Context: an optimization exercise on an open-source flow, tuned for small area and a short achievable clock period. The choices shown serve that exercise and are no tape-out recipe.
Function was checked by simulation only, so behaviour that the tests miss may differ from the original.
The series may have gaps, and a smaller design here may also do less where the tests do not look.
Power and IR drop assume default switching activity.

run_1/wires.png
(1.5 px per um) Two of the layers only.
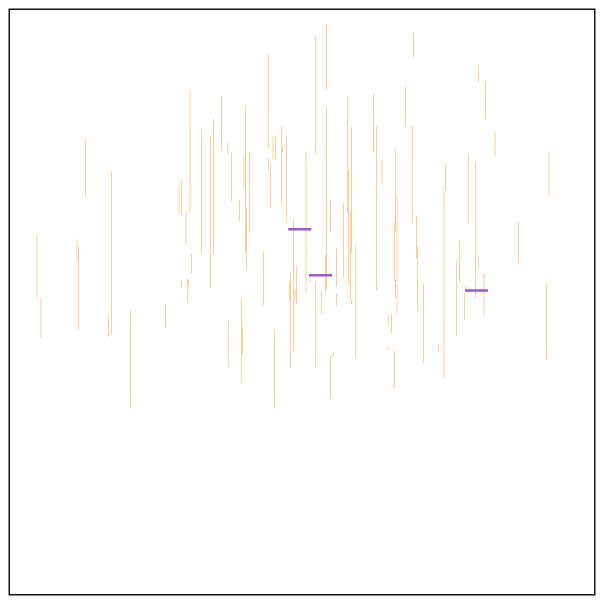
run_1/flops_by_reg.png
(1 px per um) Other sequential cells in the stronger grey, the rest of the logic in the fainter grey.
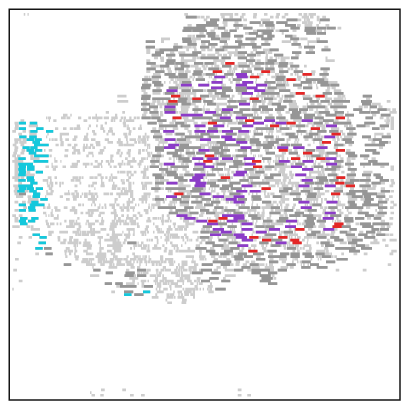
run_1/layer_met3.png
(1 px per um) Cells faint in the background.
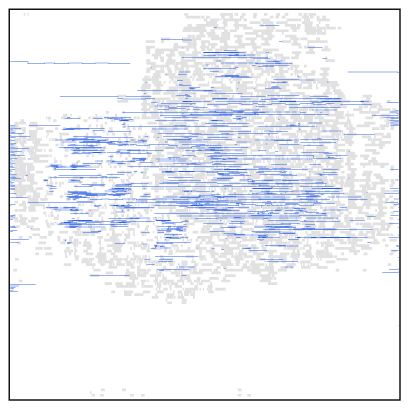
run_1/congestion.png
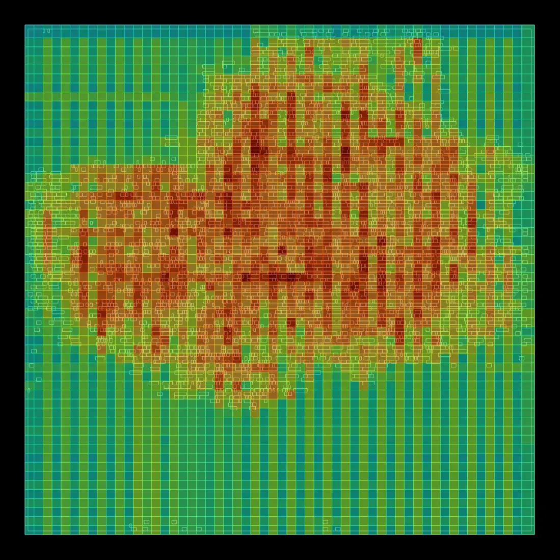
==> design.v <==
module dataplane_top #(
    parameter DATA_WIDTH = 64
)(
    input  logic                    clk,
    input  logic                    rst_n,
    input  logic [31:0]             AWADDR,
    input  logic [ 2:0]             AWPROT,
    input  logic                    AWVALID,
    output logic                    AWREADY,
    input  logic [31:0]             WDATA,
    input  logic [ 3:0]             WSTRB,
    input  logic                    WVALID,
    output logic                    WREADY,
    input  logic                    BREADY,
    output logic                    BVALID,
    output logic [ 1:0]             BRESP,
    input  logic [31:0]             ARADDR,
    input  logic [ 2:0]             ARPROT,
    input  logic                    ARVALID,
    output logic                    ARREADY,
    input  logic                    RREADY,
    output logic                    RVALID,
    output logic [31:0]             RDATA,
    output logic [ 1:0]             RRESP,
    input  logic                    tvalid,
    input  logic [DATA_WIDTH-1:0]   tdata,
    input  logic [DATA_WIDTH/8-1:0] tkeep,
    input  logic                    tlast,
    output logic                    tready
);
assign tready = 1'b1;
assign BRESP  = 2'b00;
assign RRESP  = 2'b00;
logic        we_r;       
logic        wdone_r;    
logic        w_ctrl;     
logic        w_ok;       
logic [31:0] wdata_r;
wire         awv   = ~AWREADY;
wire         wdv   = ~WREADY;
wire         wdone = we_r & wdone_r;
always_ff @(posedge clk or negedge rst_n) begin
    if (!rst_n) begin
        AWREADY <= 1'b1;
        WREADY  <= 1'b1;
        BVALID  <= 1'b0;
        we_r    <= 1'b0;
        wdone_r <= 1'b0;
    end
    else begin
        if (AWVALID && AWREADY) AWREADY <= 1'b0;
        if (WVALID && WREADY)   WREADY  <= 1'b0;
        if (wdone && awv && wdv) begin
            BVALID  <= 1'b1;
            AWREADY <= 1'b1;
            WREADY  <= 1'b1;
            we_r    <= 1'b0;
        end
        if (BVALID && BREADY) BVALID <= 1'b0;
        if (awv && wdv && !wdone) we_r <= 1'b1;
        wdone_r <= we_r & w_ok;
    end
end
always_ff @(posedge clk) begin
    if (AWVALID && AWREADY) begin
        w_ctrl <= (AWADDR[31:30] == 2'b00) && (AWADDR[5:2] == 4'h1);
        w_ok   <= (AWADDR[31:30] != 2'b11);
    end
    if (WVALID && WREADY) wdata_r <= WDATA;
end
logic        rv;
logic [63:0] rd;
logic [7:0]  rk;
logic        rl;
always_ff @(posedge clk or negedge rst_n) begin
    if (!rst_n) rv <= 1'b0;
    else        rv <= tvalid;
end
always_ff @(posedge clk) begin
    rd <= tdata;
    rk <= tkeep;
    rl <= tlast;
end
logic       in_pkt;
logic [6:0] off;         
wire        sop = rv & ~in_pkt;
wire [6:0]  B   = sop ? 7'd0 : off;
logic [3:0] n;
logic [2:0] q [0:7];     
always_comb begin
    q[0] = 3'd0;
    for (int l = 1; l < 8; l++) q[l] = q[l-1] + {2'b00, rk[l-1]};
    n = {1'b0, q[7]} + {3'b000, rk[7]};
end
wire [7:0] cur = {1'b0, B} + {4'b0000, n};
always_ff @(posedge clk or negedge rst_n) begin
    if (!rst_n) begin
        in_pkt <= 1'b0;
        off    <= 7'd0;
    end
    else if (rv) begin
        in_pkt <= ~rl;
        off    <= (B[6:5] == 2'b11) ? B : cur[6:0];
    end
end
logic [7:0] D [0:7];
always_comb begin
    for (int s = 0; s < 8; s++) begin
        D[s] = 8'h00;
        for (int l = 0; l < 8; l++)
            if (rk[l] && ((B[2:0] + q[l]) == s[2:0])) D[s] = D[s] | rd[l*8 +: 8];
    end
end
function automatic logic in_beat(input logic [7:0] p, input logic [6:0] b, input logic [7:0] c);
    in_beat = ({1'b0, b} <= p) && (p < c);
endfunction
logic [7:0]  eth_s [0:13];
logic [3:0]  ihl_s;
logic [7:0]  proto_s;
logic [31:0] sip_s, dip_s;
logic [15:0] udp_src_s, udp_dst_s, tcp_src_s, tcp_dst_s;
wire [3:0] ihl_eff = (ihl_s >= 4'd5) ? ihl_s : 4'd5;
wire [7:0] l4_base = 8'd14 + {2'b00, ihl_eff, 2'b00};
always_ff @(posedge clk) begin
    if (rv) begin
        for (int p = 0; p < 14; p++)
            if (in_beat(8'(p), B, cur)) eth_s[p] <= D[p % 8];
        if (in_beat(8'd14, B, cur)) ihl_s   <= D[6][3:0];
        if (in_beat(8'd23, B, cur)) proto_s <= D[7];
        for (int k = 0; k < 4; k++) begin
            if (in_beat(8'(26 + k), B, cur)) sip_s[(3-k)*8 +: 8] <= D[(26 + k) % 8];
            if (in_beat(8'(30 + k), B, cur)) dip_s[(3-k)*8 +: 8] <= D[(30 + k) % 8];
        end
    end
end
logic [7:0] l4b [0:3];
logic [3:0] l4en;
always_comb begin
    for (int k = 0; k < 4; k++) begin
        l4b[k]  = D[(6 + k + (ihl_eff[0] ? 4 : 0)) % 8];
        l4en[k] = rv && in_beat(l4_base + 8'(k), B, cur);
    end
end
always_ff @(posedge clk or negedge rst_n) begin
    if (!rst_n) begin
        udp_src_s <= '0;
        udp_dst_s <= '0;
        tcp_src_s <= '0;
        tcp_dst_s <= '0;
    end
    else begin
        if (proto_s == 8'd6) begin
            if (l4en[0]) tcp_src_s[15:8] <= l4b[0];
            if (l4en[1]) tcp_src_s[7:0]  <= l4b[1];
            if (l4en[2]) tcp_dst_s[15:8] <= l4b[2];
            if (l4en[3]) tcp_dst_s[7:0]  <= l4b[3];
        end
        if (proto_s == 8'd17) begin
            if (l4en[0]) udp_src_s[15:8] <= l4b[0];
            if (l4en[1]) udp_src_s[7:0]  <= l4b[1];
            if (l4en[2]) udp_dst_s[15:8] <= l4b[2];
            if (l4en[3]) udp_dst_s[7:0]  <= l4b[3];
        end
    end
end
wire       eth_rdy = (off >= 7'd14);
wire       ip_now  = ({1'b0, off} >= l4_base);
wire       l4_now  = ((proto_s == 8'd6)  && ({1'b0, off} >= l4_base + 8'd20)) ||
                     ((proto_s == 8'd17) && ({1'b0, off} >= l4_base + 8'd8));
logic      ip_rdy, l4_d, l4_rdy;
always_ff @(posedge clk or negedge rst_n) begin
    if (!rst_n) begin
        ip_rdy <= 1'b0;
        l4_d   <= 1'b0;
        l4_rdy <= 1'b0;
    end
    else begin
        ip_rdy <= ip_now;
        l4_d   <= l4_now;
        l4_rdy <= l4_d;
    end
end
logic ec, ic, uc, ks, is4, vfk;
wire  gen = ec && is4 && ic && uc && !ks;
always_ff @(posedge clk or negedge rst_n) begin
    if (!rst_n) begin
        ec  <= 1'b0;
        ic  <= 1'b0;
        uc  <= 1'b0;
        ks  <= 1'b0;
        is4 <= 1'b0;
        vfk <= 1'b0;
    end
    else begin
        vfk <= gen;
        if (ec && !is4) begin
            ec <= 1'b0;
            ic <= 1'b0;
            uc <= 1'b0;
        end
        if (eth_rdy && !ec) begin
            is4 <= ({eth_s[12], eth_s[13]} == 16'h0800);
            ec  <= 1'b1;
        end
        if (ip_rdy && ec && !ic) ic <= 1'b1;
        if (l4_rdy && ic && !uc) uc <= 1'b1;
        if (gen) ks <= 1'b1;
        if (!eth_rdy) begin
            ec <= 1'b0;
            ic <= 1'b0;
            uc <= 1'b0;
            ks <= 1'b0;
        end
    end
end
logic [31:0] ctrl;
logic [47:0] rf_dmac, rf_smac;
logic [15:0] rf_et;
logic [31:0] rf_sip, rf_dip;
logic [7:0]  rf_pr;
logic [31:0] rf_udp, rf_tcp;
logic [31:0] fk_sip, fk_dip;
logic [15:0] fk_sp, fk_dp;
logic        fk_tcp, fk_udp;
always_ff @(posedge clk or negedge rst_n) begin
    if (!rst_n) begin
        ctrl    <= '0;
        rf_dmac <= '0;
        rf_smac <= '0;
        rf_et   <= '0;
        rf_sip  <= '0;
        rf_dip  <= '0;
        rf_pr   <= '0;
        rf_udp  <= '0;
        rf_tcp  <= '0;
        fk_sip  <= '0;
        fk_dip  <= '0;
        fk_sp   <= '0;
        fk_dp   <= '0;
        fk_tcp  <= 1'b0;
        fk_udp  <= 1'b0;
    end
    else begin
        if (eth_rdy) begin
            rf_dmac <= {eth_s[0], eth_s[1], eth_s[2], eth_s[3], eth_s[4], eth_s[5]};
            rf_smac <= {eth_s[6], eth_s[7], eth_s[8], eth_s[9], eth_s[10], eth_s[11]};
            rf_et   <= {eth_s[12], eth_s[13]};
        end
        if (ip_rdy) begin
            rf_sip <= sip_s;
            rf_dip <= dip_s;
            rf_pr  <= proto_s;
        end
        if (l4_rdy) begin
            rf_udp <= {udp_src_s, udp_dst_s};
            rf_tcp <= {tcp_src_s, tcp_dst_s};
        end
        if (vfk) begin
            fk_sip <= sip_s;
            fk_dip <= dip_s;
            fk_udp <= (proto_s == 8'd17);
            fk_tcp <= (proto_s != 8'd17);
            fk_sp  <= (proto_s == 8'd17) ? udp_src_s : tcp_src_s;
            fk_dp  <= (proto_s == 8'd17) ? udp_dst_s : tcp_dst_s;
        end
        if (we_r && w_ctrl) ctrl <= wdata_r;
    end
end
wire [127:0] fk = {24'h0, fk_sip, fk_dip, fk_sp, fk_dp,
                   3'b000, fk_udp, 1'b0, fk_tcp, fk_tcp, fk_udp};
logic       re_r, rdone_r;
logic [3:0] raddr;
logic [31:0] rdata_r;
logic [31:0] rmux;
always_comb begin
    case (raddr)
        4'h0: rmux = 32'hDEADBEEF;
        4'h1: rmux = ctrl;
        4'h2: rmux = rf_dmac[31:0];
        4'h3: rmux = {16'h0, rf_dmac[47:32]};
        4'h4: rmux = rf_smac[31:0];
        4'h5: rmux = {16'h0, rf_smac[47:32]};
        4'h6: rmux = {16'h0, rf_et};
        4'h7: rmux = rf_sip;
        4'h8: rmux = rf_dip;
        4'h9: rmux = {24'h0, rf_pr};
        4'ha: rmux = rf_udp;
        4'hb: rmux = rf_tcp;
        4'hc: rmux = fk[31:0];
        4'hd: rmux = fk[63:32];
        4'he: rmux = fk[95:64];
        default: rmux = fk[127:96];
    endcase
end
always_ff @(posedge clk or negedge rst_n) begin
    if (!rst_n) begin
        ARREADY <= 1'b1;
        RVALID  <= 1'b0;
        RDATA   <= 32'b0;
        re_r    <= 1'b0;
        rdone_r <= 1'b0;
    end
    else begin
        re_r    <= ARVALID && ARREADY;
        rdone_r <= re_r;
        if (ARVALID && ARREADY) ARREADY <= 1'b0;
        if (rdone_r) begin
            RDATA  <= rdata_r;
            RVALID <= 1'b1;
        end
        if (RVALID && RREADY) begin
            RVALID  <= 1'b0;
            ARREADY <= 1'b1;
        end
    end
end
always_ff @(posedge clk) begin
    if (ARVALID && ARREADY) raddr <= ARADDR[5:2];
    rdata_r <= rmux;
end
endmodule
==> run.sh <==
#!/bin/bash
# synth_recipe.tcl (not shown) runs the flow's synth.tcl, then flattens the netlist and writes it again
# the make line also repeats each setting of config.mk as NAME=value (left out here)
make -C /OpenROAD-flow-scripts/flow DESIGN_CONFIG=/design/flow/config.mk WORK_HOME=/design/flow/orfs CLKGATE_MAP_FILE= SYNTH_SCRIPT=/design/flow/synth_recipe.tcl finish
==> config.mk <==
export PLATFORM = sky130hd
export DESIGN_NAME = dataplane_top
export DESIGN_NICKNAME = dataplane_top
export VERILOG_FILES = /design/flow/design.v
export SDC_FILE = /design/flow/constraint.sdc
export NUM_CORES = 4
export LEC_CHECK = 0
export CAP_MARGIN = 20
export CORE_MARGIN = 2
export CORE_UTILIZATION = 25
export SLEW_MARGIN = 20
==> constraint.sdc <==
create_clock -name core_clock -period 15.0 [get_ports {clk}]
set_input_delay 3.0000 -clock core_clock [delete_from_list [all_inputs] [get_ports {clk}]]
set_output_delay 3.0000 -clock core_clock [all_outputs]
set_load 0.01 [all_outputs]
==> run notes, run 1 <==
top_reg_cell synth=dfrtp_1; Multi-input gate area=14700 um^2; maximum vdd drop=0.000102 V; WL/cell=26.6 um; Seq/total area=48.9%; seq_cells=832; Die Area=152000 um^2; effective utilization at floorplan=25.2%; CP cell instances=fa_1, ha_1, ha_1, ha_1, ha_1, xnor3_2, xor2_1, ha_1, o21ai_0, nand2_1, xnor2_1, inv_1, ha_1, nor2b_1, o21ai_0, o311ai_0, or3_1, mux2_2; Largest Register=eth_s; Skew-Pair Late Insertion Delay=0.70 ns; Mapped Cells=3190; simple-gate area share of the yosys netlist=12.1%; largest net degree at the start of global routing=102; Largest regs=eth_s x112, rd x64; worst reg2reg path depth=18; combinational power=3.76 mW; share of layout cells above drive strength 1=18.5%; IO buf count=159; R2R Path Start=rk[2]$_DFF_P_; mux contribution to synthesized area=11.6%; switching part of the total=41.8%; synthesis-to-layout area growth=18.2%; Non-clk bufs=239; Top Layer Used=met5; Slew @ Worst Pin=1.26 ns; global route hottest layer=met2; Fill cells=15100; RSZ-0062 raised after global routing=false; worst hold-check path type=flop to flop; GRT overflow=0; # diodes=2; crit-path leading delay family=adder cells; final worst-path cycle share=42.5%; CTS tree=built; final setup fails=0; chip height=389 um; drc violations=0; CP Capture Type=flop; Via-to-Cell Ratio=5.30; post-cts gate resize count=0; pre-CTS setup slack=8.71 ns; Num CTS Buffers=83; PwrDens=218 nW/um^2; Fin Setup TNS=0 ns; Logic pwr share=39.3%; multi-input gate count=2077; clock share of power=22.8%; # rows=141; max-slew violation count=0; top cell type's share of synthesized area=33.6%; Design Area, Final=43900 um^2; most instantiated library cell after synthesis=nand2_1; Max stage delay cell, worst path=o311ai_0; largest stage delay on the critical path=0.60 ns; Worst setup SP type=flop; sequential share of power=37.9%; Die X=389 um; Placed Instances=5130; Post-CTS Setup Bufs=0; most frequent cells in the layout=nand2_1, dfrtp_1, mux2_2; RePlAce Congestion=0.929; max reg flops=112; post-route met1 wirelength=61600 um; P_clk=2.18 mW; max-cap violations=0; Hold Path Sink=l4_rdy$_DFF_PN0_; P_seq=3.62 mW; hold slack=0.340 ns; Post-synth EDFFs=226; Synth Area in Compound Gates=12.3%; most common cell after layout, fill and taps aside=nand2_1; HP Start=l4_d$_DFF_PN0_; DP HPWL=101000 um; worst path buffer plus inverter count=1; clock period minus worst slack=6.38 ns; Area after DPL=41000 um^2; CP Launch Point=rk[2]$_DFF_P_; final antenna-violating net count=0; wire length on met3=13200 um; reg2reg setup slack=8.62 ns; hold depth=0; ClkCell Share=6.50%; Storage cell area=21400 um^2; CP Class=flop to flop; xor/xnor share of the synthesized area=0.762%; Syn Std Cell Area=37100 um^2; CP most frequent cell=ha_1; status=no timing/DRC/antenna violations; CTS Root Cell=clkbuf_16; combinational family with the most area after synthesis=compound AO/OA/AOI/OAI gates; max frequency=157 MHz; Worst Path Arrival=6.94 ns; Syn Area/Cell=11.6 um^2; number of non-clock inverters in the layout=53; Final Non-Filler Cells=5289; WP depth=18; CTS HTree Levels=3; Top class by area=sequential cells; # hold bufs at CTS=0; clock-pin slew on the worst setup and hold paths=0.07 ns; Synth Area in Adders=2.44%; first-pass GRT wire length=200000 um; Final Power=9.56 mW; Final nets=3540; Internal Power=5.56 mW; Post-synth top cells=nand2_1, dfrtp_1, mux2_2; relative slew slack=15.7%; Setup crit end=tcp_src_s[5]$_DFFE_PN0P_; Synth area leaders=dfrtp_1, edfxtp_1, mux2_2; Starting DRT DRC Count=3165; drt pass-1 iters=6; CLK BUF=120; P_sw=4.00 mW; Top pwr grp=combinational cells; yosys warns=5; ys async rst share=60.2%; initial antenna violation count=10; CP required=15.56 ns; sequential fraction of the synthesis area=57.7%; clk buf depth=3; Final Hold Vio Count=0; clk sinks=832; Core Area=147000 um^2; met2 wire len=61800 um; Non-clock buffer share=5.06%; reg2reg end=tcp_src_s[5]$_DFFE_PN0P_; Critical Path Fanout Max=8; largest area contributor in the netlist=dfrtp_1; PnR worst setup slack=8.62 ns; I/O pin count=229; tap cells=1930; Synth Register Bits=832; fraction of area in multi-input gates=33.6%; Netlist cell types=78; Clock Skews=0.0424 ns; leak pwr=18.5 nW; number of global-route vias before repair=26800
About wires.png:
legend:
  metal 4:
    colour: orange
    wire_length: 3900 um
  metal 5:
    colour: purple
    wire_length: 41.4 um

About flops_by_reg.png:
legend:
  rd:
    colour: cyan
    sequential_cells: 64
    where: left middle
  rf_dmac:
    colour: red
    sequential_cells: 48
  eth_s:
    colour: purple
    sequential_cells: 112
not coloured: 608

About layer_met3.png:
nets with wire on the layer: 517
share of all routed wire: 9.4%
wire length on this layer: 13200 um
main direction: horizontal
longest straight run: 195 um
via count: 28000
met3 GRT Util: 4.30%
routed wire length: 140000 um

About congestion.png:
Layout Utilization: 29.7%
GRT met1 Usage: 25.8%
met2 GRT Util: 27.4%
Tot GR Track Use: 18.1%

==> run 2: a larger rewrite; changed files in full <==
==> design.v <==
module dataplane_top #(
    parameter DATA_WIDTH = 64
)(
    input  logic                    clk,
    input  logic                    rst_n,
    input  logic [31:0]             AWADDR,
    input  logic [ 2:0]             AWPROT,
    input  logic                    AWVALID,
    output logic                    AWREADY,
    input  logic [31:0]             WDATA,
    input  logic [ 3:0]             WSTRB,
    input  logic                    WVALID,
    output logic                    WREADY,
    input  logic                    BREADY,
    output logic                    BVALID,
    output logic [ 1:0]             BRESP,
    input  logic [31:0]             ARADDR,
    input  logic [ 2:0]             ARPROT,
    input  logic                    ARVALID,
    output logic                    ARREADY,
    input  logic                    RREADY,
    output logic                    RVALID,
    output logic [31:0]             RDATA,
    output logic [ 1:0]             RRESP,
    input  logic                    tvalid,
    input  logic [DATA_WIDTH-1:0]   tdata,
    input  logic [DATA_WIDTH/8-1:0] tkeep,
    input  logic                    tlast,
    output logic                    tready
);
assign tready = 1'b1;
assign BRESP  = 2'b00;
assign RRESP  = 2'b00;
logic        we_r;       
logic        wdone_r;    
logic        w_ctrl;     
logic        w_ok;       
logic [31:0] wdata_r;
logic        awv, wdv;   
wire         wdone = we_r & wdone_r;
always_ff @(posedge clk or negedge rst_n) begin
    if (!rst_n) begin
        AWREADY <= 1'b1;
        WREADY  <= 1'b1;
        awv     <= 1'b0;
        wdv     <= 1'b0;
        BVALID  <= 1'b0;
        we_r    <= 1'b0;
        wdone_r <= 1'b0;
    end
    else begin
        if (AWVALID && !awv) begin
            AWREADY <= 1'b0;
            awv     <= 1'b1;
        end
        if (WVALID && !wdv) begin
            WREADY <= 1'b0;
            wdv    <= 1'b1;
        end
        if (wdone && awv && wdv) begin
            BVALID  <= 1'b1;
            AWREADY <= 1'b1;
            WREADY  <= 1'b1;
            awv     <= 1'b0;
            wdv     <= 1'b0;
            we_r    <= 1'b0;
        end
        if (BVALID && BREADY) BVALID <= 1'b0;
        if (awv && wdv && !wdone) we_r <= 1'b1;
        wdone_r <= we_r & w_ok;
    end
end
always_ff @(posedge clk) begin
    if (!awv) begin
        w_ctrl <= (AWADDR[31:30] == 2'b00) && (AWADDR[5:2] == 4'h1);
        w_ok   <= (AWADDR[31:30] != 2'b11);
    end
    if (!wdv) wdata_r <= WDATA;
end
logic        rv;
logic [63:0] rd;
logic        rl;
logic [7:0]  f [0:7];
function automatic logic [2:0] oh2(input logic [1:0] x);
    oh2 = {x[1] & x[0], x[1] ^ x[0], ~x[1] & ~x[0]};
endfunction
function automatic logic [8:0] ohc(input logic [8:0] a, input logic [8:0] b);
    ohc = '0;
    for (int i = 0; i < 9; i++)
        for (int j = 0; j < 9; j++)
            if (i + j < 9) ohc[i + j] = ohc[i + j] | (a[i] & b[j]);
endfunction
logic [8:0] pc [0:7];    
logic [7:0] fin [0:7];
always_comb begin
    logic [8:0] k0, k2, k4, k6, p4;
    k0 = {6'b0, oh2(tkeep[1:0])};
    k2 = {6'b0, oh2(tkeep[3:2])};
    k4 = {6'b0, oh2(tkeep[5:4])};
    k6 = {7'b0, tkeep[6], ~tkeep[6]};
    p4 = ohc(k0, k2);
    pc[0] = 9'd1;
    pc[1] = {7'b0, tkeep[0], ~tkeep[0]};
    pc[2] = k0;
    pc[3] = ohc(k0, {7'b0, tkeep[2], ~tkeep[2]});
    pc[4] = p4;
    pc[5] = ohc(p4, {7'b0, tkeep[4], ~tkeep[4]});
    pc[6] = ohc(p4, k4);
    pc[7] = ohc(pc[6], k6);
    for (int l = 0; l < 8; l++) fin[l] = pc[l][7:0] & {8{tkeep[l]}};
end
always_ff @(posedge clk or negedge rst_n) begin
    if (!rst_n) rv <= 1'b0;
    else        rv <= tvalid;
end
always_ff @(posedge clk) begin
    rd <= tdata;
    rl <= tlast;
    for (int l = 0; l < 8; l++) f[l] <= fin[l];
end
logic [3:0] ohi;
logic [7:0] olo;
wire        sop = (ohi == 4'd0) && olo[0];
logic [9:1] T;
logic [8:1] N;
always_comb begin
    T[9] = 1'b0;
    for (int k = 1; k <= 8; k++) begin
        T[k] = 1'b0;
        for (int l = k - 1; l < 8; l++) T[k] = T[k] | f[l][k-1];
    end
    for (int k = 1; k <= 8; k++) N[k] = T[k] & ~T[k+1];
end
logic [7:0] sv;
logic [7:0] sel [0:7];
logic [7:0] D [0:7];
logic [7:0] olo_nx;
logic       ocy;
always_comb begin
    for (int s = 0; s < 8; s++) begin
        sv[s] = 1'b0;
        for (int lo = 0; lo < 8; lo++)
            if (olo[lo]) sv[s] = sv[s] | T[((s - lo + 8) % 8) + 1];
        for (int l = 0; l < 8; l++) begin
            sel[s][l] = 1'b0;
            for (int j = 0; j <= l; j++)
                sel[s][l] = sel[s][l] | (f[l][j] & olo[(s - j + 8) % 8]);
        end
        D[s] = 8'h00;
        for (int l = 0; l < 8; l++)
            D[s] = D[s] | (rd[l*8 +: 8] & {8{sel[s][l]}});
        olo_nx[s] = 1'b0;
        for (int k = 1; k <= 8; k++)
            olo_nx[s] = olo_nx[s] | (N[k] & olo[(s - k + 16) % 8]);
    end
    ocy = 1'b0;
    for (int lo = 0; lo < 8; lo++) ocy = ocy | (olo[lo] & T[8 - lo]);
end
always_ff @(posedge clk or negedge rst_n) begin
    if (!rst_n) begin
        ohi <= 4'd0;
        olo <= 8'd1;
    end
    else if (rv) begin
        if (rl) begin
            ohi <= 4'd0;
            olo <= 8'd1;
        end
        else if (ohi[3:2] != 2'b11) begin
            ohi <= ohi + {3'b000, ocy};
            olo <= olo_nx;
        end
    end
end
function automatic logic cov(input logic [6:0] p, input logic [3:0] hi, input logic [7:0] lo,
                             input logic [7:0] v);
    logic le, gt;
    le = 1'b0;
    gt = 1'b0;
    for (int i = 0; i < 8; i++) begin
        if (i <= p[2:0]) le = le | lo[i];
        else             gt = gt | lo[i];
    end
    cov = v[p[2:0]] && (((hi == p[6:3]) && le) || ((hi + 4'd1 == p[6:3]) && gt));
endfunction
logic [7:0]  eth_s [0:13];
logic [3:0]  ihl_s;
logic [7:0]  proto_s;
logic [31:0] sip_s, dip_s;
logic [15:0] udp_src_s, udp_dst_s, tcp_src_s, tcp_dst_s;
wire [3:0] ihl_eff = (ihl_s >= 4'd5) ? ihl_s : 4'd5;
wire [6:0] l4_base = 7'd14 + {1'b0, ihl_eff, 2'b00};
wire       p6      = (proto_s == 8'd6);
wire       p17     = (proto_s == 8'd17);
always_ff @(posedge clk) begin
    if (rv) begin
        for (int p = 0; p < 14; p++)
            if (cov(7'(p), ohi, olo, sv)) eth_s[p] <= D[p % 8];
        if (cov(7'd14, ohi, olo, sv)) ihl_s   <= D[6][3:0];
        if (cov(7'd23, ohi, olo, sv)) proto_s <= D[7];
        for (int k = 0; k < 4; k++) begin
            if (cov(7'(26 + k), ohi, olo, sv)) sip_s[(3-k)*8 +: 8] <= D[(26 + k) % 8];
            if (cov(7'(30 + k), ohi, olo, sv)) dip_s[(3-k)*8 +: 8] <= D[(30 + k) % 8];
        end
    end
end
logic [7:0] l4b [0:3];
logic [3:0] l4en;
always_comb begin
    for (int k = 0; k < 4; k++) begin
        l4b[k]  = D[(6 + k + (ihl_eff[0] ? 4 : 0)) % 8];
        l4en[k] = rv && cov(l4_base + 7'(k), ohi, olo, sv);
    end
end
always_ff @(posedge clk or negedge rst_n) begin
    if (!rst_n) begin
        udp_src_s <= '0;
        udp_dst_s <= '0;
        tcp_src_s <= '0;
        tcp_dst_s <= '0;
    end
    else begin
        if (p6) begin
            if (l4en[0]) tcp_src_s[15:8] <= l4b[0];
            if (l4en[1]) tcp_src_s[7:0]  <= l4b[1];
            if (l4en[2]) tcp_dst_s[15:8] <= l4b[2];
            if (l4en[3]) tcp_dst_s[7:0]  <= l4b[3];
        end
        if (p17) begin
            if (l4en[0]) udp_src_s[15:8] <= l4b[0];
            if (l4en[1]) udp_src_s[7:0]  <= l4b[1];
            if (l4en[2]) udp_dst_s[15:8] <= l4b[2];
            if (l4en[3]) udp_dst_s[7:0]  <= l4b[3];
        end
    end
end
logic      eth_rdy, ip_now, l4_now;
logic      ip_rdy, l4_d, l4_rdy;
always_ff @(posedge clk or negedge rst_n) begin
    if (!rst_n) begin
        eth_rdy <= 1'b0;
        ip_now  <= 1'b0;
        l4_now  <= 1'b0;
        ip_rdy  <= 1'b0;
        l4_d    <= 1'b0;
        l4_rdy  <= 1'b0;
    end
    else begin
        if (rv) begin
            eth_rdy <= (eth_rdy & ~sop) | cov(7'd13, ohi, olo, sv);
            ip_now  <= (ip_now & ~sop) | cov(l4_base - 7'd1, ohi, olo, sv);
            l4_now  <= (l4_now & ~sop) | (p6 & cov(l4_base + 7'd19, ohi, olo, sv)) |
                                         (p17 & cov(l4_base + 7'd7, ohi, olo, sv));
        end
        ip_rdy <= ip_now;
        l4_d   <= l4_now;
        l4_rdy <= l4_d;
    end
end
logic ec, ic, uc, ks, is4, vfk;
wire  gen = ec && is4 && ic && uc && !ks;
always_ff @(posedge clk or negedge rst_n) begin
    if (!rst_n) begin
        ec  <= 1'b0;
        ic  <= 1'b0;
        uc  <= 1'b0;
        ks  <= 1'b0;
        is4 <= 1'b0;
        vfk <= 1'b0;
    end
    else begin
        vfk <= gen;
        if (eth_rdy && !ec) begin
            is4 <= ({eth_s[12], eth_s[13]} == 16'h0800);
            ec  <= 1'b1;
        end
        if (ip_rdy && ec && !ic) ic <= 1'b1;
        if (l4_rdy && ic && !uc) uc <= 1'b1;
        if (gen) ks <= 1'b1;
        if (!eth_rdy) begin
            ec <= 1'b0;
            ic <= 1'b0;
            uc <= 1'b0;
            ks <= 1'b0;
        end
    end
end
logic [31:0] ctrl;
logic [47:0] rf_dmac, rf_smac;
logic [15:0] rf_et;
logic [31:0] rf_sip, rf_dip;
logic [7:0]  rf_pr;
logic [31:0] rf_udp, rf_tcp;
logic [31:0] fk_sip, fk_dip;
logic [15:0] fk_sp, fk_dp;
logic        fk_udp;
logic        v_ctrl, v_eth, v_ip, v_l4, v_fk;
always_ff @(posedge clk or negedge rst_n) begin
    if (!rst_n) begin
        v_ctrl <= 1'b0;
        v_eth  <= 1'b0;
        v_ip   <= 1'b0;
        v_l4   <= 1'b0;
        v_fk   <= 1'b0;
    end
    else begin
        if (we_r && w_ctrl) v_ctrl <= 1'b1;
        if (eth_rdy)        v_eth  <= 1'b1;
        if (ip_rdy)         v_ip   <= 1'b1;
        if (l4_rdy)         v_l4   <= 1'b1;
        if (vfk)            v_fk   <= 1'b1;
    end
end
always_ff @(posedge clk) begin
    if (eth_rdy) begin
        rf_dmac <= {eth_s[0], eth_s[1], eth_s[2], eth_s[3], eth_s[4], eth_s[5]};
        rf_smac <= {eth_s[6], eth_s[7], eth_s[8], eth_s[9], eth_s[10], eth_s[11]};
        rf_et   <= {eth_s[12], eth_s[13]};
    end
    if (ip_rdy) begin
        rf_sip <= sip_s;
        rf_dip <= dip_s;
        rf_pr  <= proto_s;
    end
    if (l4_rdy) begin
        rf_udp <= {udp_src_s, udp_dst_s};
        rf_tcp <= {tcp_src_s, tcp_dst_s};
    end
    if (vfk) begin
        fk_sip <= sip_s;
        fk_dip <= dip_s;
        fk_udp <= (proto_s == 8'd17);
        fk_sp  <= (proto_s == 8'd17) ? udp_src_s : tcp_src_s;
        fk_dp  <= (proto_s == 8'd17) ? udp_dst_s : tcp_dst_s;
    end
    if (we_r && w_ctrl) ctrl <= wdata_r;
end
wire [127:0] fk = {24'h0, fk_sip, fk_dip, fk_sp, fk_dp,
                   3'b000, fk_udp, 1'b0, ~fk_udp, ~fk_udp, fk_udp};
logic       re_r, rdone_r;
logic       arv;         
logic [3:0] raddr;
logic [31:0] rdata_r;
logic [31:0] rmux;
always_comb begin
    case (raddr)
        4'h0: rmux = 32'hDEADBEEF;
        4'h1: rmux = {32{v_ctrl}} & ctrl;
        4'h2: rmux = {32{v_eth}} & rf_dmac[31:0];
        4'h3: rmux = {32{v_eth}} & {16'h0, rf_dmac[47:32]};
        4'h4: rmux = {32{v_eth}} & rf_smac[31:0];
        4'h5: rmux = {32{v_eth}} & {16'h0, rf_smac[47:32]};
        4'h6: rmux = {32{v_eth}} & {16'h0, rf_et};
        4'h7: rmux = {32{v_ip}} & rf_sip;
        4'h8: rmux = {32{v_ip}} & rf_dip;
        4'h9: rmux = {32{v_ip}} & {24'h0, rf_pr};
        4'ha: rmux = {32{v_l4}} & rf_udp;
        4'hb: rmux = {32{v_l4}} & rf_tcp;
        4'hc: rmux = {32{v_fk}} & fk[31:0];
        4'hd: rmux = {32{v_fk}} & fk[63:32];
        4'he: rmux = {32{v_fk}} & fk[95:64];
        default: rmux = {32{v_fk}} & fk[127:96];
    endcase
end
always_ff @(posedge clk or negedge rst_n) begin
    if (!rst_n) begin
        ARREADY <= 1'b1;
        arv     <= 1'b0;
        RVALID  <= 1'b0;
        RDATA   <= 32'b0;
        re_r    <= 1'b0;
        rdone_r <= 1'b0;
    end
    else begin
        re_r    <= ARVALID && !arv;
        rdone_r <= re_r;
        if (ARVALID && !arv) begin
            ARREADY <= 1'b0;
            arv     <= 1'b1;
        end
        if (rdone_r) begin
            RDATA  <= rdata_r;
            RVALID <= 1'b1;
        end
        if (RVALID && RREADY) begin
            RVALID  <= 1'b0;
            ARREADY <= 1'b1;
            arv     <= 1'b0;
        end
    end
end
always_ff @(posedge clk) begin
    if (!arv) raddr <= ARADDR[5:2];
    rdata_r <= rmux;
end
endmodule
==> run notes, run 2 <==
CP Capture Type=flop; I/O pin count=229 (unchanged); combinational power=1.47 mW (-61%); Multi-input gate area=11100 um^2 (-25%); status=no timing/DRC/antenna violations; Final Power=6.95 mW (-27%); Worst setup SP type=flop; number of non-clock inverters in the layout=77 (+45%); IO buf count=159 (unchanged); max reg flops=112 (unchanged); Syn Std Cell Area=36500 um^2 (-1.6%); Synth Register Bits=874 (+5.0%); via count=25500 (-9.1%); CTS Root Cell=clkbuf_16; # diodes=1 (-1); Synth Area in Adders=0.582% (-1.9 points); Non-clk bufs=214 (-10%); Largest Register=eth_s; GRT met1 Usage=23.0% (-2.8 points); number of global-route vias before repair=24000 (-10%); sequential share of power=47.0% (+9.1 points); largest area contributor in the netlist=edfxtp_1; post-route met1 wirelength=52400 um (-15%); CLK BUF=111 (-7.5%); Starting DRT DRC Count=4680 (+48%); CTS HTree Levels=3 (unchanged); Max stage delay cell, worst path=or2_2; mux contribution to synthesized area=5.62% (-6.0 points); Internal Power=4.75 mW (-15%); initial antenna violation count=11 (+1); Seq/total area=56.3% (+7.5 points); Mapped Cells=2806 (-12%); Tot GR Track Use=15.8% (-2.2 points); Clock Skews=0.0531 ns (+0.0107 ns); worst hold-check path type=flop to flop; most common cell after layout, fill and taps aside=edfxtp_1; clock share of power=31.8% (+9.0 points); RSZ-0062 raised after global routing=false; Synth area leaders=edfxtp_1, dfrtp_1, dfxtp_1; tap cells=1917 (-0.67%); final antenna-violating net count=0 (unchanged); P_seq=3.27 mW (-9.7%); RePlAce Congestion=0.945 (+1.7%); multi-input gate count=1603 (-23%); WL/cell=25.1 um (-5.4%); largest net degree at the start of global routing=84 (-18%); Fill cells=14600 (-2.9%); clock period minus worst slack=5.30 ns (-1.08 ns); seq_cells=874 (+5.0%); ClkCell Share=6.84% (+0.34 points); Skew-Pair Late Insertion Delay=0.70 ns (about the same); xor/xnor share of the synthesized area=0.575% (-0.19 points); Setup crit end=udp_dst_s[10]$_DFFE_PN0P_; # rows=140 (-0.71%); P_clk=2.21 mW (about the same); most instantiated library cell after synthesis=edfxtp_1; effective utilization at floorplan=25.1% (-0.036 points); Post-CTS Setup Bufs=0 (unchanged); hold depth=0 (unchanged); Final Non-Filler Cells=4842 (-8.5%); crit-path leading delay family=simple AND/OR/NAND/NOR gates; routed wire length=122000 um (-13%); DP HPWL=84300 um (-17%); P_sw=2.21 mW (-45%); Slew @ Worst Pin=1.15 ns (-0.106 ns); Final Hold Vio Count=0 (unchanged); Top Layer Used=met4; Core Area=145000 um^2 (-1.4%); CP required=15.61 ns (+0.05 ns); pre-CTS setup slack=9.72 ns (+1.00 ns); yosys warns=8 (+3); final worst-path cycle share=35.3% (-7.2 points); CP Class=flop to flop; hold slack=0.345 ns (+0.00527 ns); leak pwr=15.1 nW (-18%); Storage cell area=24200 um^2 (+13%); max frequency=189 MHz (+20%); Die X=386 um (-0.78%); ys async rst share=15.8% (-44 points); PwrDens=162 nW/um^2 (-26%); clk sinks=874 (+5.0%); final setup fails=0 (unchanged); Netlist cell types=73 (-6.4%); Top pwr grp=sequential cells; drc violations=0 (unchanged); PnR worst setup slack=9.70 ns (+1.08 ns); fraction of area in multi-input gates=25.9% (-7.7 points); Non-clock buffer share=4.71% (-0.35 points); largest stage delay on the critical path=0.83 ns (+0.23 ns); combinational family with the most area after synthesis=compound AO/OA/AOI/OAI gates; Critical Path Fanout Max=29 (+21); worst path buffer plus inverter count=2 (+1); Placed Instances=4684 (-8.7%); wire length on met3=14600 um (+11%); maximum vdd drop=0.0000875 V (-14%); Area after DPL=40000 um^2 (-2.3%); Syn Area/Cell=13.0 um^2 (+12%); share of layout cells above drive strength 1=10.9% (-7.6 points); Post-synth EDFFs=603 (+170%); Synth Area in Compound Gates=14.6% (+2.3 points); top_reg_cell synth=edfxtp_1; synthesis-to-layout area growth=17.7%; CP cell instances=a21oi_1, or2_2, clkinv_1, ha_1, xnor2_1, inv_1, ha_1, nand2b_1, a21oi_1, nor3_1, or4_1, o22ai_1, nand3_2, mux2i_1; Logic pwr share=21.2% (-18 points); GRT overflow=0 (unchanged); CP Launch Point=ihl_s[3]$_DFFE_PP_; R2R Path Start=ihl_s[3]$_DFFE_PP_; reg2reg end=udp_dst_s[10]$_DFFE_PN0P_; worst reg2reg path depth=14 (-4); WP depth=14 (-4); Worst Path Arrival=5.90 ns (-1.04 ns); Largest regs=eth_s x112, rd x64; Final nets=3058 (-14%); max-slew violation count=0 (unchanged); Design Area, Final=43000 um^2 (-1.9%); Hold Path Sink=l4_rdy$_DFF_PN0_; top cell type's share of synthesized area=49.6% (+16 points); chip height=386 um (-0.78%); Top class by area=sequential cells; reg2reg setup slack=9.70 ns (+1.08 ns); Num CTS Buffers=84 (+1.2%); CTS tree=built; most frequent cells in the layout=edfxtp_1, nand2_1, a22oi_1; simple-gate area share of the yosys netlist=8.71% (-3.4 points); clock-pin slew on the worst setup and hold paths=0.07 ns (about the same); clk buf depth=3 (unchanged); Post-synth top cells=edfxtp_1, nand2_1, a22oi_1; met2 wire len=52600 um (-15%); Via-to-Cell Ratio=5.26 (-0.73%); post-cts gate resize count=0 (unchanged); sequential fraction of the synthesis area=66.3% (+8.6 points); drt pass-1 iters=12 (+6); switching part of the total=31.7% (-10 points); first-pass GRT wire length=173000 um (-14%); relative slew slack=23.0% (+7.2 points); Die Area=149000 um^2 (-1.5%); HP Start=l4_d$_DFF_PN0_; max-cap violations=0 (unchanged); # hold bufs at CTS=0 (unchanged); Fin Setup TNS=0 ns (unchanged)
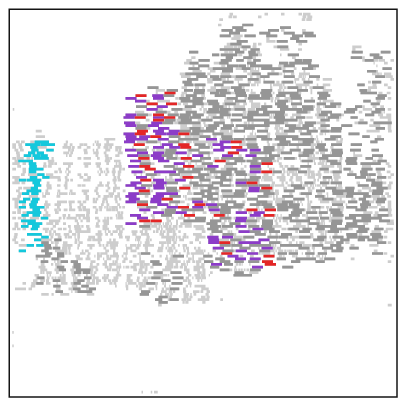
run_2/flops_by_reg.png
(1 px per um) Other sequential cells in the stronger grey, the rest of the logic in the fainter grey.
legend:
  rd:
    colour: cyan
    sequential_cells: 64
    where: left middle
  eth_s:
    colour: purple
    sequential_cells: 112
  rf_dmac:
    colour: red
    sequential_cells: 48
    where: middle
not coloured: 650

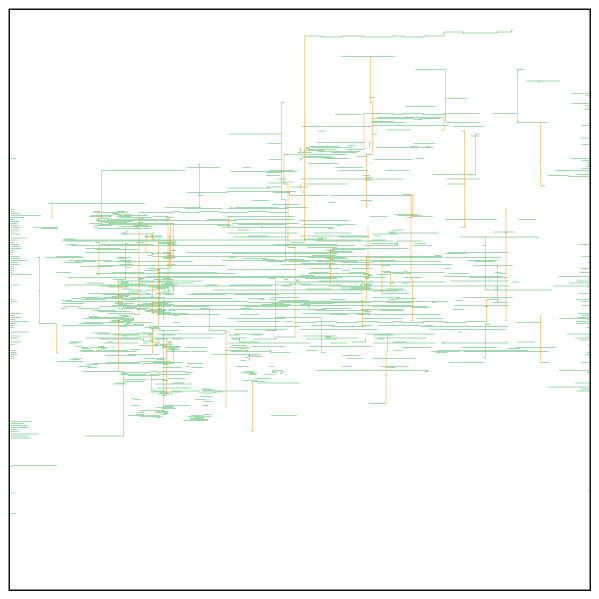
run_2/wires.png
(1.5 px per um) Two of the layers only.
legend:
  metal 3:
    colour: green
    wire_length: 14600 um
  metal 4:
    colour: orange
    wire_length: 2060 um

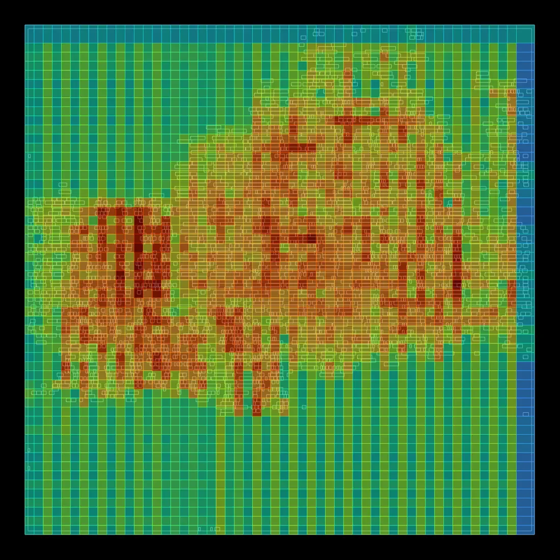
run_2/congestion.png
global route hottest layer: met2
met3 GRT Util: 4.37%
met2 GRT Util: 23.6%
Layout Utilization: 29.6%

==> run 3, diff against run 2 <==
--- a/config.mk
+++ b/config.mk
@@ -7,5 +7,5 @@
 export LEC_CHECK = 0
 export CAP_MARGIN = 20
 export CORE_MARGIN = 2
-export CORE_UTILIZATION = 25
+export CORE_UTILIZATION = 50
 export SLEW_MARGIN = 20
==> run notes, run 3 <==
status=no timing/DRC/antenna violations; CP Class=flop to flop; Synth Area in Adders=0.582% (unchanged); clk buf depth=3 (unchanged); Hold Path Sink=rdone_r$_DFF_PN0_; tap cells=959 (-50%); final worst-path cycle share=33.9% (-1.4 points); Via-to-Cell Ratio=6.65 (+26%); P_clk=2.20 mW (about the same); synthesis-to-layout area growth=14.2%; pre-CTS setup slack=9.82 ns (+0.106 ns); Num CTS Buffers=89 (+6.0%); top cell type's share of synthesized area=49.6% (unchanged); CP cell instances=a21oi_1, or2_2, buf_4, clkinv_1, buf_4, ha_1, xnor2_1, inv_1, ha_1, nand2b_1, a21oi_1, nor3_1, or4_1, o22ai_1, nand3_2, mux2i_1; most instantiated library cell after synthesis=edfxtp_1; Top Layer Used=met5; Final Power=6.96 mW (about the same); Netlist cell types=73 (unchanged); seq_cells=874 (unchanged); R2R Path Start=ihl_s[2]$_DFFE_PP_; Synth Register Bits=874 (unchanged); Mapped Cells=2806 (unchanged); CP Launch Point=ihl_s[2]$_DFFE_PP_; Storage cell area=24200 um^2 (unchanged); largest net degree at the start of global routing=67 (-20%); clock-pin slew on the worst setup and hold paths=0.06 ns (about the same); first-pass GRT wire length=177000 um (+2.7%); global route hottest layer=met2; worst reg2reg path depth=16 (+2); GRT met1 Usage=45.2% (+22 points); yosys warns=8 (unchanged); IO buf count=159 (unchanged); Synth Area in Compound Gates=14.6% (unchanged); # hold bufs at CTS=0 (unchanged); relative slew slack=26.2% (+3.2 points); Area after DPL=38800 um^2 (-3.0%); Top class by area=sequential cells; most frequent cells in the layout=edfxtp_1, nand2_1, a22oi_1; leak pwr=15.1 nW (-0.46%); clock period minus worst slack=5.09 ns (-0.209 ns); reg2reg setup slack=9.91 ns (+0.21 ns); most common cell after layout, fill and taps aside=edfxtp_1; max-slew violation count=0 (unchanged); Largest Register=eth_s; clk sinks=874 (unchanged); final antenna-violating net count=0 (unchanged); Internal Power=4.76 mW (+0.17%); Skew-Pair Late Insertion Delay=0.65 ns (-0.05 ns); fraction of area in multi-input gates=26.7% (+0.80 points); maximum vdd drop=0.000114 V (+31%); via count=25900 (+1.7%); CLK BUF=121 (+9.0%); Setup crit end=udp_dst_s[14]$_DFFE_PN0P_; Final nets=3062 (+0.13%); CTS HTree Levels=3 (unchanged); Fin Setup TNS=0 ns (unchanged); chip height=274 um (-29%); Synth area leaders=edfxtp_1, dfrtp_1, dfxtp_1; Top pwr grp=sequential cells; ClkCell Share=6.91% (+0.077 points); GRT overflow=0 (unchanged); switching part of the total=31.7% (-0.088 points); share of layout cells above drive strength 1=10.3% (-0.65 points); post-cts gate resize count=0 (unchanged); final setup fails=0 (unchanged); effective utilization at floorplan=50.2% (+25 points); worst path buffer plus inverter count=4 (+2); number of non-clock inverters in the layout=77 (unchanged); Die X=274 um (-29%); P_seq=3.31 mW (+1%); Seq/total area=58.1% (+1.7 points); Layout Utilization=57.4% (+28 points); sequential fraction of the synthesis area=66.3% (unchanged); Logic pwr share=20.9% (-0.3 points); max-cap violations=0 (unchanged); CTS tree=built; RePlAce Congestion=0.951 (+0.66%); max reg flops=112 (unchanged); ys async rst share=15.8% (unchanged); combinational power=1.46 mW (about the same); Die Area=75300 um^2 (-50%); met2 wire len=58100 um (+11%); Core Area=72700 um^2 (-50%); drt pass-1 iters=11 (-1); Worst setup SP type=flop; simple-gate area share of the yosys netlist=8.71% (unchanged); Post-synth EDFFs=603 (unchanged); met2 GRT Util=52.4% (+29 points); Worst Path Arrival=5.58 ns (-0.32 ns); # rows=99 (-29%); I/O pin count=229 (unchanged); Largest regs=eth_s x112, rd x64; HP Start=re_r$_DFF_PN0_; wire length on met3=11500 um (-21%); multi-input gate count=1603 (unchanged); Max stage delay cell, worst path=or4_1; DP HPWL=88600 um (+5.1%); largest area contributor in the netlist=edfxtp_1; top_reg_cell synth=edfxtp_1; CP Capture Type=flop; CP required=15.49 ns (-0.12 ns); # diodes=2 (+1); Final Non-Filler Cells=3895 (-20%); P_sw=2.20 mW (-0.23%); number of global-route vias before repair=24800 (+3.3%); Fill cells=5860 (-60%); clock share of power=31.6% (-0.2 points); Post-synth top cells=edfxtp_1, nand2_1, a22oi_1; Syn Area/Cell=13.0 um^2 (unchanged); drc violations=0 (unchanged); combinational family with the most area after synthesis=compound AO/OA/AOI/OAI gates; sequential share of power=47.5% (+0.5 points)
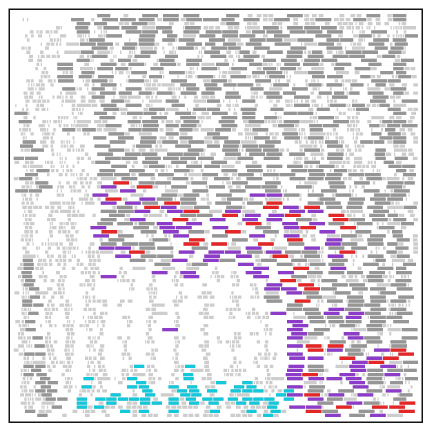
run_3/flops_by_reg.png
(1.5 px per um) Other sequential cells in the stronger grey, the rest of the logic in the fainter grey.
legend:
  eth_s:
    colour: purple
    sequential_cells: 112
  rf_dmac:
    colour: red
    sequential_cells: 48
  rd:
    colour: cyan
    sequential_cells: 64

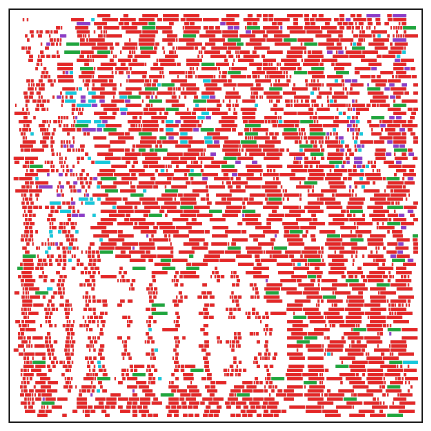
run_3/sizes.png
(1.5 px per um)
legend:
  _2 cells:
    colour: purple
    cells: 109
    share: 3.7%
  _6 and larger:
    colour: green
    cells: 109
    share: 3.7%
  _3 and _4 cells:
    colour: cyan
    cells: 83
    share: 2.8%
  _0 and _1 cells:
    colour: red
    cells: 2633
    share: 90%
Design Area, Final: 41700 um^2
Non-clk bufs: 213
PnR worst setup slack: 9.91 ns

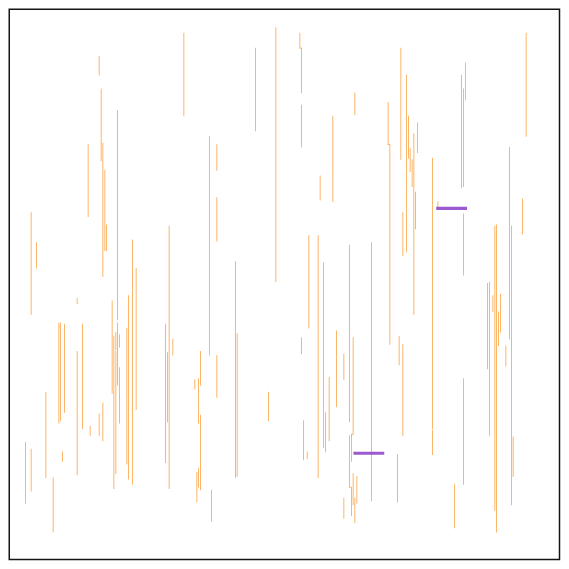
run_3/wires.png
(2 px per um) Two of the layers only.
legend:
  metal 5:
    colour: purple
    wire_length: 27.6 um
  metal 4:
    colour: orange
    wire_length: 4940 um
Tot GR Track Use: 33.0%
routed wire length: 125000 um

==> run 4, diff against run 3 <==
--- a/design.v
+++ b/design.v
@@ -183,25 +183,28 @@
     end
     cov = v[p[2:0]] && (((hi == p[6:3]) && le) || ((hi + 4'd1 == p[6:3]) && gt));
 endfunction
-logic [7:0]  eth_s [0:13];
+logic [7:0]  hs [0:13];
+logic [7:0]  dip_h [0:1];    
 logic [3:0]  ihl_s;
 logic [7:0]  proto_s;
-logic [31:0] sip_s, dip_s;
 logic [15:0] udp_src_s, udp_dst_s, tcp_src_s, tcp_dst_s;
+wire  [31:0] sip_s = {hs[10], hs[11], hs[12], hs[13]};
+wire  [31:0] dip_s = {dip_h[0], dip_h[1], hs[8], hs[9]};
 wire [3:0] ihl_eff = (ihl_s >= 4'd5) ? ihl_s : 4'd5;
 wire [6:0] l4_base = 7'd14 + {1'b0, ihl_eff, 2'b00};
 wire       p6      = (proto_s == 8'd6);
 wire       p17     = (proto_s == 8'd17);
 always_ff @(posedge clk) begin
     if (rv) begin
-        for (int p = 0; p < 14; p++)
-            if (cov(7'(p), ohi, olo, sv)) eth_s[p] <= D[p % 8];
-        if (cov(7'd14, ohi, olo, sv)) ihl_s   <= D[6][3:0];
-        if (cov(7'd23, ohi, olo, sv)) proto_s <= D[7];
-        for (int k = 0; k < 4; k++) begin
-            if (cov(7'(26 + k), ohi, olo, sv)) sip_s[(3-k)*8 +: 8] <= D[(26 + k) % 8];
-            if (cov(7'(30 + k), ohi, olo, sv)) dip_s[(3-k)*8 +: 8] <= D[(30 + k) % 8];
-        end
+        for (int p = 0; p < 8; p++)
+            if (cov(7'(p), ohi, olo, sv)) hs[p] <= D[p];
+        for (int p = 8; p < 14; p++)
+            if (cov(7'(p), ohi, olo, sv) || cov((p < 10) ? 7'(p + 24) : 7'(p + 16), ohi, olo, sv))
+                hs[p] <= D[p % 8];
+        if (cov(7'd14, ohi, olo, sv)) ihl_s    <= D[6][3:0];
+        if (cov(7'd23, ohi, olo, sv)) proto_s  <= D[7];
+        if (cov(7'd30, ohi, olo, sv)) dip_h[0] <= D[6];
+        if (cov(7'd31, ohi, olo, sv)) dip_h[1] <= D[7];
     end
 end
 logic [7:0] l4b [0:3];
@@ -271,7 +274,7 @@
     else begin
         vfk <= gen;
         if (eth_rdy && !ec) begin
-            is4 <= ({eth_s[12], eth_s[13]} == 16'h0800);
+            is4 <= ({hs[12], hs[13]} == 16'h0800);
             ec  <= 1'b1;
         end
         if (ip_rdy && ec && !ic) ic <= 1'b1;
@@ -312,12 +315,12 @@
     end
 end
 always_ff @(posedge clk) begin
-    if (eth_rdy) begin
-        rf_dmac <= {eth_s[0], eth_s[1], eth_s[2], eth_s[3], eth_s[4], eth_s[5]};
-        rf_smac <= {eth_s[6], eth_s[7], eth_s[8], eth_s[9], eth_s[10], eth_s[11]};
-        rf_et   <= {eth_s[12], eth_s[13]};
+    if (eth_rdy && !ec) begin
+        rf_dmac <= {hs[0], hs[1], hs[2], hs[3], hs[4], hs[5]};
+        rf_smac <= {hs[6], hs[7], hs[8], hs[9], hs[10], hs[11]};
+        rf_et   <= {hs[12], hs[13]};
     end
-    if (ip_rdy) begin
+    if (ip_rdy && !ic) begin
         rf_sip <= sip_s;
         rf_dip <= dip_s;
         rf_pr  <= proto_s;
@@ -327,11 +330,11 @@
         rf_tcp <= {tcp_src_s, tcp_dst_s};
     end
     if (vfk) begin
-        fk_sip <= sip_s;
-        fk_dip <= dip_s;
-        fk_udp <= (proto_s == 8'd17);
-        fk_sp  <= (proto_s == 8'd17) ? udp_src_s : tcp_src_s;
-        fk_dp  <= (proto_s == 8'd17) ? udp_dst_s : tcp_dst_s;
+        fk_sip <= rf_sip;
+        fk_dip <= rf_dip;
+        fk_udp <= (rf_pr == 8'd17);
+        fk_sp  <= (rf_pr == 8'd17) ? udp_src_s : tcp_src_s;
+        fk_dp  <= (rf_pr == 8'd17) ? udp_dst_s : tcp_dst_s;
     end
     if (we_r && w_ctrl) ctrl <= wdata_r;
 end
==> run notes, run 4 <==
multi-input gate count=1617 (+0.87%); Largest Register=hs; final setup fails=0 (unchanged); Die X=269 um (-2.1%); status=no timing/DRC/antenna violations; clock-pin slew on the worst setup and hold paths=0.06 ns (about the same); CTS tree=built; reg2reg setup slack=9.08 ns (-0.83 ns); # hold bufs at CTS=0 (unchanged); most instantiated library cell after synthesis=edfxtp_1; CP Launch Point=ihl_s[3]$_DFFE_PP_; share of layout cells above drive strength 1=9.59% (-0.67 points); CP Capture Type=flop; Final nets=3001 (-2.0%); PnR worst setup slack=9.08 ns (-0.833 ns); maximum vdd drop=0.0000900 V (-21%); RePlAce Congestion=0.925 (-2.8%); chip height=269 um (-2.1%); largest net degree at the start of global routing=73 (+9.0%); drt pass-1 iters=11 (unchanged); Logic pwr share=19.8% (-1.1 points); yosys warns=9 (+1); Area after DPL=37200 um^2 (-4.2%); combinational power=1.26 mW (-14%); seq_cells=826 (-5.5%); P_clk=2.09 mW (-5%); tap cells=940 (-2.0%); top_reg_cell synth=edfxtp_1; Post-synth top cells=edfxtp_1, nand2_1, a22oi_1; Synth Register Bits=826 (-5.5%); P_seq=3.02 mW (-8.8%); clock period minus worst slack=5.92 ns (+0.833 ns); HP Start=l4_d$_DFF_PN0_; most frequent cells in the layout=edfxtp_1, nand2_1, a22oi_1; top cell type's share of synthesized area=47.6% (-2.0 points); worst path buffer plus inverter count=3 (-1); CTS HTree Levels=3 (unchanged); Top pwr grp=sequential cells; drc violations=0 (unchanged); Skew-Pair Late Insertion Delay=0.65 ns (about the same); effective utilization at floorplan=50.2% (about the same); first-pass GRT wire length=170000 um (-4.3%); switching part of the total=30.5% (-1.1 points); Core Area=69700 um^2 (-4.2%); clk buf depth=3 (unchanged); I/O pin count=229 (unchanged); CP cell instances=a21oi_1, or2_2, buf_4, clkinv_1, ha_1, inv_1, xnor2_1, ha_1, nor2b_1, o211ai_1, o211ai_1, xnor2_1, o22ai_1, nand3_2, mux2_1; most common cell after layout, fill and taps aside=edfxtp_1; Fin Setup TNS=0 ns (unchanged); Post-synth EDFFs=555 (-8.0%); GRT met1 Usage=46.8% (+1.6 points); Synth area leaders=edfxtp_1, dfrtp_1, dfxtp_1; Final Power=6.38 mW (-8.4%); fraction of area in multi-input gates=27.7% (+1.0 points); max-cap violations=0 (unchanged); Storage cell area=22800 um^2 (-6.0%); max-slew violation count=0 (unchanged); Worst Path Arrival=6.43 ns (+0.85 ns); Top class by area=sequential cells; Final Non-Filler Cells=3810 (-2.2%); Mapped Cells=2757 (-1.7%); clk sinks=826 (-5.5%); Internal Power=4.43 mW (-6.9%); Seq/total area=57.0% (-1.0 points); Top Layer Used=met5; R2R Path Start=ihl_s[3]$_DFFE_PP_; Largest regs=hs x112, rd x64; ClkCell Share=6.94% (+0.024 points); number of global-route vias before repair=23900 (-3.5%); wire length on met3=10900 um (-5.1%)
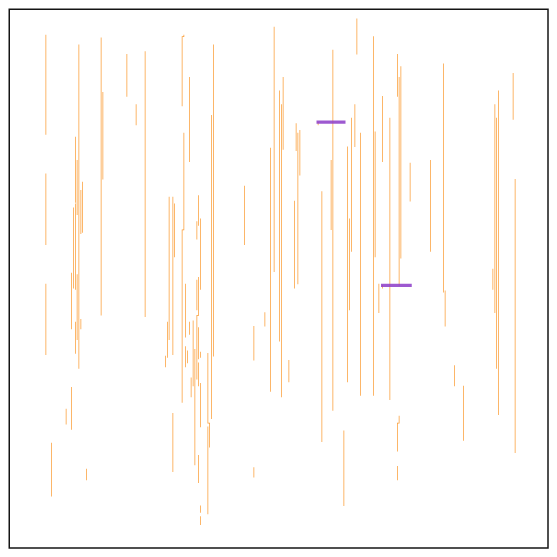
run_4/wires.png
(2 px per um) Two of the layers only.
legend:
  metal 5:
    colour: purple
    wire_length: 26.7 um
  metal 4:
    colour: orange
    wire_length: 5180 um
WL/cell: 31.2 um
via count: 25100
Tot GR Track Use: 33.0%
routed wire length: 119000 um

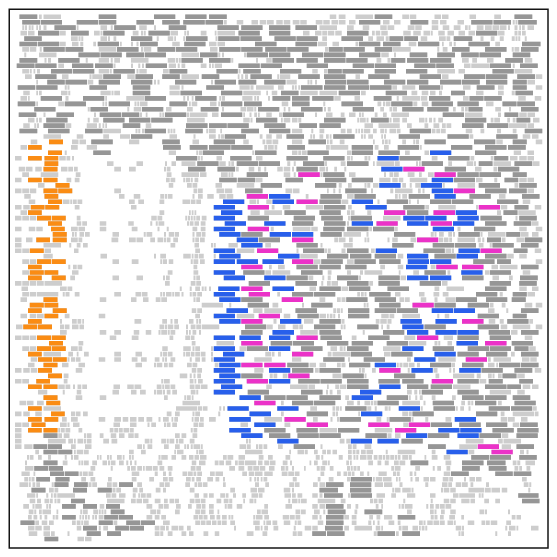
run_4/flops_by_reg.png
(2 px per um) Other sequential cells in the stronger grey, the rest of the logic in the fainter grey.
legend:
  rd:
    colour: orange
    sequential_cells: 64
  hs:
    colour: blue
    sequential_cells: 112
  rf_dmac:
    colour: magenta
    sequential_cells: 48

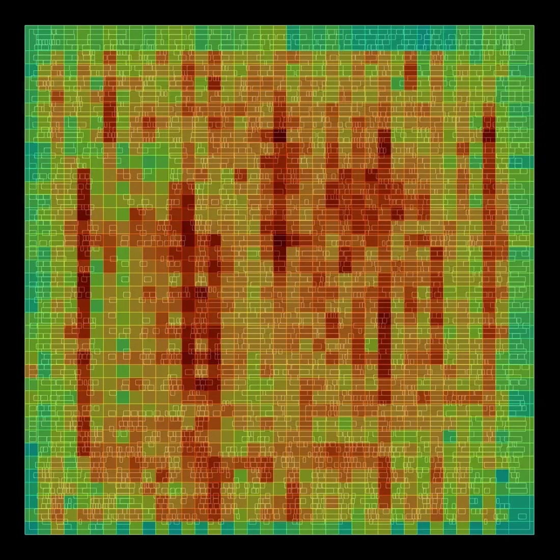
run_4/congestion.png
met3 GRT Util: 5.03%
met2 GRT Util: 51.2%
Layout Utilization: 57.4%

==> run 5, diff against run 4 <==
--- a/config.mk
+++ b/config.mk
@@ -5,7 +5,7 @@
 export SDC_FILE = /design/flow/constraint.sdc
 export NUM_CORES = 4
 export LEC_CHECK = 0
-export CAP_MARGIN = 20
+export CAP_MARGIN = 40
 export CORE_MARGIN = 2
 export CORE_UTILIZATION = 50
-export SLEW_MARGIN = 20
+export SLEW_MARGIN = 60
==> run notes, run 5 <==
status=no timing/DRC/antenna violations; seq_cells=826 (unchanged); tap cells=940 (unchanged); Netlist cell types=78; Largest Register=hs; multi-input gate count=1617 (unchanged); wire length on met3=11100 um (+1.7%); Seq/total area=55.9% (-1.1 points); Mapped Cells=2757 (unchanged); chip height=269 um (unchanged); max frequency=210 MHz; worst reg2reg path depth=15; Non-clk bufs=232; Critical Path Fanout Max=33; I/O pin count=229 (unchanged); max-cap violations=0 (unchanged); Die X=269 um (unchanged); GRT met1 Usage=46.3% (-0.51 points); clock period minus worst slack=4.77 ns (-1.16 ns); CP cell instances=a21oi_1, or2_2, buf_6, clkinv_2, ha_1, inv_1, xnor2_1, ha_1, nor2b_1, o211ai_1, o211ai_1, xnor2_1, o22ai_4, nand3_2, mux2_1; drc violations=0 (unchanged); combinational power=1.32 mW (+5%); first-pass GRT wire length=169000 um (-0.77%); fraction of area in multi-input gates=28.0% (+0.30 points); Core Area=69700 um^2 (unchanged); final setup fails=0 (unchanged); # rows=97; Syn Std Cell Area=35000 um^2; synthesis-to-layout area growth=16.4%; Top class by area=sequential cells; largest area contributor in the netlist=edfxtp_1; clk buf depth=3 (unchanged); most common cell after layout, fill and taps aside=edfxtp_1; top_reg_cell synth=edfxtp_1; worst path buffer plus inverter count=3 (unchanged); largest net degree at the start of global routing=73 (unchanged); CTS HTree Levels=3 (unchanged); Placed Instances=3668; Final nets=3034 (+1.1%); Logic pwr share=20.5% (+0.7 points); Synth area leaders=edfxtp_1, dfrtp_1, dfxtp_1; CTS tree=built; Skew-Pair Late Insertion Delay=0.65 ns (about the same); P_seq=3.02 mW (about the same); max reg flops=112; Post-synth EDFFs=555 (unchanged); Storage cell area=22800 um^2 (about the same); Top pwr grp=sequential cells; global route hottest layer=met2; Post-synth top cells=edfxtp_1, nand2_1, a22oi_1; reg2reg setup slack=10.23 ns (+1.16 ns); effective utilization at floorplan=50.2% (unchanged); Synth Register Bits=826 (unchanged); clk sinks=826 (unchanged); share of layout cells above drive strength 1=12.8% (+3.2 points); switching part of the total=30.4% (-0.17 points); Via-to-Cell Ratio=6.59; relative slew slack=56.6%; Worst Path Arrival=5.29 ns (-1.14 ns); top cell type's share of synthesized area=47.6% (unchanged); Layout Utilization=58.5% (+1.1 points); Multi-input gate area=11400 um^2; hold depth=0; Top Layer Used=met5; CP Capture Type=flop; ClkCell Share=7.00% (+0.065 points); RePlAce Congestion=0.925 (unchanged); max-slew violation count=0 (unchanged); drt pass-1 iters=9 (-2); met2 GRT Util=51.9% (+0.65 points); simple-gate area share of the yosys netlist=9.45%; CP Launch Point=ihl_s[2]$_DFFE_PP_; clock-pin slew on the worst setup and hold paths=0.06 ns (about the same); Hold Path Sink=l4_rdy$_DFF_PN0_; post-cts gate resize count=0; met3 GRT Util=4.70% (-0.33 points); # diodes=1; worst hold-check path type=flop to flop; met2 wire len=55000 um; # hold bufs at CTS=0 (unchanged); Area after DPL=37700 um^2 (+1.3%); Internal Power=4.50 mW (+1.7%); Slew @ Worst Pin=0.650 ns; R2R Path Start=ihl_s[2]$_DFFE_PP_; Fin Setup TNS=0 ns (unchanged); most frequent cells in the layout=edfxtp_1, nand2_1, a22oi_1; yosys warns=9 (unchanged); number of global-route vias before repair=24000 (+0.11%); maximum vdd drop=0.000151 V (+68%); Final Non-Filler Cells=3842 (+0.84%); largest stage delay on the critical path=0.61 ns; Largest regs=hs x112, rd x64; CP Class=flop to flop; HP Start=l4_d$_DFF_PN0_; most instantiated library cell after synthesis=edfxtp_1; GRT overflow=0; Final Power=6.47 mW (+1.4%); P_clk=2.12 mW (about the same); Non-clock buffer share=5.58%
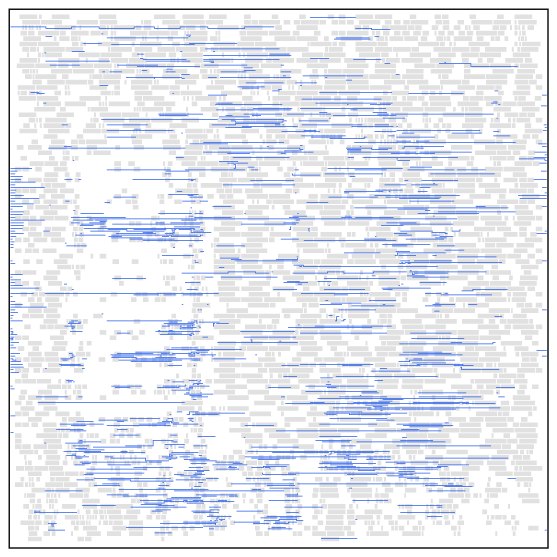
run_5/layer_met3.png
(2 px per um) Cells faint in the background.
longest straight run: 184 um
main direction: horizontal
wire length on this layer: 11100 um
share of all routed wire: 9.3%
nets with wire on the layer: 539

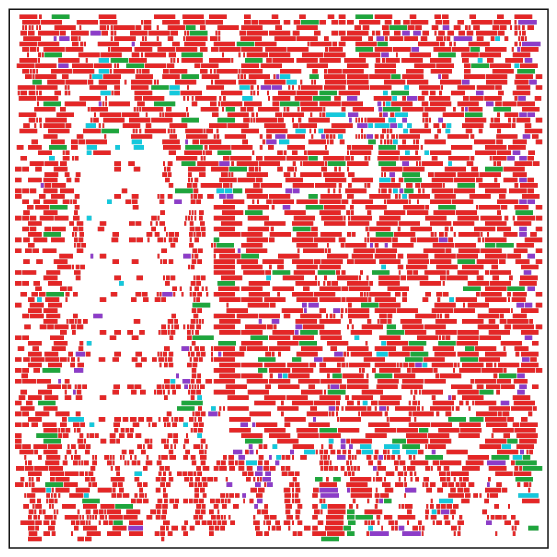
run_5/sizes.png
(2 px per um)
legend:
  _6 and larger:
    colour: green
    cells: 133
    share: 4.6%
  _2 cells:
    colour: purple
    cells: 151
    share: 5.2%
  _3 and _4 cells:
    colour: cyan
    cells: 88
    share: 3.0%
  _0 and _1 cells:
    colour: red
    cells: 2529
    share: 87%
Design Area, Final: 40800 um^2
PnR worst setup slack: 10.23 ns

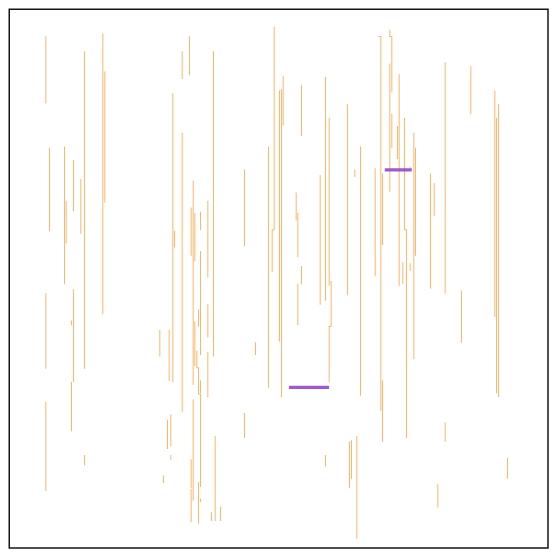
run_5/wires.png
(2 px per um) Two of the layers only.
legend:
  metal 5:
    colour: purple
    wire_length: 30.4 um
  metal 4:
    colour: orange
    wire_length: 4720 um
Tot GR Track Use: 32.8%
routed wire length: 119000 um
via count: 25300
WL/cell: 31.1 um

==> run 6, diff against run 5 <==
--- a/design.v
+++ b/design.v
@@ -186,12 +186,26 @@
 logic [7:0]  hs [0:13];
 logic [7:0]  dip_h [0:1];    
 logic [3:0]  ihl_s;
+logic [3:0]  lb_h;         
+logic        lb_par;
 logic [7:0]  proto_s;
 logic [15:0] udp_src_s, udp_dst_s, tcp_src_s, tcp_dst_s;
 wire  [31:0] sip_s = {hs[10], hs[11], hs[12], hs[13]};
 wire  [31:0] dip_s = {dip_h[0], dip_h[1], hs[8], hs[9]};
 wire [3:0] ihl_eff = (ihl_s >= 4'd5) ? ihl_s : 4'd5;
-wire [6:0] l4_base = 7'd14 + {1'b0, ihl_eff, 2'b00};
+wire [6:0] l4_in   = 7'd14 + {1'b0, ihl_eff, 2'b00};
+wire [3:0] dh      = ohi - lb_h;
+logic [7:0] ole, ogt;
+always_comb begin
+    for (int x = 0; x < 8; x++) begin
+        ole[x] = 1'b0;
+        ogt[x] = 1'b0;
+        for (int i = 0; i < 8; i++) begin
+            if (i <= x) ole[x] = ole[x] | olo[i];
+            else        ogt[x] = ogt[x] | olo[i];
+        end
+    end
+end
 wire       p6      = (proto_s == 8'd6);
 wire       p17     = (proto_s == 8'd17);
 always_ff @(posedge clk) begin
@@ -201,19 +215,30 @@
         for (int p = 8; p < 14; p++)
             if (cov(7'(p), ohi, olo, sv) || cov((p < 10) ? 7'(p + 24) : 7'(p + 16), ohi, olo, sv))
                 hs[p] <= D[p % 8];
-        if (cov(7'd14, ohi, olo, sv)) ihl_s    <= D[6][3:0];
+        if (cov(7'd14, ohi, olo, sv)) ihl_s <= D[6][3:0];
         if (cov(7'd23, ohi, olo, sv)) proto_s  <= D[7];
         if (cov(7'd30, ohi, olo, sv)) dip_h[0] <= D[6];
         if (cov(7'd31, ohi, olo, sv)) dip_h[1] <= D[7];
     end
 end
+always_ff @(posedge clk or negedge rst_n) begin
+    if (!rst_n) begin
+        lb_h   <= 4'd4;
+        lb_par <= 1'b1;
+    end
+    else begin
+        lb_h   <= l4_in[6:3];
+        lb_par <= ihl_eff[0];
+    end
+end
 logic [7:0] l4b [0:3];
 logic [3:0] l4en;
 always_comb begin
-    for (int k = 0; k < 4; k++) begin
-        l4b[k]  = D[(6 + k + (ihl_eff[0] ? 4 : 0)) % 8];
-        l4en[k] = rv && cov(l4_base + 7'(k), ohi, olo, sv);
-    end
+    for (int k = 0; k < 4; k++) l4b[k] = lb_par ? D[2 + k] : D[(6 + k) % 8];
+    l4en[0] = rv && (lb_par ? (sv[2] && (((dh == 4'd0) && ole[2]) || ((dh == 4'd15) && ogt[2]))) : (sv[6] && (((dh == 4'd0) && ole[6]) || ((dh == 4'd15) && ogt[6]))));
+    l4en[1] = rv && (lb_par ? (sv[3] && (((dh == 4'd0) && ole[3]) || ((dh == 4'd15) && ogt[3]))) : (sv[7] && (((dh == 4'd0) && ole[7]) || ((dh == 4'd15) && ogt[7]))));
+    l4en[2] = rv && (lb_par ? (sv[4] && (((dh == 4'd0) && ole[4]) || ((dh == 4'd15) && ogt[4]))) : (sv[0] && (((dh == 4'd1) && ole[0]) || ((dh == 4'd0) && ogt[0]))));
+    l4en[3] = rv && (lb_par ? (sv[5] && (((dh == 4'd0) && ole[5]) || ((dh == 4'd15) && ogt[5]))) : (sv[1] && (((dh == 4'd1) && ole[1]) || ((dh == 4'd0) && ogt[1]))));
 end
 always_ff @(posedge clk or negedge rst_n) begin
     if (!rst_n) begin
@@ -251,9 +276,9 @@
     else begin
         if (rv) begin
             eth_rdy <= (eth_rdy & ~sop) | cov(7'd13, ohi, olo, sv);
-            ip_now  <= (ip_now & ~sop) | cov(l4_base - 7'd1, ohi, olo, sv);
-            l4_now  <= (l4_now & ~sop) | (p6 & cov(l4_base + 7'd19, ohi, olo, sv)) |
-                                         (p17 & cov(l4_base + 7'd7, ohi, olo, sv));
+            ip_now  <= (ip_now & ~sop) | (lb_par ? (sv[1] && (((dh == 4'd0) && ole[1]) || ((dh == 4'd15) && ogt[1]))) : (sv[5] && (((dh == 4'd0) && ole[5]) || ((dh == 4'd15) && ogt[5]))));
+            l4_now  <= (l4_now & ~sop) | (p6 & (lb_par ? (sv[5] && (((dh == 4'd2) && ole[5]) || ((dh == 4'd1) && ogt[5]))) : (sv[1] && (((dh == 4'd3) && ole[1]) || ((dh == 4'd2) && ogt[1]))))) |
+                                         (p17 & (lb_par ? (sv[1] && (((dh == 4'd1) && ole[1]) || ((dh == 4'd0) && ogt[1]))) : (sv[5] && (((dh == 4'd1) && ole[5]) || ((dh == 4'd0) && ogt[5])))));
         end
         ip_rdy <= ip_now;
         l4_d   <= l4_now;
==> run notes, run 6 <==
R2R Path Start=ohi[1]$_DFFE_PN0P_; Post-synth top cells=edfxtp_1, nand2_1, a22oi_1; Non-clk bufs=259 (+12%); final setup fails=0 (unchanged); RePlAce Congestion=0.978 (+5.7%); met2 GRT Util=50.7% (-1.1 points); CTS Root Cell=clkbuf_16; global route hottest layer=met2; Final Non-Filler Cells=3837 (-0.13%); Final Hold Vio Count=0; GRT overflow=0 (unchanged); clock-pin slew on the worst setup and hold paths=0.06 ns (about the same); Layout Utilization=59.0% (+0.49 points); status=no timing/DRC/antenna violations; Placed Instances=3664 (-0.11%); worst path buffer plus inverter count=1 (-2); Final nets=3025 (-0.30%); # hold bufs at CTS=0 (unchanged); number of global-route vias before repair=23900 (-0.37%); CLK BUF=111; Area after DPL=38100 um^2 (+1.1%); largest area contributor in the netlist=edfxtp_1; WL/cell=31.8 um (+2.5%); max-slew violation count=0 (unchanged); Top pwr grp=sequential cells; clk sinks=831 (+0.61%); Post-synth EDFFs=555 (unchanged); initial antenna violation count=12; yosys warns=9 (unchanged); xor/xnor share of the synthesized area=0.125%; CP Launch Point=ARREADY$_DFFE_PN1P_; largest stage delay on the critical path=0.55 ns (-0.06 ns); Internal Power=4.52 mW (+0.34%); P_seq=3.06 mW (+1%); worst hold-check path type=flop to flop; CP required=12.00 ns; Top Layer Used=met5; Worst Path Arrival=1.72 ns (-3.57 ns); effective utilization at floorplan=50.3% (+0.074 points); chip height=269 um (about the same); maximum vdd drop=0.000105 V (-30%); tap cells=940 (unchanged); Worst setup SP type=flop; number of non-clock inverters in the layout=93; clock period minus worst slack=4.72 ns (-0.0452 ns); fraction of area in multi-input gates=27.6% (-0.39 points); Multi-input gate area=11300 um^2 (-0.57%); Synth Register Bits=831 (+0.61%); most frequent cells in the layout=edfxtp_1, nand2_1, a22oi_1; Syn Std Cell Area=35100 um^2 (+0.15%); Logic pwr share=21.8% (+1.3 points); final antenna-violating net count=0; most instantiated library cell after synthesis=edfxtp_1; Non-clock buffer share=6.32% (+0.74 points); CTS HTree Levels=3 (unchanged); Mapped Cells=2723 (-1.2%); Hold Path Sink=l4_rdy$_DFF_PN0_; first-pass GRT wire length=172000 um (+2.1%); HP Start=l4_d$_DFF_PN0_; ClkCell Share=6.59% (-0.41 points); most common cell after layout, fill and taps aside=edfxtp_1; drt pass-1 iters=14 (+5); Post-CTS Setup Bufs=0; Slew @ Worst Pin=0.674 ns (+0.0233 ns); GRT met1 Usage=48.5% (+2.2 points); CTS tree=built; Top class by area=sequential cells; Skew-Pair Late Insertion Delay=0.65 ns (about the same); Max stage delay cell, worst path=clkdlybuf4s50_1; CP Class=flop to output port; drc violations=0 (unchanged); Via-to-Cell Ratio=6.65 (+0.79%); met2 wire len=54300 um (-1.2%); top_reg_cell synth=edfxtp_1; Final Power=6.55 mW (+1.3%); hold depth=0 (unchanged); max-cap violations=0 (unchanged); sequential share of power=46.7%; crit-path leading delay family=buffers and inverters; Largest regs=hs x112, rd x64; combinational power=1.43 mW (+8%); reg2reg setup slack=10.73 ns (+0.50 ns); post-cts gate resize count=0 (unchanged); relative slew slack=54.9% (-1.7 points); seq_cells=831 (+0.61%); Core Area=69700 um^2 (unchanged); worst reg2reg path depth=9 (-6); Tot GR Track Use=33.6% (+0.83 points); I/O pin count=229 (unchanged); multi-input gate count=1556 (-3.8%); CP cell instances=clkdlybuf4s50_1; synthesis-to-layout area growth=17.2%; Storage cell area=22900 um^2 (+0.55%); Netlist cell types=76 (-2.6%); switching part of the total=31.0% (+0.64 points); post-route met1 wirelength=50200 um; Design Area, Final=41100 um^2 (+0.84%); P_clk=2.06 mW (-3%); CP Capture Type=output port; simple-gate area share of the yosys netlist=8.17% (-1.3 points); Syn Area/Cell=12.9 um^2; max reg flops=112 (unchanged); share of layout cells above drive strength 1=13.3% (+0.43 points); largest net degree at the start of global routing=66 (-9.6%); Synth area leaders=edfxtp_1, dfrtp_1, dfxtp_1; combinational family with the most area after synthesis=compound AO/OA/AOI/OAI gates; Largest Register=hs; Die X=269 um (about the same); top cell type's share of synthesized area=47.5% (-0.070 points); # diodes=7 (+6); Synth Area in Compound Gates=16.4%; DP HPWL=88800 um; Fin Setup TNS=0 ns (unchanged); Seq/total area=55.8% (-0.16 points); ys async rst share=17.2%; # rows=97 (unchanged); Critical Path Fanout Max=2 (-94%); PnR worst setup slack=10.28 ns (+0.0452 ns); max frequency=212 MHz (+0.96%); clk buf depth=3 (unchanged); Fill cells=5516; wire length on met3=12200 um (+10%)
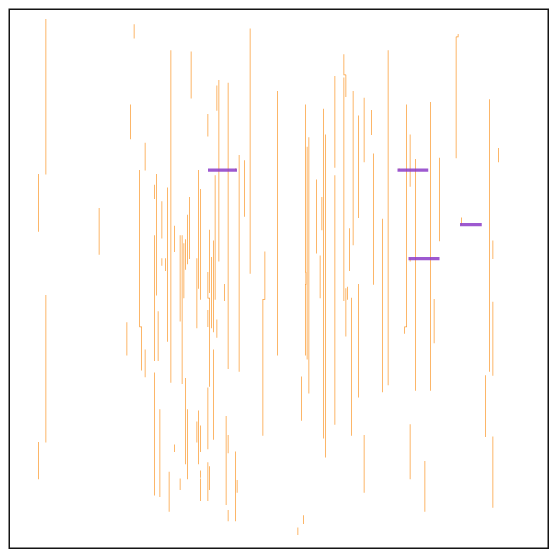
run_6/wires.png
(2 px per um) Two of the layers only.
legend:
  metal 5:
    colour: purple
    wire_length: 49.7 um
  metal 4:
    colour: orange
    wire_length: 5320 um

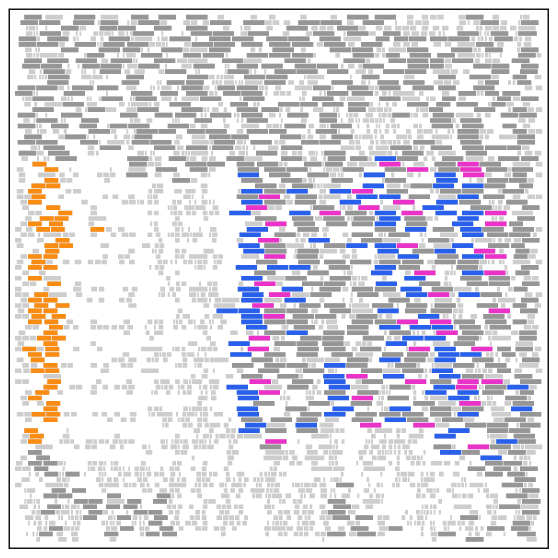
run_6/flops_by_reg.png
(2 px per um) Other sequential cells in the stronger grey, the rest of the logic in the fainter grey.
legend:
  rf_dmac:
    colour: magenta
    sequential_cells: 48
  rd:
    colour: orange
    sequential_cells: 64
  hs:
    colour: blue
    sequential_cells: 112

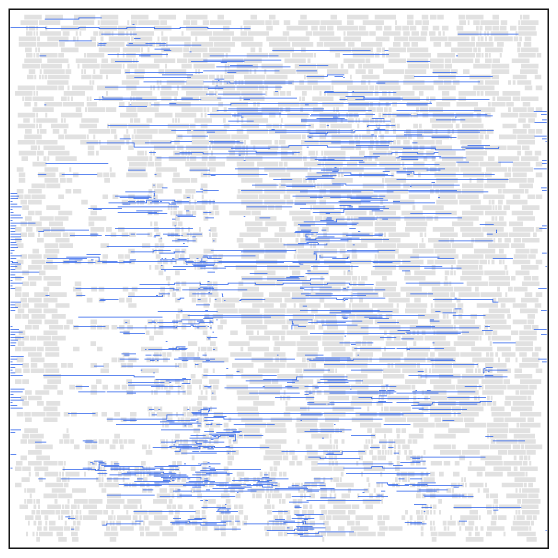
run_6/layer_met3.png
(2 px per um) Cells faint in the background.
longest straight run: 134 um
share of all routed wire: 10%
wire length on this layer: 12200 um
routed wire length: 122000 um
via count: 25500
met3 GRT Util: 6.06%

==> run 7, diff against run 6 <==
--- a/design.v
+++ b/design.v
@@ -38,9 +38,9 @@
 logic [31:0] wdata_r;
 logic        awv, wdv;   
 wire         wdone = we_r & wdone_r;
+assign AWREADY = ~awv;
 always_ff @(posedge clk or negedge rst_n) begin
     if (!rst_n) begin
-        AWREADY <= 1'b1;
         WREADY  <= 1'b1;
         awv     <= 1'b0;
         wdv     <= 1'b0;
@@ -49,17 +49,13 @@
         wdone_r <= 1'b0;
     end
     else begin
-        if (AWVALID && !awv) begin
-            AWREADY <= 1'b0;
-            awv     <= 1'b1;
-        end
+        if (AWVALID && !awv) awv <= 1'b1;
         if (WVALID && !wdv) begin
             WREADY <= 1'b0;
             wdv    <= 1'b1;
         end
         if (wdone && awv && wdv) begin
             BVALID  <= 1'b1;
-            AWREADY <= 1'b1;
             WREADY  <= 1'b1;
             awv     <= 1'b0;
             wdv     <= 1'b0;
@@ -194,7 +190,18 @@
 wire  [31:0] dip_s = {dip_h[0], dip_h[1], hs[8], hs[9]};
 wire [3:0] ihl_eff = (ihl_s >= 4'd5) ? ihl_s : 4'd5;
 wire [6:0] l4_in   = 7'd14 + {1'b0, ihl_eff, 2'b00};
-wire [3:0] dh      = ohi - lb_h;
+wire [3:0] lbn  = l4_in[6:3];
+wire [3:0] dcur = ohi - lbn;
+wire [3:0] dclr = 4'd0 - lbn;
+wire       oinc = rv & ~rl & (ohi[3:2] != 2'b11) & ocy;
+wire       oclr = rv & rl;
+logic [4:0] dhe;
+always_ff @(posedge clk or negedge rst_n) begin
+    if (!rst_n) dhe <= 5'd0;
+    else
+        for (int i = 0; i < 5; i++)
+            dhe[i] <= oclr ? (dclr == 4'(i - 1)) : oinc ? (dcur == 4'(i - 2)) : (dcur == 4'(i - 1));
+end
 logic [7:0] ole, ogt;
 always_comb begin
     for (int x = 0; x < 8; x++) begin
@@ -235,10 +242,10 @@
 logic [3:0] l4en;
 always_comb begin
     for (int k = 0; k < 4; k++) l4b[k] = lb_par ? D[2 + k] : D[(6 + k) % 8];
-    l4en[0] = rv && (lb_par ? (sv[2] && (((dh == 4'd0) && ole[2]) || ((dh == 4'd15) && ogt[2]))) : (sv[6] && (((dh == 4'd0) && ole[6]) || ((dh == 4'd15) && ogt[6]))));
-    l4en[1] = rv && (lb_par ? (sv[3] && (((dh == 4'd0) && ole[3]) || ((dh == 4'd15) && ogt[3]))) : (sv[7] && (((dh == 4'd0) && ole[7]) || ((dh == 4'd15) && ogt[7]))));
-    l4en[2] = rv && (lb_par ? (sv[4] && (((dh == 4'd0) && ole[4]) || ((dh == 4'd15) && ogt[4]))) : (sv[0] && (((dh == 4'd1) && ole[0]) || ((dh == 4'd0) && ogt[0]))));
-    l4en[3] = rv && (lb_par ? (sv[5] && (((dh == 4'd0) && ole[5]) || ((dh == 4'd15) && ogt[5]))) : (sv[1] && (((dh == 4'd1) && ole[1]) || ((dh == 4'd0) && ogt[1]))));
+    l4en[0] = rv && (lb_par ? (sv[2] && ((dhe[(0) + 1] && ole[2]) || (dhe[(-1) + 1] && ogt[2]))) : (sv[6] && ((dhe[(0) + 1] && ole[6]) || (dhe[(-1) + 1] && ogt[6]))));
+    l4en[1] = rv && (lb_par ? (sv[3] && ((dhe[(0) + 1] && ole[3]) || (dhe[(-1) + 1] && ogt[3]))) : (sv[7] && ((dhe[(0) + 1] && ole[7]) || (dhe[(-1) + 1] && ogt[7]))));
+    l4en[2] = rv && (lb_par ? (sv[4] && ((dhe[(0) + 1] && ole[4]) || (dhe[(-1) + 1] && ogt[4]))) : (sv[0] && ((dhe[(1) + 1] && ole[0]) || (dhe[(0) + 1] && ogt[0]))));
+    l4en[3] = rv && (lb_par ? (sv[5] && ((dhe[(0) + 1] && ole[5]) || (dhe[(-1) + 1] && ogt[5]))) : (sv[1] && ((dhe[(1) + 1] && ole[1]) || (dhe[(0) + 1] && ogt[1]))));
 end
 always_ff @(posedge clk or negedge rst_n) begin
     if (!rst_n) begin
@@ -276,9 +283,9 @@
     else begin
         if (rv) begin
             eth_rdy <= (eth_rdy & ~sop) | cov(7'd13, ohi, olo, sv);
-            ip_now  <= (ip_now & ~sop) | (lb_par ? (sv[1] && (((dh == 4'd0) && ole[1]) || ((dh == 4'd15) && ogt[1]))) : (sv[5] && (((dh == 4'd0) && ole[5]) || ((dh == 4'd15) && ogt[5]))));
-            l4_now  <= (l4_now & ~sop) | (p6 & (lb_par ? (sv[5] && (((dh == 4'd2) && ole[5]) || ((dh == 4'd1) && ogt[5]))) : (sv[1] && (((dh == 4'd3) && ole[1]) || ((dh == 4'd2) && ogt[1]))))) |
-                                         (p17 & (lb_par ? (sv[1] && (((dh == 4'd1) && ole[1]) || ((dh == 4'd0) && ogt[1]))) : (sv[5] && (((dh == 4'd1) && ole[5]) || ((dh == 4'd0) && ogt[5])))));
+            ip_now  <= (ip_now & ~sop) | (lb_par ? (sv[1] && ((dhe[(0) + 1] && ole[1]) || (dhe[(-1) + 1] && ogt[1]))) : (sv[5] && ((dhe[(0) + 1] && ole[5]) || (dhe[(-1) + 1] && ogt[5]))));
+            l4_now  <= (l4_now & ~sop) | (p6 & (lb_par ? (sv[5] && ((dhe[(2) + 1] && ole[5]) || (dhe[(1) + 1] && ogt[5]))) : (sv[1] && ((dhe[(3) + 1] && ole[1]) || (dhe[(2) + 1] && ogt[1]))))) |
+                                         (p17 & (lb_par ? (sv[1] && ((dhe[(1) + 1] && ole[1]) || (dhe[(0) + 1] && ogt[1]))) : (sv[5] && ((dhe[(1) + 1] && ole[5]) || (dhe[(0) + 1] && ogt[5])))));
         end
         ip_rdy <= ip_now;
         l4_d   <= l4_now;
@@ -367,6 +374,7 @@
                    3'b000, fk_udp, 1'b0, ~fk_udp, ~fk_udp, fk_udp};
 logic       re_r, rdone_r;
 logic       arv;         
+assign ARREADY = ~arv;
 logic [3:0] raddr;
 logic [31:0] rdata_r;
 logic [31:0] rmux;
@@ -392,7 +400,6 @@
 end
 always_ff @(posedge clk or negedge rst_n) begin
     if (!rst_n) begin
-        ARREADY <= 1'b1;
         arv     <= 1'b0;
         RVALID  <= 1'b0;
         RDATA   <= 32'b0;
@@ -402,17 +409,13 @@
     else begin
         re_r    <= ARVALID && !arv;
         rdone_r <= re_r;
-        if (ARVALID && !arv) begin
-            ARREADY <= 1'b0;
-            arv     <= 1'b1;
-        end
+        if (ARVALID && !arv) arv <= 1'b1;
         if (rdone_r) begin
             RDATA  <= rdata_r;
             RVALID <= 1'b1;
         end
         if (RVALID && RREADY) begin
             RVALID  <= 1'b0;
-            ARREADY <= 1'b1;
             arv     <= 1'b0;
         end
     end
==> flow/run.sh (new file) <==
#!/bin/bash
export BUFFER_PORTS_ARGS="-buffer_cell sky130_fd_sc_hd__buf_2"
bash standard.sh > standard.log 2>&1
==> standard.sh (new file) <==
#!/bin/bash
# synth_recipe.tcl (not shown) runs the flow's synth.tcl, then flattens the netlist and writes it again
# the make line also repeats each setting of config.mk as NAME=value (left out here)
make -C /OpenROAD-flow-scripts/flow DESIGN_CONFIG=/design/flow/config.mk WORK_HOME=/design/flow/orfs CLKGATE_MAP_FILE= SYNTH_SCRIPT=/design/flow/synth_recipe.tcl "${@:-finish}"
--- a/config.mk
+++ b/config.mk
@@ -8,4 +8,6 @@
 export CAP_MARGIN = 40
 export CORE_MARGIN = 2
 export CORE_UTILIZATION = 50
+export CTS_CLUSTER_DIAMETER = 80
+export CTS_CLUSTER_SIZE = 24
 export SLEW_MARGIN = 60
removed: run.sh
==> run notes, run 7 <==
HP Start=re_r$_DFF_PN0_; Worst Path Arrival=1.34 ns (-0.38 ns); Max stage delay cell, worst path=dfrtp_1; most common cell after layout, fill and taps aside=edfxtp_1; Fill cells=5681 (+3.0%); Multi-input gate area=11200 um^2 (-0.92%); worst path buffer plus inverter count=2 (+1); combinational power=1.43 mW (about the same); Post-synth top cells=edfxtp_1, nand2_1, a22oi_1; max-slew violation count=0 (unchanged); Syn Std Cell Area=34900 um^2 (-0.41%); Hold Path Sink=rdone_r$_DFF_PN0_; CTS tree=built; CTS Root Cell=clkbuf_16; CP Class=flop to output port; ClkCell Share=3.66% (-2.9 points); Post-synth EDFFs=555 (unchanged); CTS HTree Levels=2 (-1); crit-path leading delay family=flip-flops; P_clk=1.36 mW (-34%); met3 GRT Util=3.62% (-2.4 points); via count=24100 (-5.6%); effective utilization at floorplan=50.7% (+0.40 points); Final Non-Filler Cells=3715 (-3.2%); Critical Path Fanout Max=5 (+3); post-cts gate resize count=0 (unchanged); Layout Utilization=56.1% (-2.9 points); RePlAce Congestion=0.951 (-2.7%); PnR worst setup slack=10.66 ns (+0.378 ns); Logic pwr share=24.1% (+2.3 points); P_seq=3.15 mW (+3%); worst reg2reg path depth=6 (-3); Seq/total area=59.3% (+3.5 points); Largest regs=hs x112, rd x64; status=no timing/DRC/antenna violations; Synth area leaders=edfxtp_1, dfrtp_1, dfxtp_1; Worst setup SP type=flop; Top pwr grp=sequential cells; Via-to-Cell Ratio=6.48 (-2.5%); number of non-clock inverters in the layout=85 (-8.6%); Final Hold Vio Count=0 (unchanged); simple-gate area share of the yosys netlist=7.99% (-0.18 points); Top Layer Used=met4; Storage cell area=22900 um^2 (-0.11%); drc violations=0 (unchanged); CP cell instances=inv_1, buf_2; clk sinks=830 (-0.12%); Syn Area/Cell=12.9 um^2 (+0.17%); I/O pin count=229 (unchanged); multi-input gate count=1548 (-0.51%); clock period minus worst slack=4.34 ns (-0.378 ns); xor/xnor share of the synthesized area=0.151% (+0.026 points); met2 wire len=53900 um (-0.72%); largest area contributor in the netlist=edfxtp_1; largest stage delay on the critical path=0.40 ns (-0.15 ns); CP Launch Point=arv$_DFFE_PN0P_; combinational family with the most area after synthesis=compound AO/OA/AOI/OAI gates; # hold bufs at CTS=0 (unchanged); CP Capture Type=output port; Netlist cell types=79 (+3.9%); synthesis-to-layout area growth=10.6%; max frequency=230 MHz (+8.7%); final setup fails=0 (unchanged); seq_cells=830 (-0.12%)
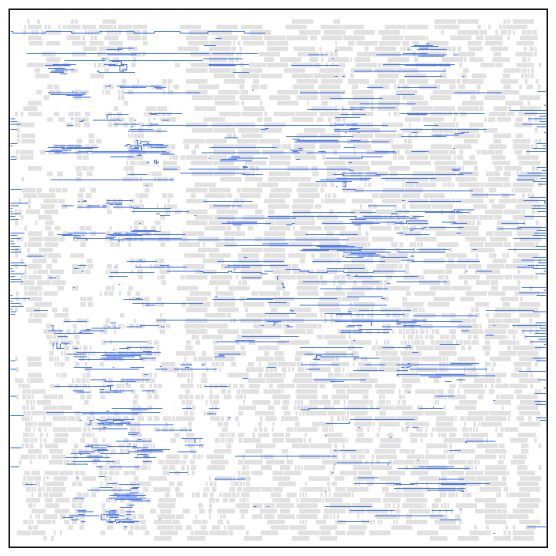
run_7/layer_met3.png
(2 px per um) Cells faint in the background.
nets with wire on the layer: 470
wire length on this layer: 8280 um
main direction: horizontal

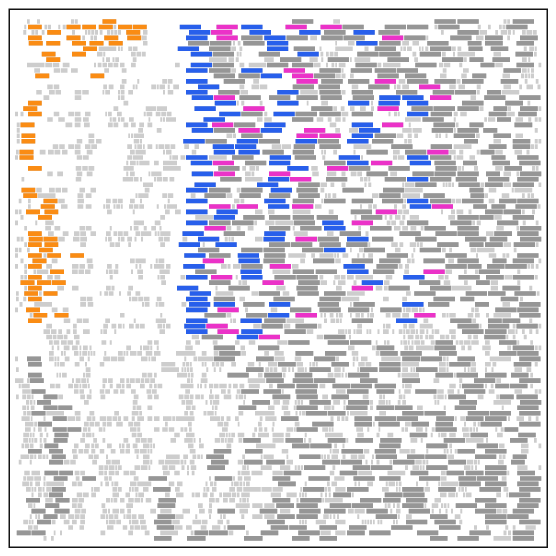
run_7/flops_by_reg.png
(2 px per um) Other sequential cells in the stronger grey, the rest of the logic in the fainter grey.
legend:
  rd:
    colour: orange
    sequential_cells: 64
  rf_dmac:
    colour: magenta
    sequential_cells: 48
  hs:
    colour: blue
    sequential_cells: 112

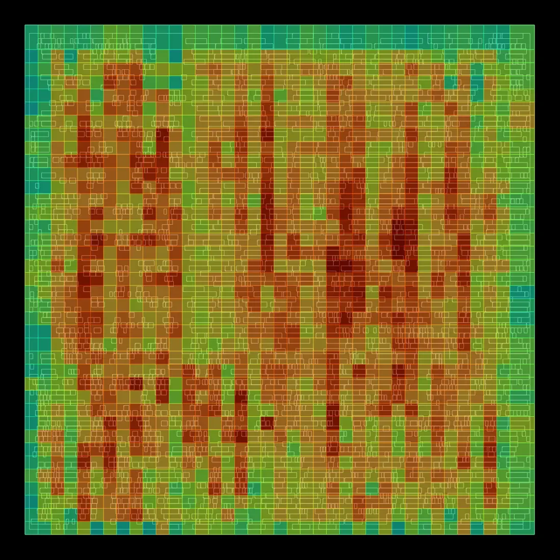
run_7/congestion.png
WL/cell: 30.1 um
Tot GR Track Use: 31.0%
GRT met1 Usage: 41.7%

==> run 8, diff against run 7 <==
--- a/config.mk
+++ b/config.mk
@@ -5,9 +5,9 @@
 export SDC_FILE = /design/flow/constraint.sdc
 export NUM_CORES = 4
 export LEC_CHECK = 0
-export CAP_MARGIN = 40
+export CAP_MARGIN = 20
 export CORE_MARGIN = 2
 export CORE_UTILIZATION = 50
 export CTS_CLUSTER_DIAMETER = 80
 export CTS_CLUSTER_SIZE = 24
-export SLEW_MARGIN = 60
+export SLEW_MARGIN = 30
==> run notes, run 8 <==
largest area contributor in the netlist=edfxtp_1; max-slew violation count=0 (unchanged); clock period minus worst slack=4.33 ns (-0.00930 ns); Post-synth EDFFs=555 (unchanged); Mapped Cells=2707; Worst Path Arrival=1.33 ns (about the same); most frequent cells in the layout=edfxtp_1, nand2_1, a22oi_1; Storage cell area=22900 um^2 (about the same); CTS tree=built; Top pwr grp=sequential cells; Core Area=68800 um^2; CTS HTree Levels=2 (unchanged); Critical Path Fanout Max=5 (unchanged); simple-gate area share of the yosys netlist=7.99% (unchanged); multi-input gate count=1548 (unchanged); CP cell instances=inv_1, buf_2; Skew-Pair Late Insertion Delay=0.63 ns; Fill cells=5685 (+0.070%); Seq/total area=60.5% (+1.2 points); xor/xnor share of the synthesized area=0.151% (unchanged); CTS Root Cell=clkbuf_16; status=no timing/DRC/antenna violations; Post-synth top cells=edfxtp_1, nand2_1, a22oi_1; Largest regs=hs x112, rd x64; RePlAce Congestion=0.951 (unchanged); clk buf depth=3; largest stage delay on the critical path=0.40 ns (about the same); CP Capture Type=output port; drc violations=0 (unchanged); Hold Path Sink=l4_rdy$_DFF_PN0_; Via-to-Cell Ratio=6.52 (+0.57%); Multi-input gate area=10900 um^2 (-3.1%); number of non-clock inverters in the layout=85 (unchanged); R2R Path Start=raddr[1]$_DFFE_PN_; combinational family with the most area after synthesis=compound AO/OA/AOI/OAI gates; chip height=268 um; switching part of the total=32.9%; Top Layer Used=met4; Logic pwr share=23.2% (-0.9 points); Final Non-Filler Cells=3695 (-0.54%); Max stage delay cell, worst path=dfrtp_1; Syn Area/Cell=12.9 um^2 (unchanged); post-cts gate resize count=0 (unchanged); clk sinks=830 (unchanged); I/O pin count=229 (unchanged); final setup fails=0 (unchanged); met2 wire len=54800 um (+1.5%); # hold bufs at CTS=0 (unchanged); worst reg2reg path depth=9 (+3); CP Class=flop to output port; worst path buffer plus inverter count=2 (unchanged); Netlist cell types=79 (unchanged); HP Start=l4_d$_DFF_PN0_; Synth Register Bits=830; ClkCell Share=3.51% (-0.15 points); PnR worst setup slack=10.67 ns (+0.00930 ns); most common cell after layout, fill and taps aside=edfxtp_1; Synth area leaders=edfxtp_1, dfrtp_1, dfxtp_1; P_clk=1.31 mW (-4%); seq_cells=830 (unchanged); CP Launch Point=arv$_DFFE_PN0P_; Final Hold Vio Count=0 (unchanged); Syn Std Cell Area=34900 um^2 (unchanged); effective utilization at floorplan=50.7% (unchanged)
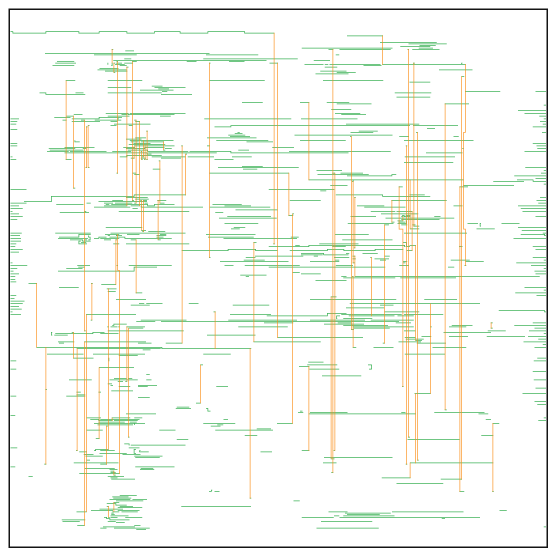
run_8/wires.png
(2 px per um) Two of the layers only.
legend:
  metal 3:
    colour: green
    wire_length: 8420 um
  metal 4:
    colour: orange
    wire_length: 4500 um
Tot GR Track Use: 31.0%
routed wire length: 112000 um
WL/cell: 30.3 um
via count: 24100

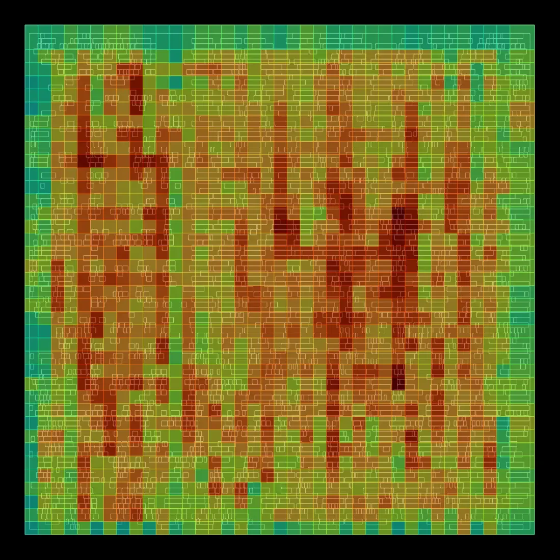
run_8/congestion.png
Layout Utilization: 55.0%
met3 GRT Util: 3.75%
GRT met1 Usage: 41.5%
met2 GRT Util: 52.2%

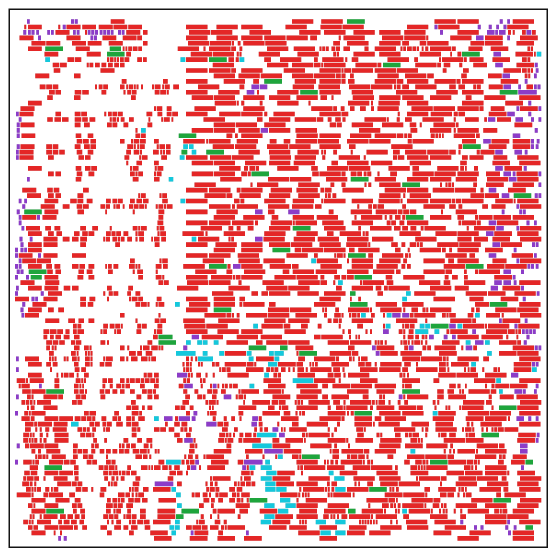
run_8/sizes.png
(2 px per um)
legend:
  _6 and larger:
    colour: green
    cells: 55
    share: 2.0%
  _3 and _4 cells:
    colour: cyan
    cells: 88
    share: 3.2%
  _2 cells:
    colour: purple
    cells: 238
    share: 8.6%
  _0 and _1 cells:
    colour: red
    cells: 2379
    share: 86%

==> run 9, diff against run 8 <==
--- a/design.v
+++ b/design.v
@@ -36,42 +36,49 @@
 logic        w_ctrl;     
 logic        w_ok;       
 logic [31:0] wdata_r;
-logic        awv, wdv;   
+logic        awr, wrr;
+logic        awo, wro;
 wire         wdone = we_r & wdone_r;
-assign AWREADY = ~awv;
+assign AWREADY = ~awo;
+assign WREADY  = ~wro;
 always_ff @(posedge clk or negedge rst_n) begin
     if (!rst_n) begin
-        WREADY  <= 1'b1;
-        awv     <= 1'b0;
-        wdv     <= 1'b0;
+        awr     <= 1'b1;
+        wrr     <= 1'b1;
+        awo     <= 1'b0;
+        wro     <= 1'b0;
         BVALID  <= 1'b0;
         we_r    <= 1'b0;
         wdone_r <= 1'b0;
     end
     else begin
-        if (AWVALID && !awv) awv <= 1'b1;
-        if (WVALID && !wdv) begin
-            WREADY <= 1'b0;
-            wdv    <= 1'b1;
-        end
-        if (wdone && awv && wdv) begin
-            BVALID  <= 1'b1;
-            WREADY  <= 1'b1;
-            awv     <= 1'b0;
-            wdv     <= 1'b0;
-            we_r    <= 1'b0;
+        if (AWVALID && awr) begin
+            awr <= 1'b0;
+            awo <= 1'b1;
+        end
+        if (WVALID && wrr) begin
+            wrr <= 1'b0;
+            wro <= 1'b1;
+        end
+        if (wdone && !awr && !wrr) begin
+            BVALID <= 1'b1;
+            awr    <= 1'b1;
+            wrr    <= 1'b1;
+            awo    <= 1'b0;
+            wro    <= 1'b0;
+            we_r   <= 1'b0;
         end
         if (BVALID && BREADY) BVALID <= 1'b0;
-        if (awv && wdv && !wdone) we_r <= 1'b1;
+        if (!awr && !wrr && !wdone) we_r <= 1'b1;
         wdone_r <= we_r & w_ok;
     end
 end
 always_ff @(posedge clk) begin
-    if (!awv) begin
+    if (awr) begin
         w_ctrl <= (AWADDR[31:30] == 2'b00) && (AWADDR[5:2] == 4'h1);
         w_ok   <= (AWADDR[31:30] != 2'b11);
     end
-    if (!wdv) wdata_r <= WDATA;
+    if (wrr) wdata_r <= WDATA;
 end
 logic        rv;
 logic [63:0] rd;
@@ -373,8 +380,9 @@
 wire [127:0] fk = {24'h0, fk_sip, fk_dip, fk_sp, fk_dp,
                    3'b000, fk_udp, 1'b0, ~fk_udp, ~fk_udp, fk_udp};
 logic       re_r, rdone_r;
-logic       arv;         
-assign ARREADY = ~arv;
+logic       arr;         
+logic       aro;         
+assign ARREADY = ~aro;
 logic [3:0] raddr;
 logic [31:0] rdata_r;
 logic [31:0] rmux;
@@ -400,28 +408,33 @@
 end
 always_ff @(posedge clk or negedge rst_n) begin
     if (!rst_n) begin
-        arv     <= 1'b0;
+        arr     <= 1'b1;
+        aro     <= 1'b0;
         RVALID  <= 1'b0;
         RDATA   <= 32'b0;
         re_r    <= 1'b0;
         rdone_r <= 1'b0;
     end
     else begin
-        re_r    <= ARVALID && !arv;
+        re_r    <= ARVALID && arr;
         rdone_r <= re_r;
-        if (ARVALID && !arv) arv <= 1'b1;
+        if (ARVALID && arr) begin
+            arr <= 1'b0;
+            aro <= 1'b1;
+        end
         if (rdone_r) begin
             RDATA  <= rdata_r;
             RVALID <= 1'b1;
         end
         if (RVALID && RREADY) begin
             RVALID  <= 1'b0;
-            arv     <= 1'b0;
+            arr     <= 1'b1;
+            aro     <= 1'b0;
         end
     end
 end
 always_ff @(posedge clk) begin
-    if (!arv) raddr <= ARADDR[5:2];
+    if (arr) raddr <= ARADDR[5:2];
     rdata_r <= rmux;
 end
 endmodule
==> run notes, run 9 <==
Clock Skews=0.0261 ns; Largest regs=hs x112, rd x64; share of layout cells above drive strength 1=13.0%; Storage cell area=22900 um^2 (+0.25%); top_reg_cell synth=edfxtp_1; Starting DRT DRC Count=3289; Top Layer Used=met4; P_sw=1.92 mW; Synth Area in Adders=0.520%; tap cells=940; worst path buffer plus inverter count=2 (unchanged); # rows=97; RePlAce Congestion=0.914 (-3.9%); Multi-input gate area=11000 um^2 (+1.2%); mux contribution to synthesized area=4.93%; Post-CTS Setup Bufs=0; largest net degree at the start of global routing=85; Top class by area=sequential cells; Skew-Pair Late Insertion Delay=0.61 ns (-0.02 ns); Seq/total area=60.3% (-0.13 points); CP required=15.49 ns; ys async rst share=17.3%; first-pass GRT wire length=164000 um; number of global-route vias before repair=23500; HP Start=l4_d$_DFF_PN0_; Netlist cell types=76 (-3.8%); Core Area=69800 um^2 (+1.4%); post-route met1 wirelength=44900 um; Post-synth EDFFs=555 (unchanged); Internal Power=3.88 mW; Fill cells=5883 (+3.5%); met3 GRT Util=4.77% (+1.0 points); IO buf count=159; # diodes=1; CTS HTree Levels=2 (unchanged); wire length on met3=9520 um; PnR worst setup slack=10.76 ns (+0.0936 ns); Top pwr grp=sequential cells; reg2reg setup slack=11.37 ns; worst reg2reg path depth=7 (-2); Worst setup SP type=input port; crit-path leading delay family=compound AO/OA/AOI/OAI gates; drc violations=0 (unchanged); Syn Area/Cell=12.6 um^2 (-2.0%); final antenna-violating net count=0; pre-CTS setup slack=10.21 ns; Setup crit end=f[7][4]$_DFF_P_; leak pwr=13.6 nW; largest area contributor in the netlist=edfxtp_1; status=no timing/DRC/antenna violations; max-cap violations=0; number of non-clock inverters in the layout=100 (+18%); Synth Register Bits=832 (+0.24%); most common cell after layout, fill and taps aside=edfxtp_1; effective utilization at floorplan=50.3% (-0.38 points); Syn Std Cell Area=35100 um^2 (+0.63%); fraction of area in multi-input gates=29.0%; Mapped Cells=2780 (+2.7%); Non-clk bufs=212; GRT overflow=0; Die Area=72400 um^2; Via-to-Cell Ratio=6.52 (about the same); initial antenna violation count=3; maximum vdd drop=0.000101 V; chip height=269 um (+0.31%); global route hottest layer=met2; simple-gate area share of the yosys netlist=8.61% (+0.62 points); CP cell instances=buf_2, inv_1, ha_1, a22oi_1, nand2_1, a222oi_1, nor2_1, o21a_1; Die X=269 um; R2R Path Start=raddr[1]$_DFFE_PP_; Logic pwr share=23.0% (-0.2 points); Final Hold Vio Count=0 (unchanged); combinational family with the most area after synthesis=compound AO/OA/AOI/OAI gates; worst hold-check path type=flop to flop; Non-clock buffer share=3.19%; synthesis-to-layout area growth=8.26%; top cell type's share of synthesized area=47.4%; Worst Path Arrival=4.73 ns (+3.40 ns); Synth area leaders=edfxtp_1, dfrtp_1, dfxtp_1; Max stage delay cell, worst path=a222oi_1; final worst-path cycle share=28.3%; Post-synth top cells=edfxtp_1, nand2_1, a22oi_1; Slew @ Worst Pin=1.07 ns; relative slew slack=28.4%; Area after DPL=36700 um^2; CP Launch Point=tkeep[0]; max reg flops=112; seq_cells=832 (+0.24%); CTS tree=built; # hold bufs at CTS=0 (unchanged); I/O pin count=229 (unchanged); P_clk=1.29 mW (about the same); CP Capture Type=flop; max frequency=236 MHz; switching part of the total=33.1% (+0.22 points); clock period minus worst slack=4.24 ns (-0.0936 ns); combinational power=1.34 mW; hold depth=0; Synth Area in Compound Gates=16.5%; Design Area, Final=38000 um^2; Critical Path Fanout Max=5 (unchanged); reg2reg end=rdata_r[3]$_DFF_P_; Final Power=5.80 mW; Final nets=2987; hold slack=0.357 ns; most instantiated library cell after synthesis=edfxtp_1; clock-pin slew on the worst setup and hold paths=0.09 ns; multi-input gate count=1598 (+3.2%); PwrDens=153 nW/um^2; RSZ-0062 raised after global routing=false; clk sinks=832 (+0.24%); most frequent cells in the layout=edfxtp_1, nand2_1, a22oi_1; xor/xnor share of the synthesized area=0.150% (-0.00094 points); Placed Instances=3680; DP HPWL=81400 um; WP depth=8; sequential share of power=54.8%; Hold Path Sink=l4_rdy$_DFF_PN0_; Num CTS Buffers=42; Final Non-Filler Cells=3761 (+1.8%); largest stage delay on the critical path=0.43 ns (+0.03 ns); CLK BUF=69; CTS Root Cell=clkbuf_16; CP Class=input port to flop; routed wire length=115000 um (+2.7%); via count=24500 (+1.8%); clock share of power=22.2%; final setup fails=0 (unchanged); yosys warns=9; P_seq=3.18 mW; clk buf depth=3 (unchanged); Largest Register=hs; met2 wire len=54700 um (about the same); sequential fraction of the synthesis area=65.3%; drt pass-1 iters=10; post-cts gate resize count=0 (unchanged); Fin Setup TNS=0 ns; ClkCell Share=3.41% (-0.098 points); max-slew violation count=0 (unchanged)
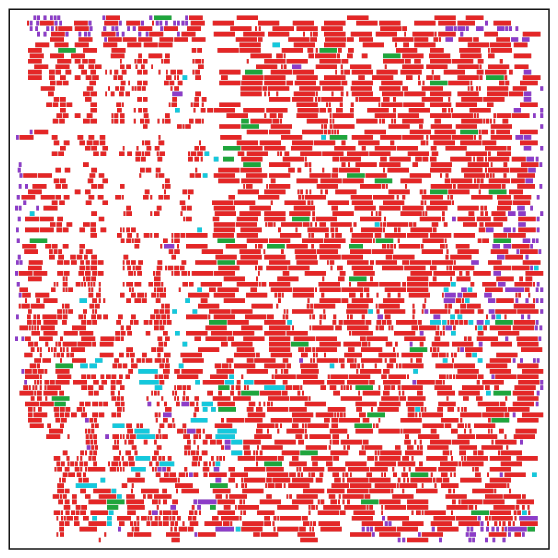
run_9/sizes.png
(2 px per um)
legend:
  _2 cells:
    colour: purple
    cells: 236
    share: 8.4%
  _3 and _4 cells:
    colour: cyan
    cells: 78
    share: 2.8%
  _0 and _1 cells:
    colour: red
    cells: 2454
    share: 87%
  _6 and larger:
    colour: green
    cells: 52
    share: 1.8%

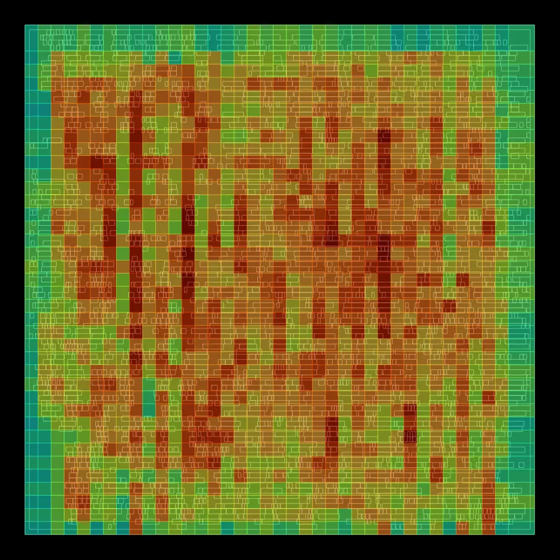
run_9/congestion.png
Layout Utilization: 54.5%
Tot GR Track Use: 31.5%
GRT met1 Usage: 41.7%
met2 GRT Util: 51.6%
WL/cell: 30.6 um

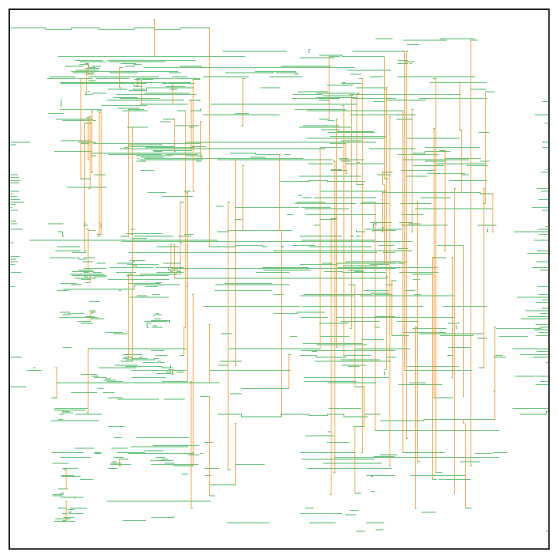
run_9/wires.png
(2 px per um) Two of the layers only.
legend:
  metal 4:
    colour: orange
    wire_length: 5750 um
  metal 3:
    colour: green
    wire_length: 9520 um

==> run 10, diff against run 9 <==
--- a/config.mk
+++ b/config.mk
@@ -10,4 +10,4 @@
 export CORE_UTILIZATION = 50
 export CTS_CLUSTER_DIAMETER = 80
 export CTS_CLUSTER_SIZE = 24
-export SLEW_MARGIN = 30
+export SLEW_MARGIN = 20
==> run notes, run 10 <==
status=no timing/DRC/antenna violations; Synth Area in Adders=0.520% (unchanged); drc violations=0 (unchanged); synthesis-to-layout area growth=8.13%; Largest regs=hs x112, rd x64; Post-CTS Setup Bufs=0 (unchanged); fraction of area in multi-input gates=28.9% (-0.069 points); WL/cell=30.6 um (about the same); Tot GR Track Use=31.6% (+0.16 points); routed wire length=115000 um (about the same); Storage cell area=22900 um^2 (about the same); # diodes=1 (unchanged); Fill cells=5899 (+0.27%); Critical Path Fanout Max=6 (+1); Top Layer Used=met4; tap cells=940 (unchanged); most common cell after layout, fill and taps aside=edfxtp_1; clock period minus worst slack=4.24 ns (+0.00330 ns); chip height=269 um (unchanged); Synth Area in Compound Gates=16.5% (unchanged); Worst setup SP type=input port; leak pwr=13.5 nW (about the same); CP Class=input port to flop; most frequent cells in the layout=edfxtp_1, nand2_1, a22oi_1; yosys warns=9 (unchanged); Hold Path Sink=l4_rdy$_DFF_PN0_; RSZ-0062 raised after global routing=false; switching part of the total=33.3% (+0.12 points); global route hottest layer=met2; Setup crit end=f[7][4]$_DFF_P_; IO buf count=159 (unchanged); hold slack=0.353 ns (-0.00320 ns); Layout Utilization=54.4% (-0.063 points); first-pass GRT wire length=165000 um (+0.44%); largest area contributor in the netlist=edfxtp_1; drt pass-1 iters=9 (-1); CTS HTree Levels=2 (unchanged); hold depth=0 (unchanged); CP Capture Type=flop; CLK BUF=67 (-2.9%); # hold bufs at CTS=0 (unchanged); sequential fraction of the synthesis area=65.3% (unchanged); GRT overflow=0 (unchanged); multi-input gate count=1598 (unchanged); Die Area=72400 um^2 (unchanged); xor/xnor share of the synthesized area=0.150% (unchanged); number of non-clock inverters in the layout=100 (unchanged); max-slew violation count=0 (unchanged); share of layout cells above drive strength 1=12.9% (-0.10 points); Final Hold Vio Count=0 (unchanged); DP HPWL=81300 um (about the same); max-cap violations=0 (unchanged); mux contribution to synthesized area=4.93% (unchanged); Non-clock buffer share=3.12% (-0.069 points); most instantiated library cell after synthesis=edfxtp_1; top_reg_cell synth=edfxtp_1; ys async rst share=17.3% (unchanged); Core Area=69800 um^2 (unchanged); Die X=269 um (unchanged); CP cell instances=buf_2, inv_1, ha_1, a22oi_1, nand2_1, a222oi_1, nor2_1, o21a_1; P_seq=3.18 mW (about the same); Num CTS Buffers=43 (+2.4%); Synth area leaders=edfxtp_1, dfrtp_1, dfxtp_1; seq_cells=832 (unchanged); largest net degree at the start of global routing=85 (unchanged); combinational family with the most area after synthesis=compound AO/OA/AOI/OAI gates; post-cts gate resize count=0 (unchanged); Multi-input gate area=11000 um^2 (-0.35%); Netlist cell types=76 (unchanged); R2R Path Start=olo[0]$_DFFE_PN1P_; Largest Register=hs; Final Power=5.82 mW (+0.34%); CTS tree=built; clk sinks=832 (unchanged); WP depth=8 (unchanged); reg2reg end=udp_dst_s[13]$_DFFE_PN0P_; CP required=15.51 ns (+0.02 ns); max reg flops=112 (unchanged); Max stage delay cell, worst path=a222oi_1; # rows=97 (unchanged); clock-pin slew on the worst setup and hold paths=0.09 ns (about the same); Post-synth top cells=edfxtp_1, nand2_1, a22oi_1; Seq/total area=60.4% (about the same); largest stage delay on the critical path=0.43 ns (about the same)
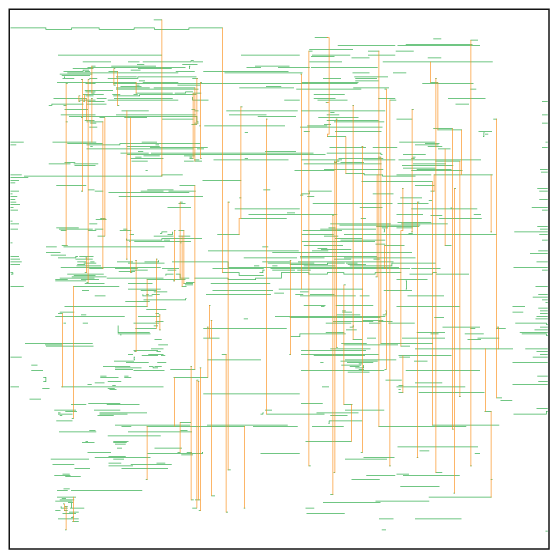
run_10/wires.png
(2 px per um) Two of the layers only.
legend:
  metal 4:
    colour: orange
    wire_length: 5770 um
  metal 3:
    colour: green
    wire_length: 9590 um

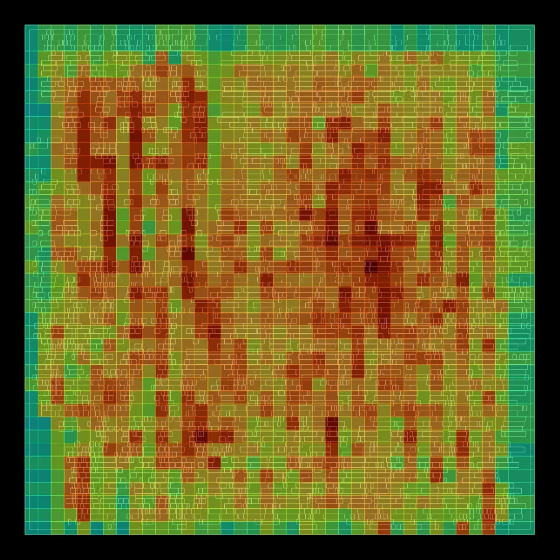
run_10/congestion.png
GRT met1 Usage: 42.3%
met2 GRT Util: 52.0%

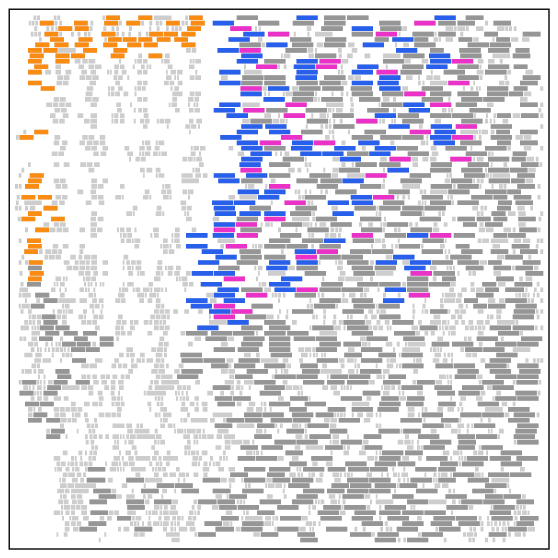
run_10/flops_by_reg.png
(2 px per um) Other sequential cells in the stronger grey, the rest of the logic in the fainter grey.
legend:
  rf_dmac:
    colour: magenta
    sequential_cells: 48
  hs:
    colour: blue
    sequential_cells: 112
  rd:
    colour: orange
    sequential_cells: 64
not coloured: 608

==> run 11, diff against run 10 <==
--- a/config.mk
+++ b/config.mk
@@ -8,6 +8,6 @@
 export CAP_MARGIN = 20
 export CORE_MARGIN = 2
 export CORE_UTILIZATION = 50
-export CTS_CLUSTER_DIAMETER = 80
-export CTS_CLUSTER_SIZE = 24
-export SLEW_MARGIN = 20
+export CTS_CLUSTER_DIAMETER = 70
+export CTS_CLUSTER_SIZE = 27
+export SLEW_MARGIN = 30
==> run notes, run 11 <==
Num CTS Buffers=44 (+2.3%); Non-clock buffer share=3.19% (+0.067 points); CLK BUF=57 (-15%); Syn Area/Cell=12.6 um^2; Via-to-Cell Ratio=6.56; simple-gate area share of the yosys netlist=8.61%; P_clk=1.44 mW; clock-pin slew on the worst setup and hold paths=0.10 ns (about the same); number of global-route vias before repair=23500; Worst setup SP type=input port; switching part of the total=33.6% (+0.37 points); Final Non-Filler Cells=3767; Largest Register=hs; largest area contributor in the netlist=edfxtp_1; HP Start=re_r$_DFF_PN0_; max-slew violation count=0 (unchanged); post-route met1 wirelength=45300 um; Placed Instances=3680; met2 GRT Util=51.5% (-0.47 points); Post-CTS Setup Bufs=0 (unchanged); CTS HTree Levels=2 (unchanged); hold slack=0.357 ns (+0.00411 ns); combinational power=1.34 mW; Hold Path Sink=rdone_r$_DFF_PN0_; most instantiated library cell after synthesis=edfxtp_1; reg2reg end=udp_dst_s[13]$_DFFE_PN0P_; largest net degree at the start of global routing=85 (unchanged); Core Area=69800 um^2 (unchanged); global route hottest layer=met2; first-pass GRT wire length=165000 um (about the same); xor/xnor share of the synthesized area=0.150% (unchanged); Area after DPL=36700 um^2; Post-synth top cells=edfxtp_1, nand2_1, a22oi_1; CTS Root Cell=clkbuf_16; RSZ-0062 raised after global routing=false; P_sw=2.00 mW; top_reg_cell synth=edfxtp_1; drc violations=0 (unchanged); # rows=97 (unchanged); combinational family with the most area after synthesis=compound AO/OA/AOI/OAI gates; status=no timing/DRC/antenna violations; clock period minus worst slack=4.22 ns (-0.0238 ns); P_seq=3.18 mW (about the same); post-cts gate resize count=0 (unchanged); largest stage delay on the critical path=0.43 ns (about the same); clk sinks=832 (unchanged); leak pwr=13.7 nW (+1.0%); CP required=15.54 ns (+0.03 ns); Final Power=5.96 mW (+2.3%); share of layout cells above drive strength 1=13.6% (+0.72 points); seq_cells=832 (unchanged); sequential fraction of the synthesis area=65.3% (unchanged); Max stage delay cell, worst path=a222oi_1; clk buf depth=3; relative slew slack=30.0%; Final Hold Vio Count=0 (unchanged); Top Layer Used=met4; GRT overflow=0 (unchanged); max-cap violations=0 (unchanged); most frequent cells in the layout=edfxtp_1, nand2_1, a22oi_1; fraction of area in multi-input gates=28.8% (-0.12 points); Post-synth EDFFs=555; Largest regs=hs x112, rd x64; CP Class=input port to flop; Synth Area in Compound Gates=16.5% (unchanged); yosys warns=9 (unchanged); number of non-clock inverters in the layout=100 (unchanged); Fin Setup TNS=0 ns; Synth Register Bits=832; Mapped Cells=2780; Synth area leaders=edfxtp_1, dfrtp_1, dfxtp_1; chip height=269 um (unchanged); sequential share of power=53.4%; Die X=269 um (unchanged); mux contribution to synthesized area=4.93% (unchanged); Multi-input gate area=11000 um^2 (+0.35%); Synth Area in Adders=0.520% (unchanged); Worst Path Arrival=4.76 ns; Critical Path Fanout Max=5 (-1); R2R Path Start=olo[4]$_DFFE_PN0P_; Setup crit end=f[7][4]$_DFF_P_; I/O pin count=229; Netlist cell types=76 (unchanged); # hold bufs at CTS=0 (unchanged); Die Area=72400 um^2 (unchanged); PwrDens=156 nW/um^2; # diodes=3 (+2); top cell type's share of synthesized area=47.4%; met2 wire len=54700 um; initial antenna violation count=4; CTS tree=built; Fill cells=5856 (-0.73%); tap cells=940 (unchanged); DP HPWL=81400 um (about the same); Skew-Pair Late Insertion Delay=0.66 ns; ys async rst share=17.3% (unchanged); hold depth=0 (unchanged); CP Launch Point=tkeep[0]; Logic pwr share=22.4%; IO buf count=159 (unchanged); final antenna-violating net count=0; Syn Std Cell Area=35100 um^2; drt pass-1 iters=9 (unchanged); wire length on met3=9400 um; Internal Power=3.95 mW; WP depth=8 (unchanged); GRT met1 Usage=42.4% (+0.17 points); WL/cell=30.6 um (+0.15%); CP Capture Type=flop; max reg flops=112 (unchanged); Storage cell area=22900 um^2 (about the same); Tot GR Track Use=31.7% (about the same); multi-input gate count=1598 (unchanged); most common cell after layout, fill and taps aside=edfxtp_1; RePlAce Congestion=0.914; CP cell instances=buf_2, inv_1, ha_1, a22oi_1, nand2_1, a222oi_1, nor2_1, o21a_1; worst path buffer plus inverter count=2
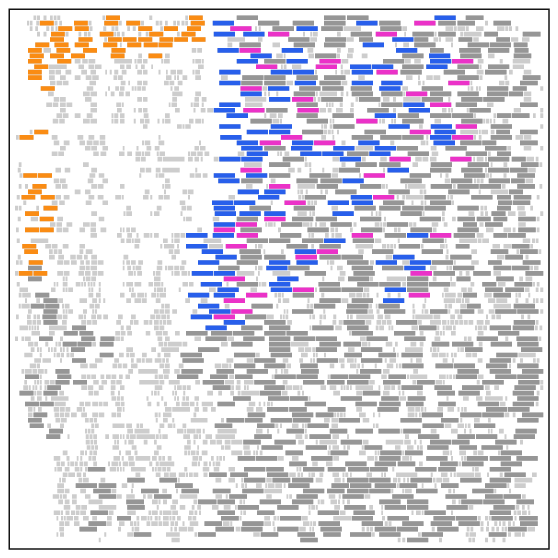
run_11/flops_by_reg.png
(2 px per um) Other sequential cells in the stronger grey, the rest of the logic in the fainter grey.
legend:
  hs:
    colour: blue
    sequential_cells: 112
  rf_dmac:
    colour: magenta
    sequential_cells: 48
  rd:
    colour: orange
    sequential_cells: 64
not coloured: 608
Layout Utilization: 54.9%
Seq/total area: 59.9%

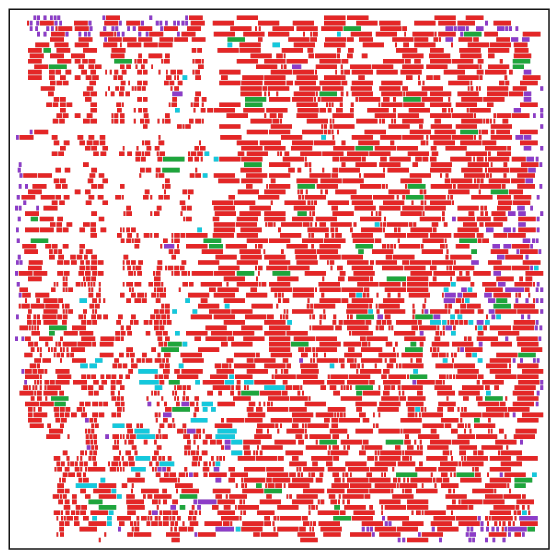
run_11/sizes.png
(2 px per um)
legend:
  _2 cells:
    colour: purple
    cells: 234
    share: 8.3%
  _0 and _1 cells:
    colour: red
    cells: 2440
    share: 86%
  _3 and _4 cells:
    colour: cyan
    cells: 80
    share: 2.8%
  _6 and larger:
    colour: green
    cells: 70
    share: 2.5%
Non-clk bufs: 212
Design Area, Final: 38300 um^2
PnR worst setup slack: 10.78 ns
synthesis-to-layout area growth: 8.97%

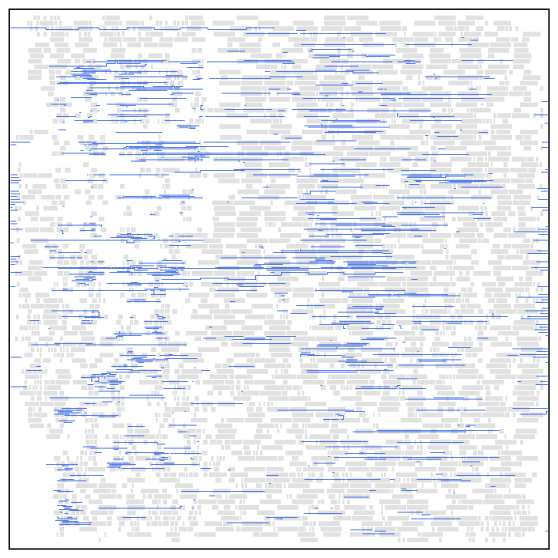
run_11/layer_met3.png
(2 px per um) Cells faint in the background.
main direction: horizontal
nets with wire on the layer: 450
longest straight run: 112 um
share of all routed wire: 8.2%
via count: 24700
routed wire length: 115000 um
met3 GRT Util: 4.17%

[port drivers added, routing unchanged]
No port has a modelled driver above. Below, the same layouts with a new extraction and two added sets of constraints.
Step 1, drivers: a clkbuf_16 drives clk and a buf_2 each remaining input, both assumed.
Step 2 times the ports against the registers' clock, not the clock port: input delays grow and output delays shrink by t, the midpoint of the rising clock arrivals with the driver on.
Slacks: ideal / step 1 / step 2; pairs: ideal / step 1.
| run | shift t [ns] | slack for setup (ns) | worst setup path after step 2 | clock arrival spread, ns | worst register clock-pin slew, ns |
|---|---|---|---|---|---|
| run 1 | 0.740 | 8.622 / 8.622 / 8.622 | register to register | 0.042 / 0.043 | 0.07 / 0.07 |
| run 2 | 0.742 | 9.702 / 9.702 / 9.702 | register to register | 0.053 / 0.053 | 0.07 / 0.07 |
| run 3 | 0.706 | 9.911 / 9.911 / 9.801 | input to register | 0.023 / 0.023 | 0.07 / 0.07 |
| run 4 | 0.701 | 9.078 / 9.078 / 9.078 | register to register | 0.038 / 0.038 | 0.07 / 0.07 |
| run 5 | 0.700 | 10.234 / 10.212 / 9.726 | input to register | 0.033 / 0.033 | 0.06 / 0.06 |
| run 6 | 0.693 | 10.280 / 10.213 / 9.701 | input to register | 0.048 / 0.049 | 0.07 / 0.07 |
| run 7 | 0.691 | 10.657 / 10.592 / 10.298 | input to register | 0.037 / 0.037 | 0.10 / 0.10 |
| run 8 | 0.674 | 10.667 / 10.604 / 10.285 | input to register | 0.039 / 0.039 | 0.10 / 0.10 |
| run 9 | 0.661 | 10.760 / 10.766 / 10.121 | input to register | 0.026 / 0.026 | 0.10 / 0.10 |
| run 10 | 0.683 | 10.757 / 10.744 / 10.099 | input to register | 0.029 / 0.030 | 0.10 / 0.10 |
| run 11 | 0.702 | 10.781 / 10.723 / 10.104 | input to register | 0.043 / 0.043 | 0.11 / 0.11 |
After both steps every run listed still meets setup and hold. The setup slack of run 11, which loses most, moves by -0.058 ns with the drivers and by -0.677 ns with both steps.
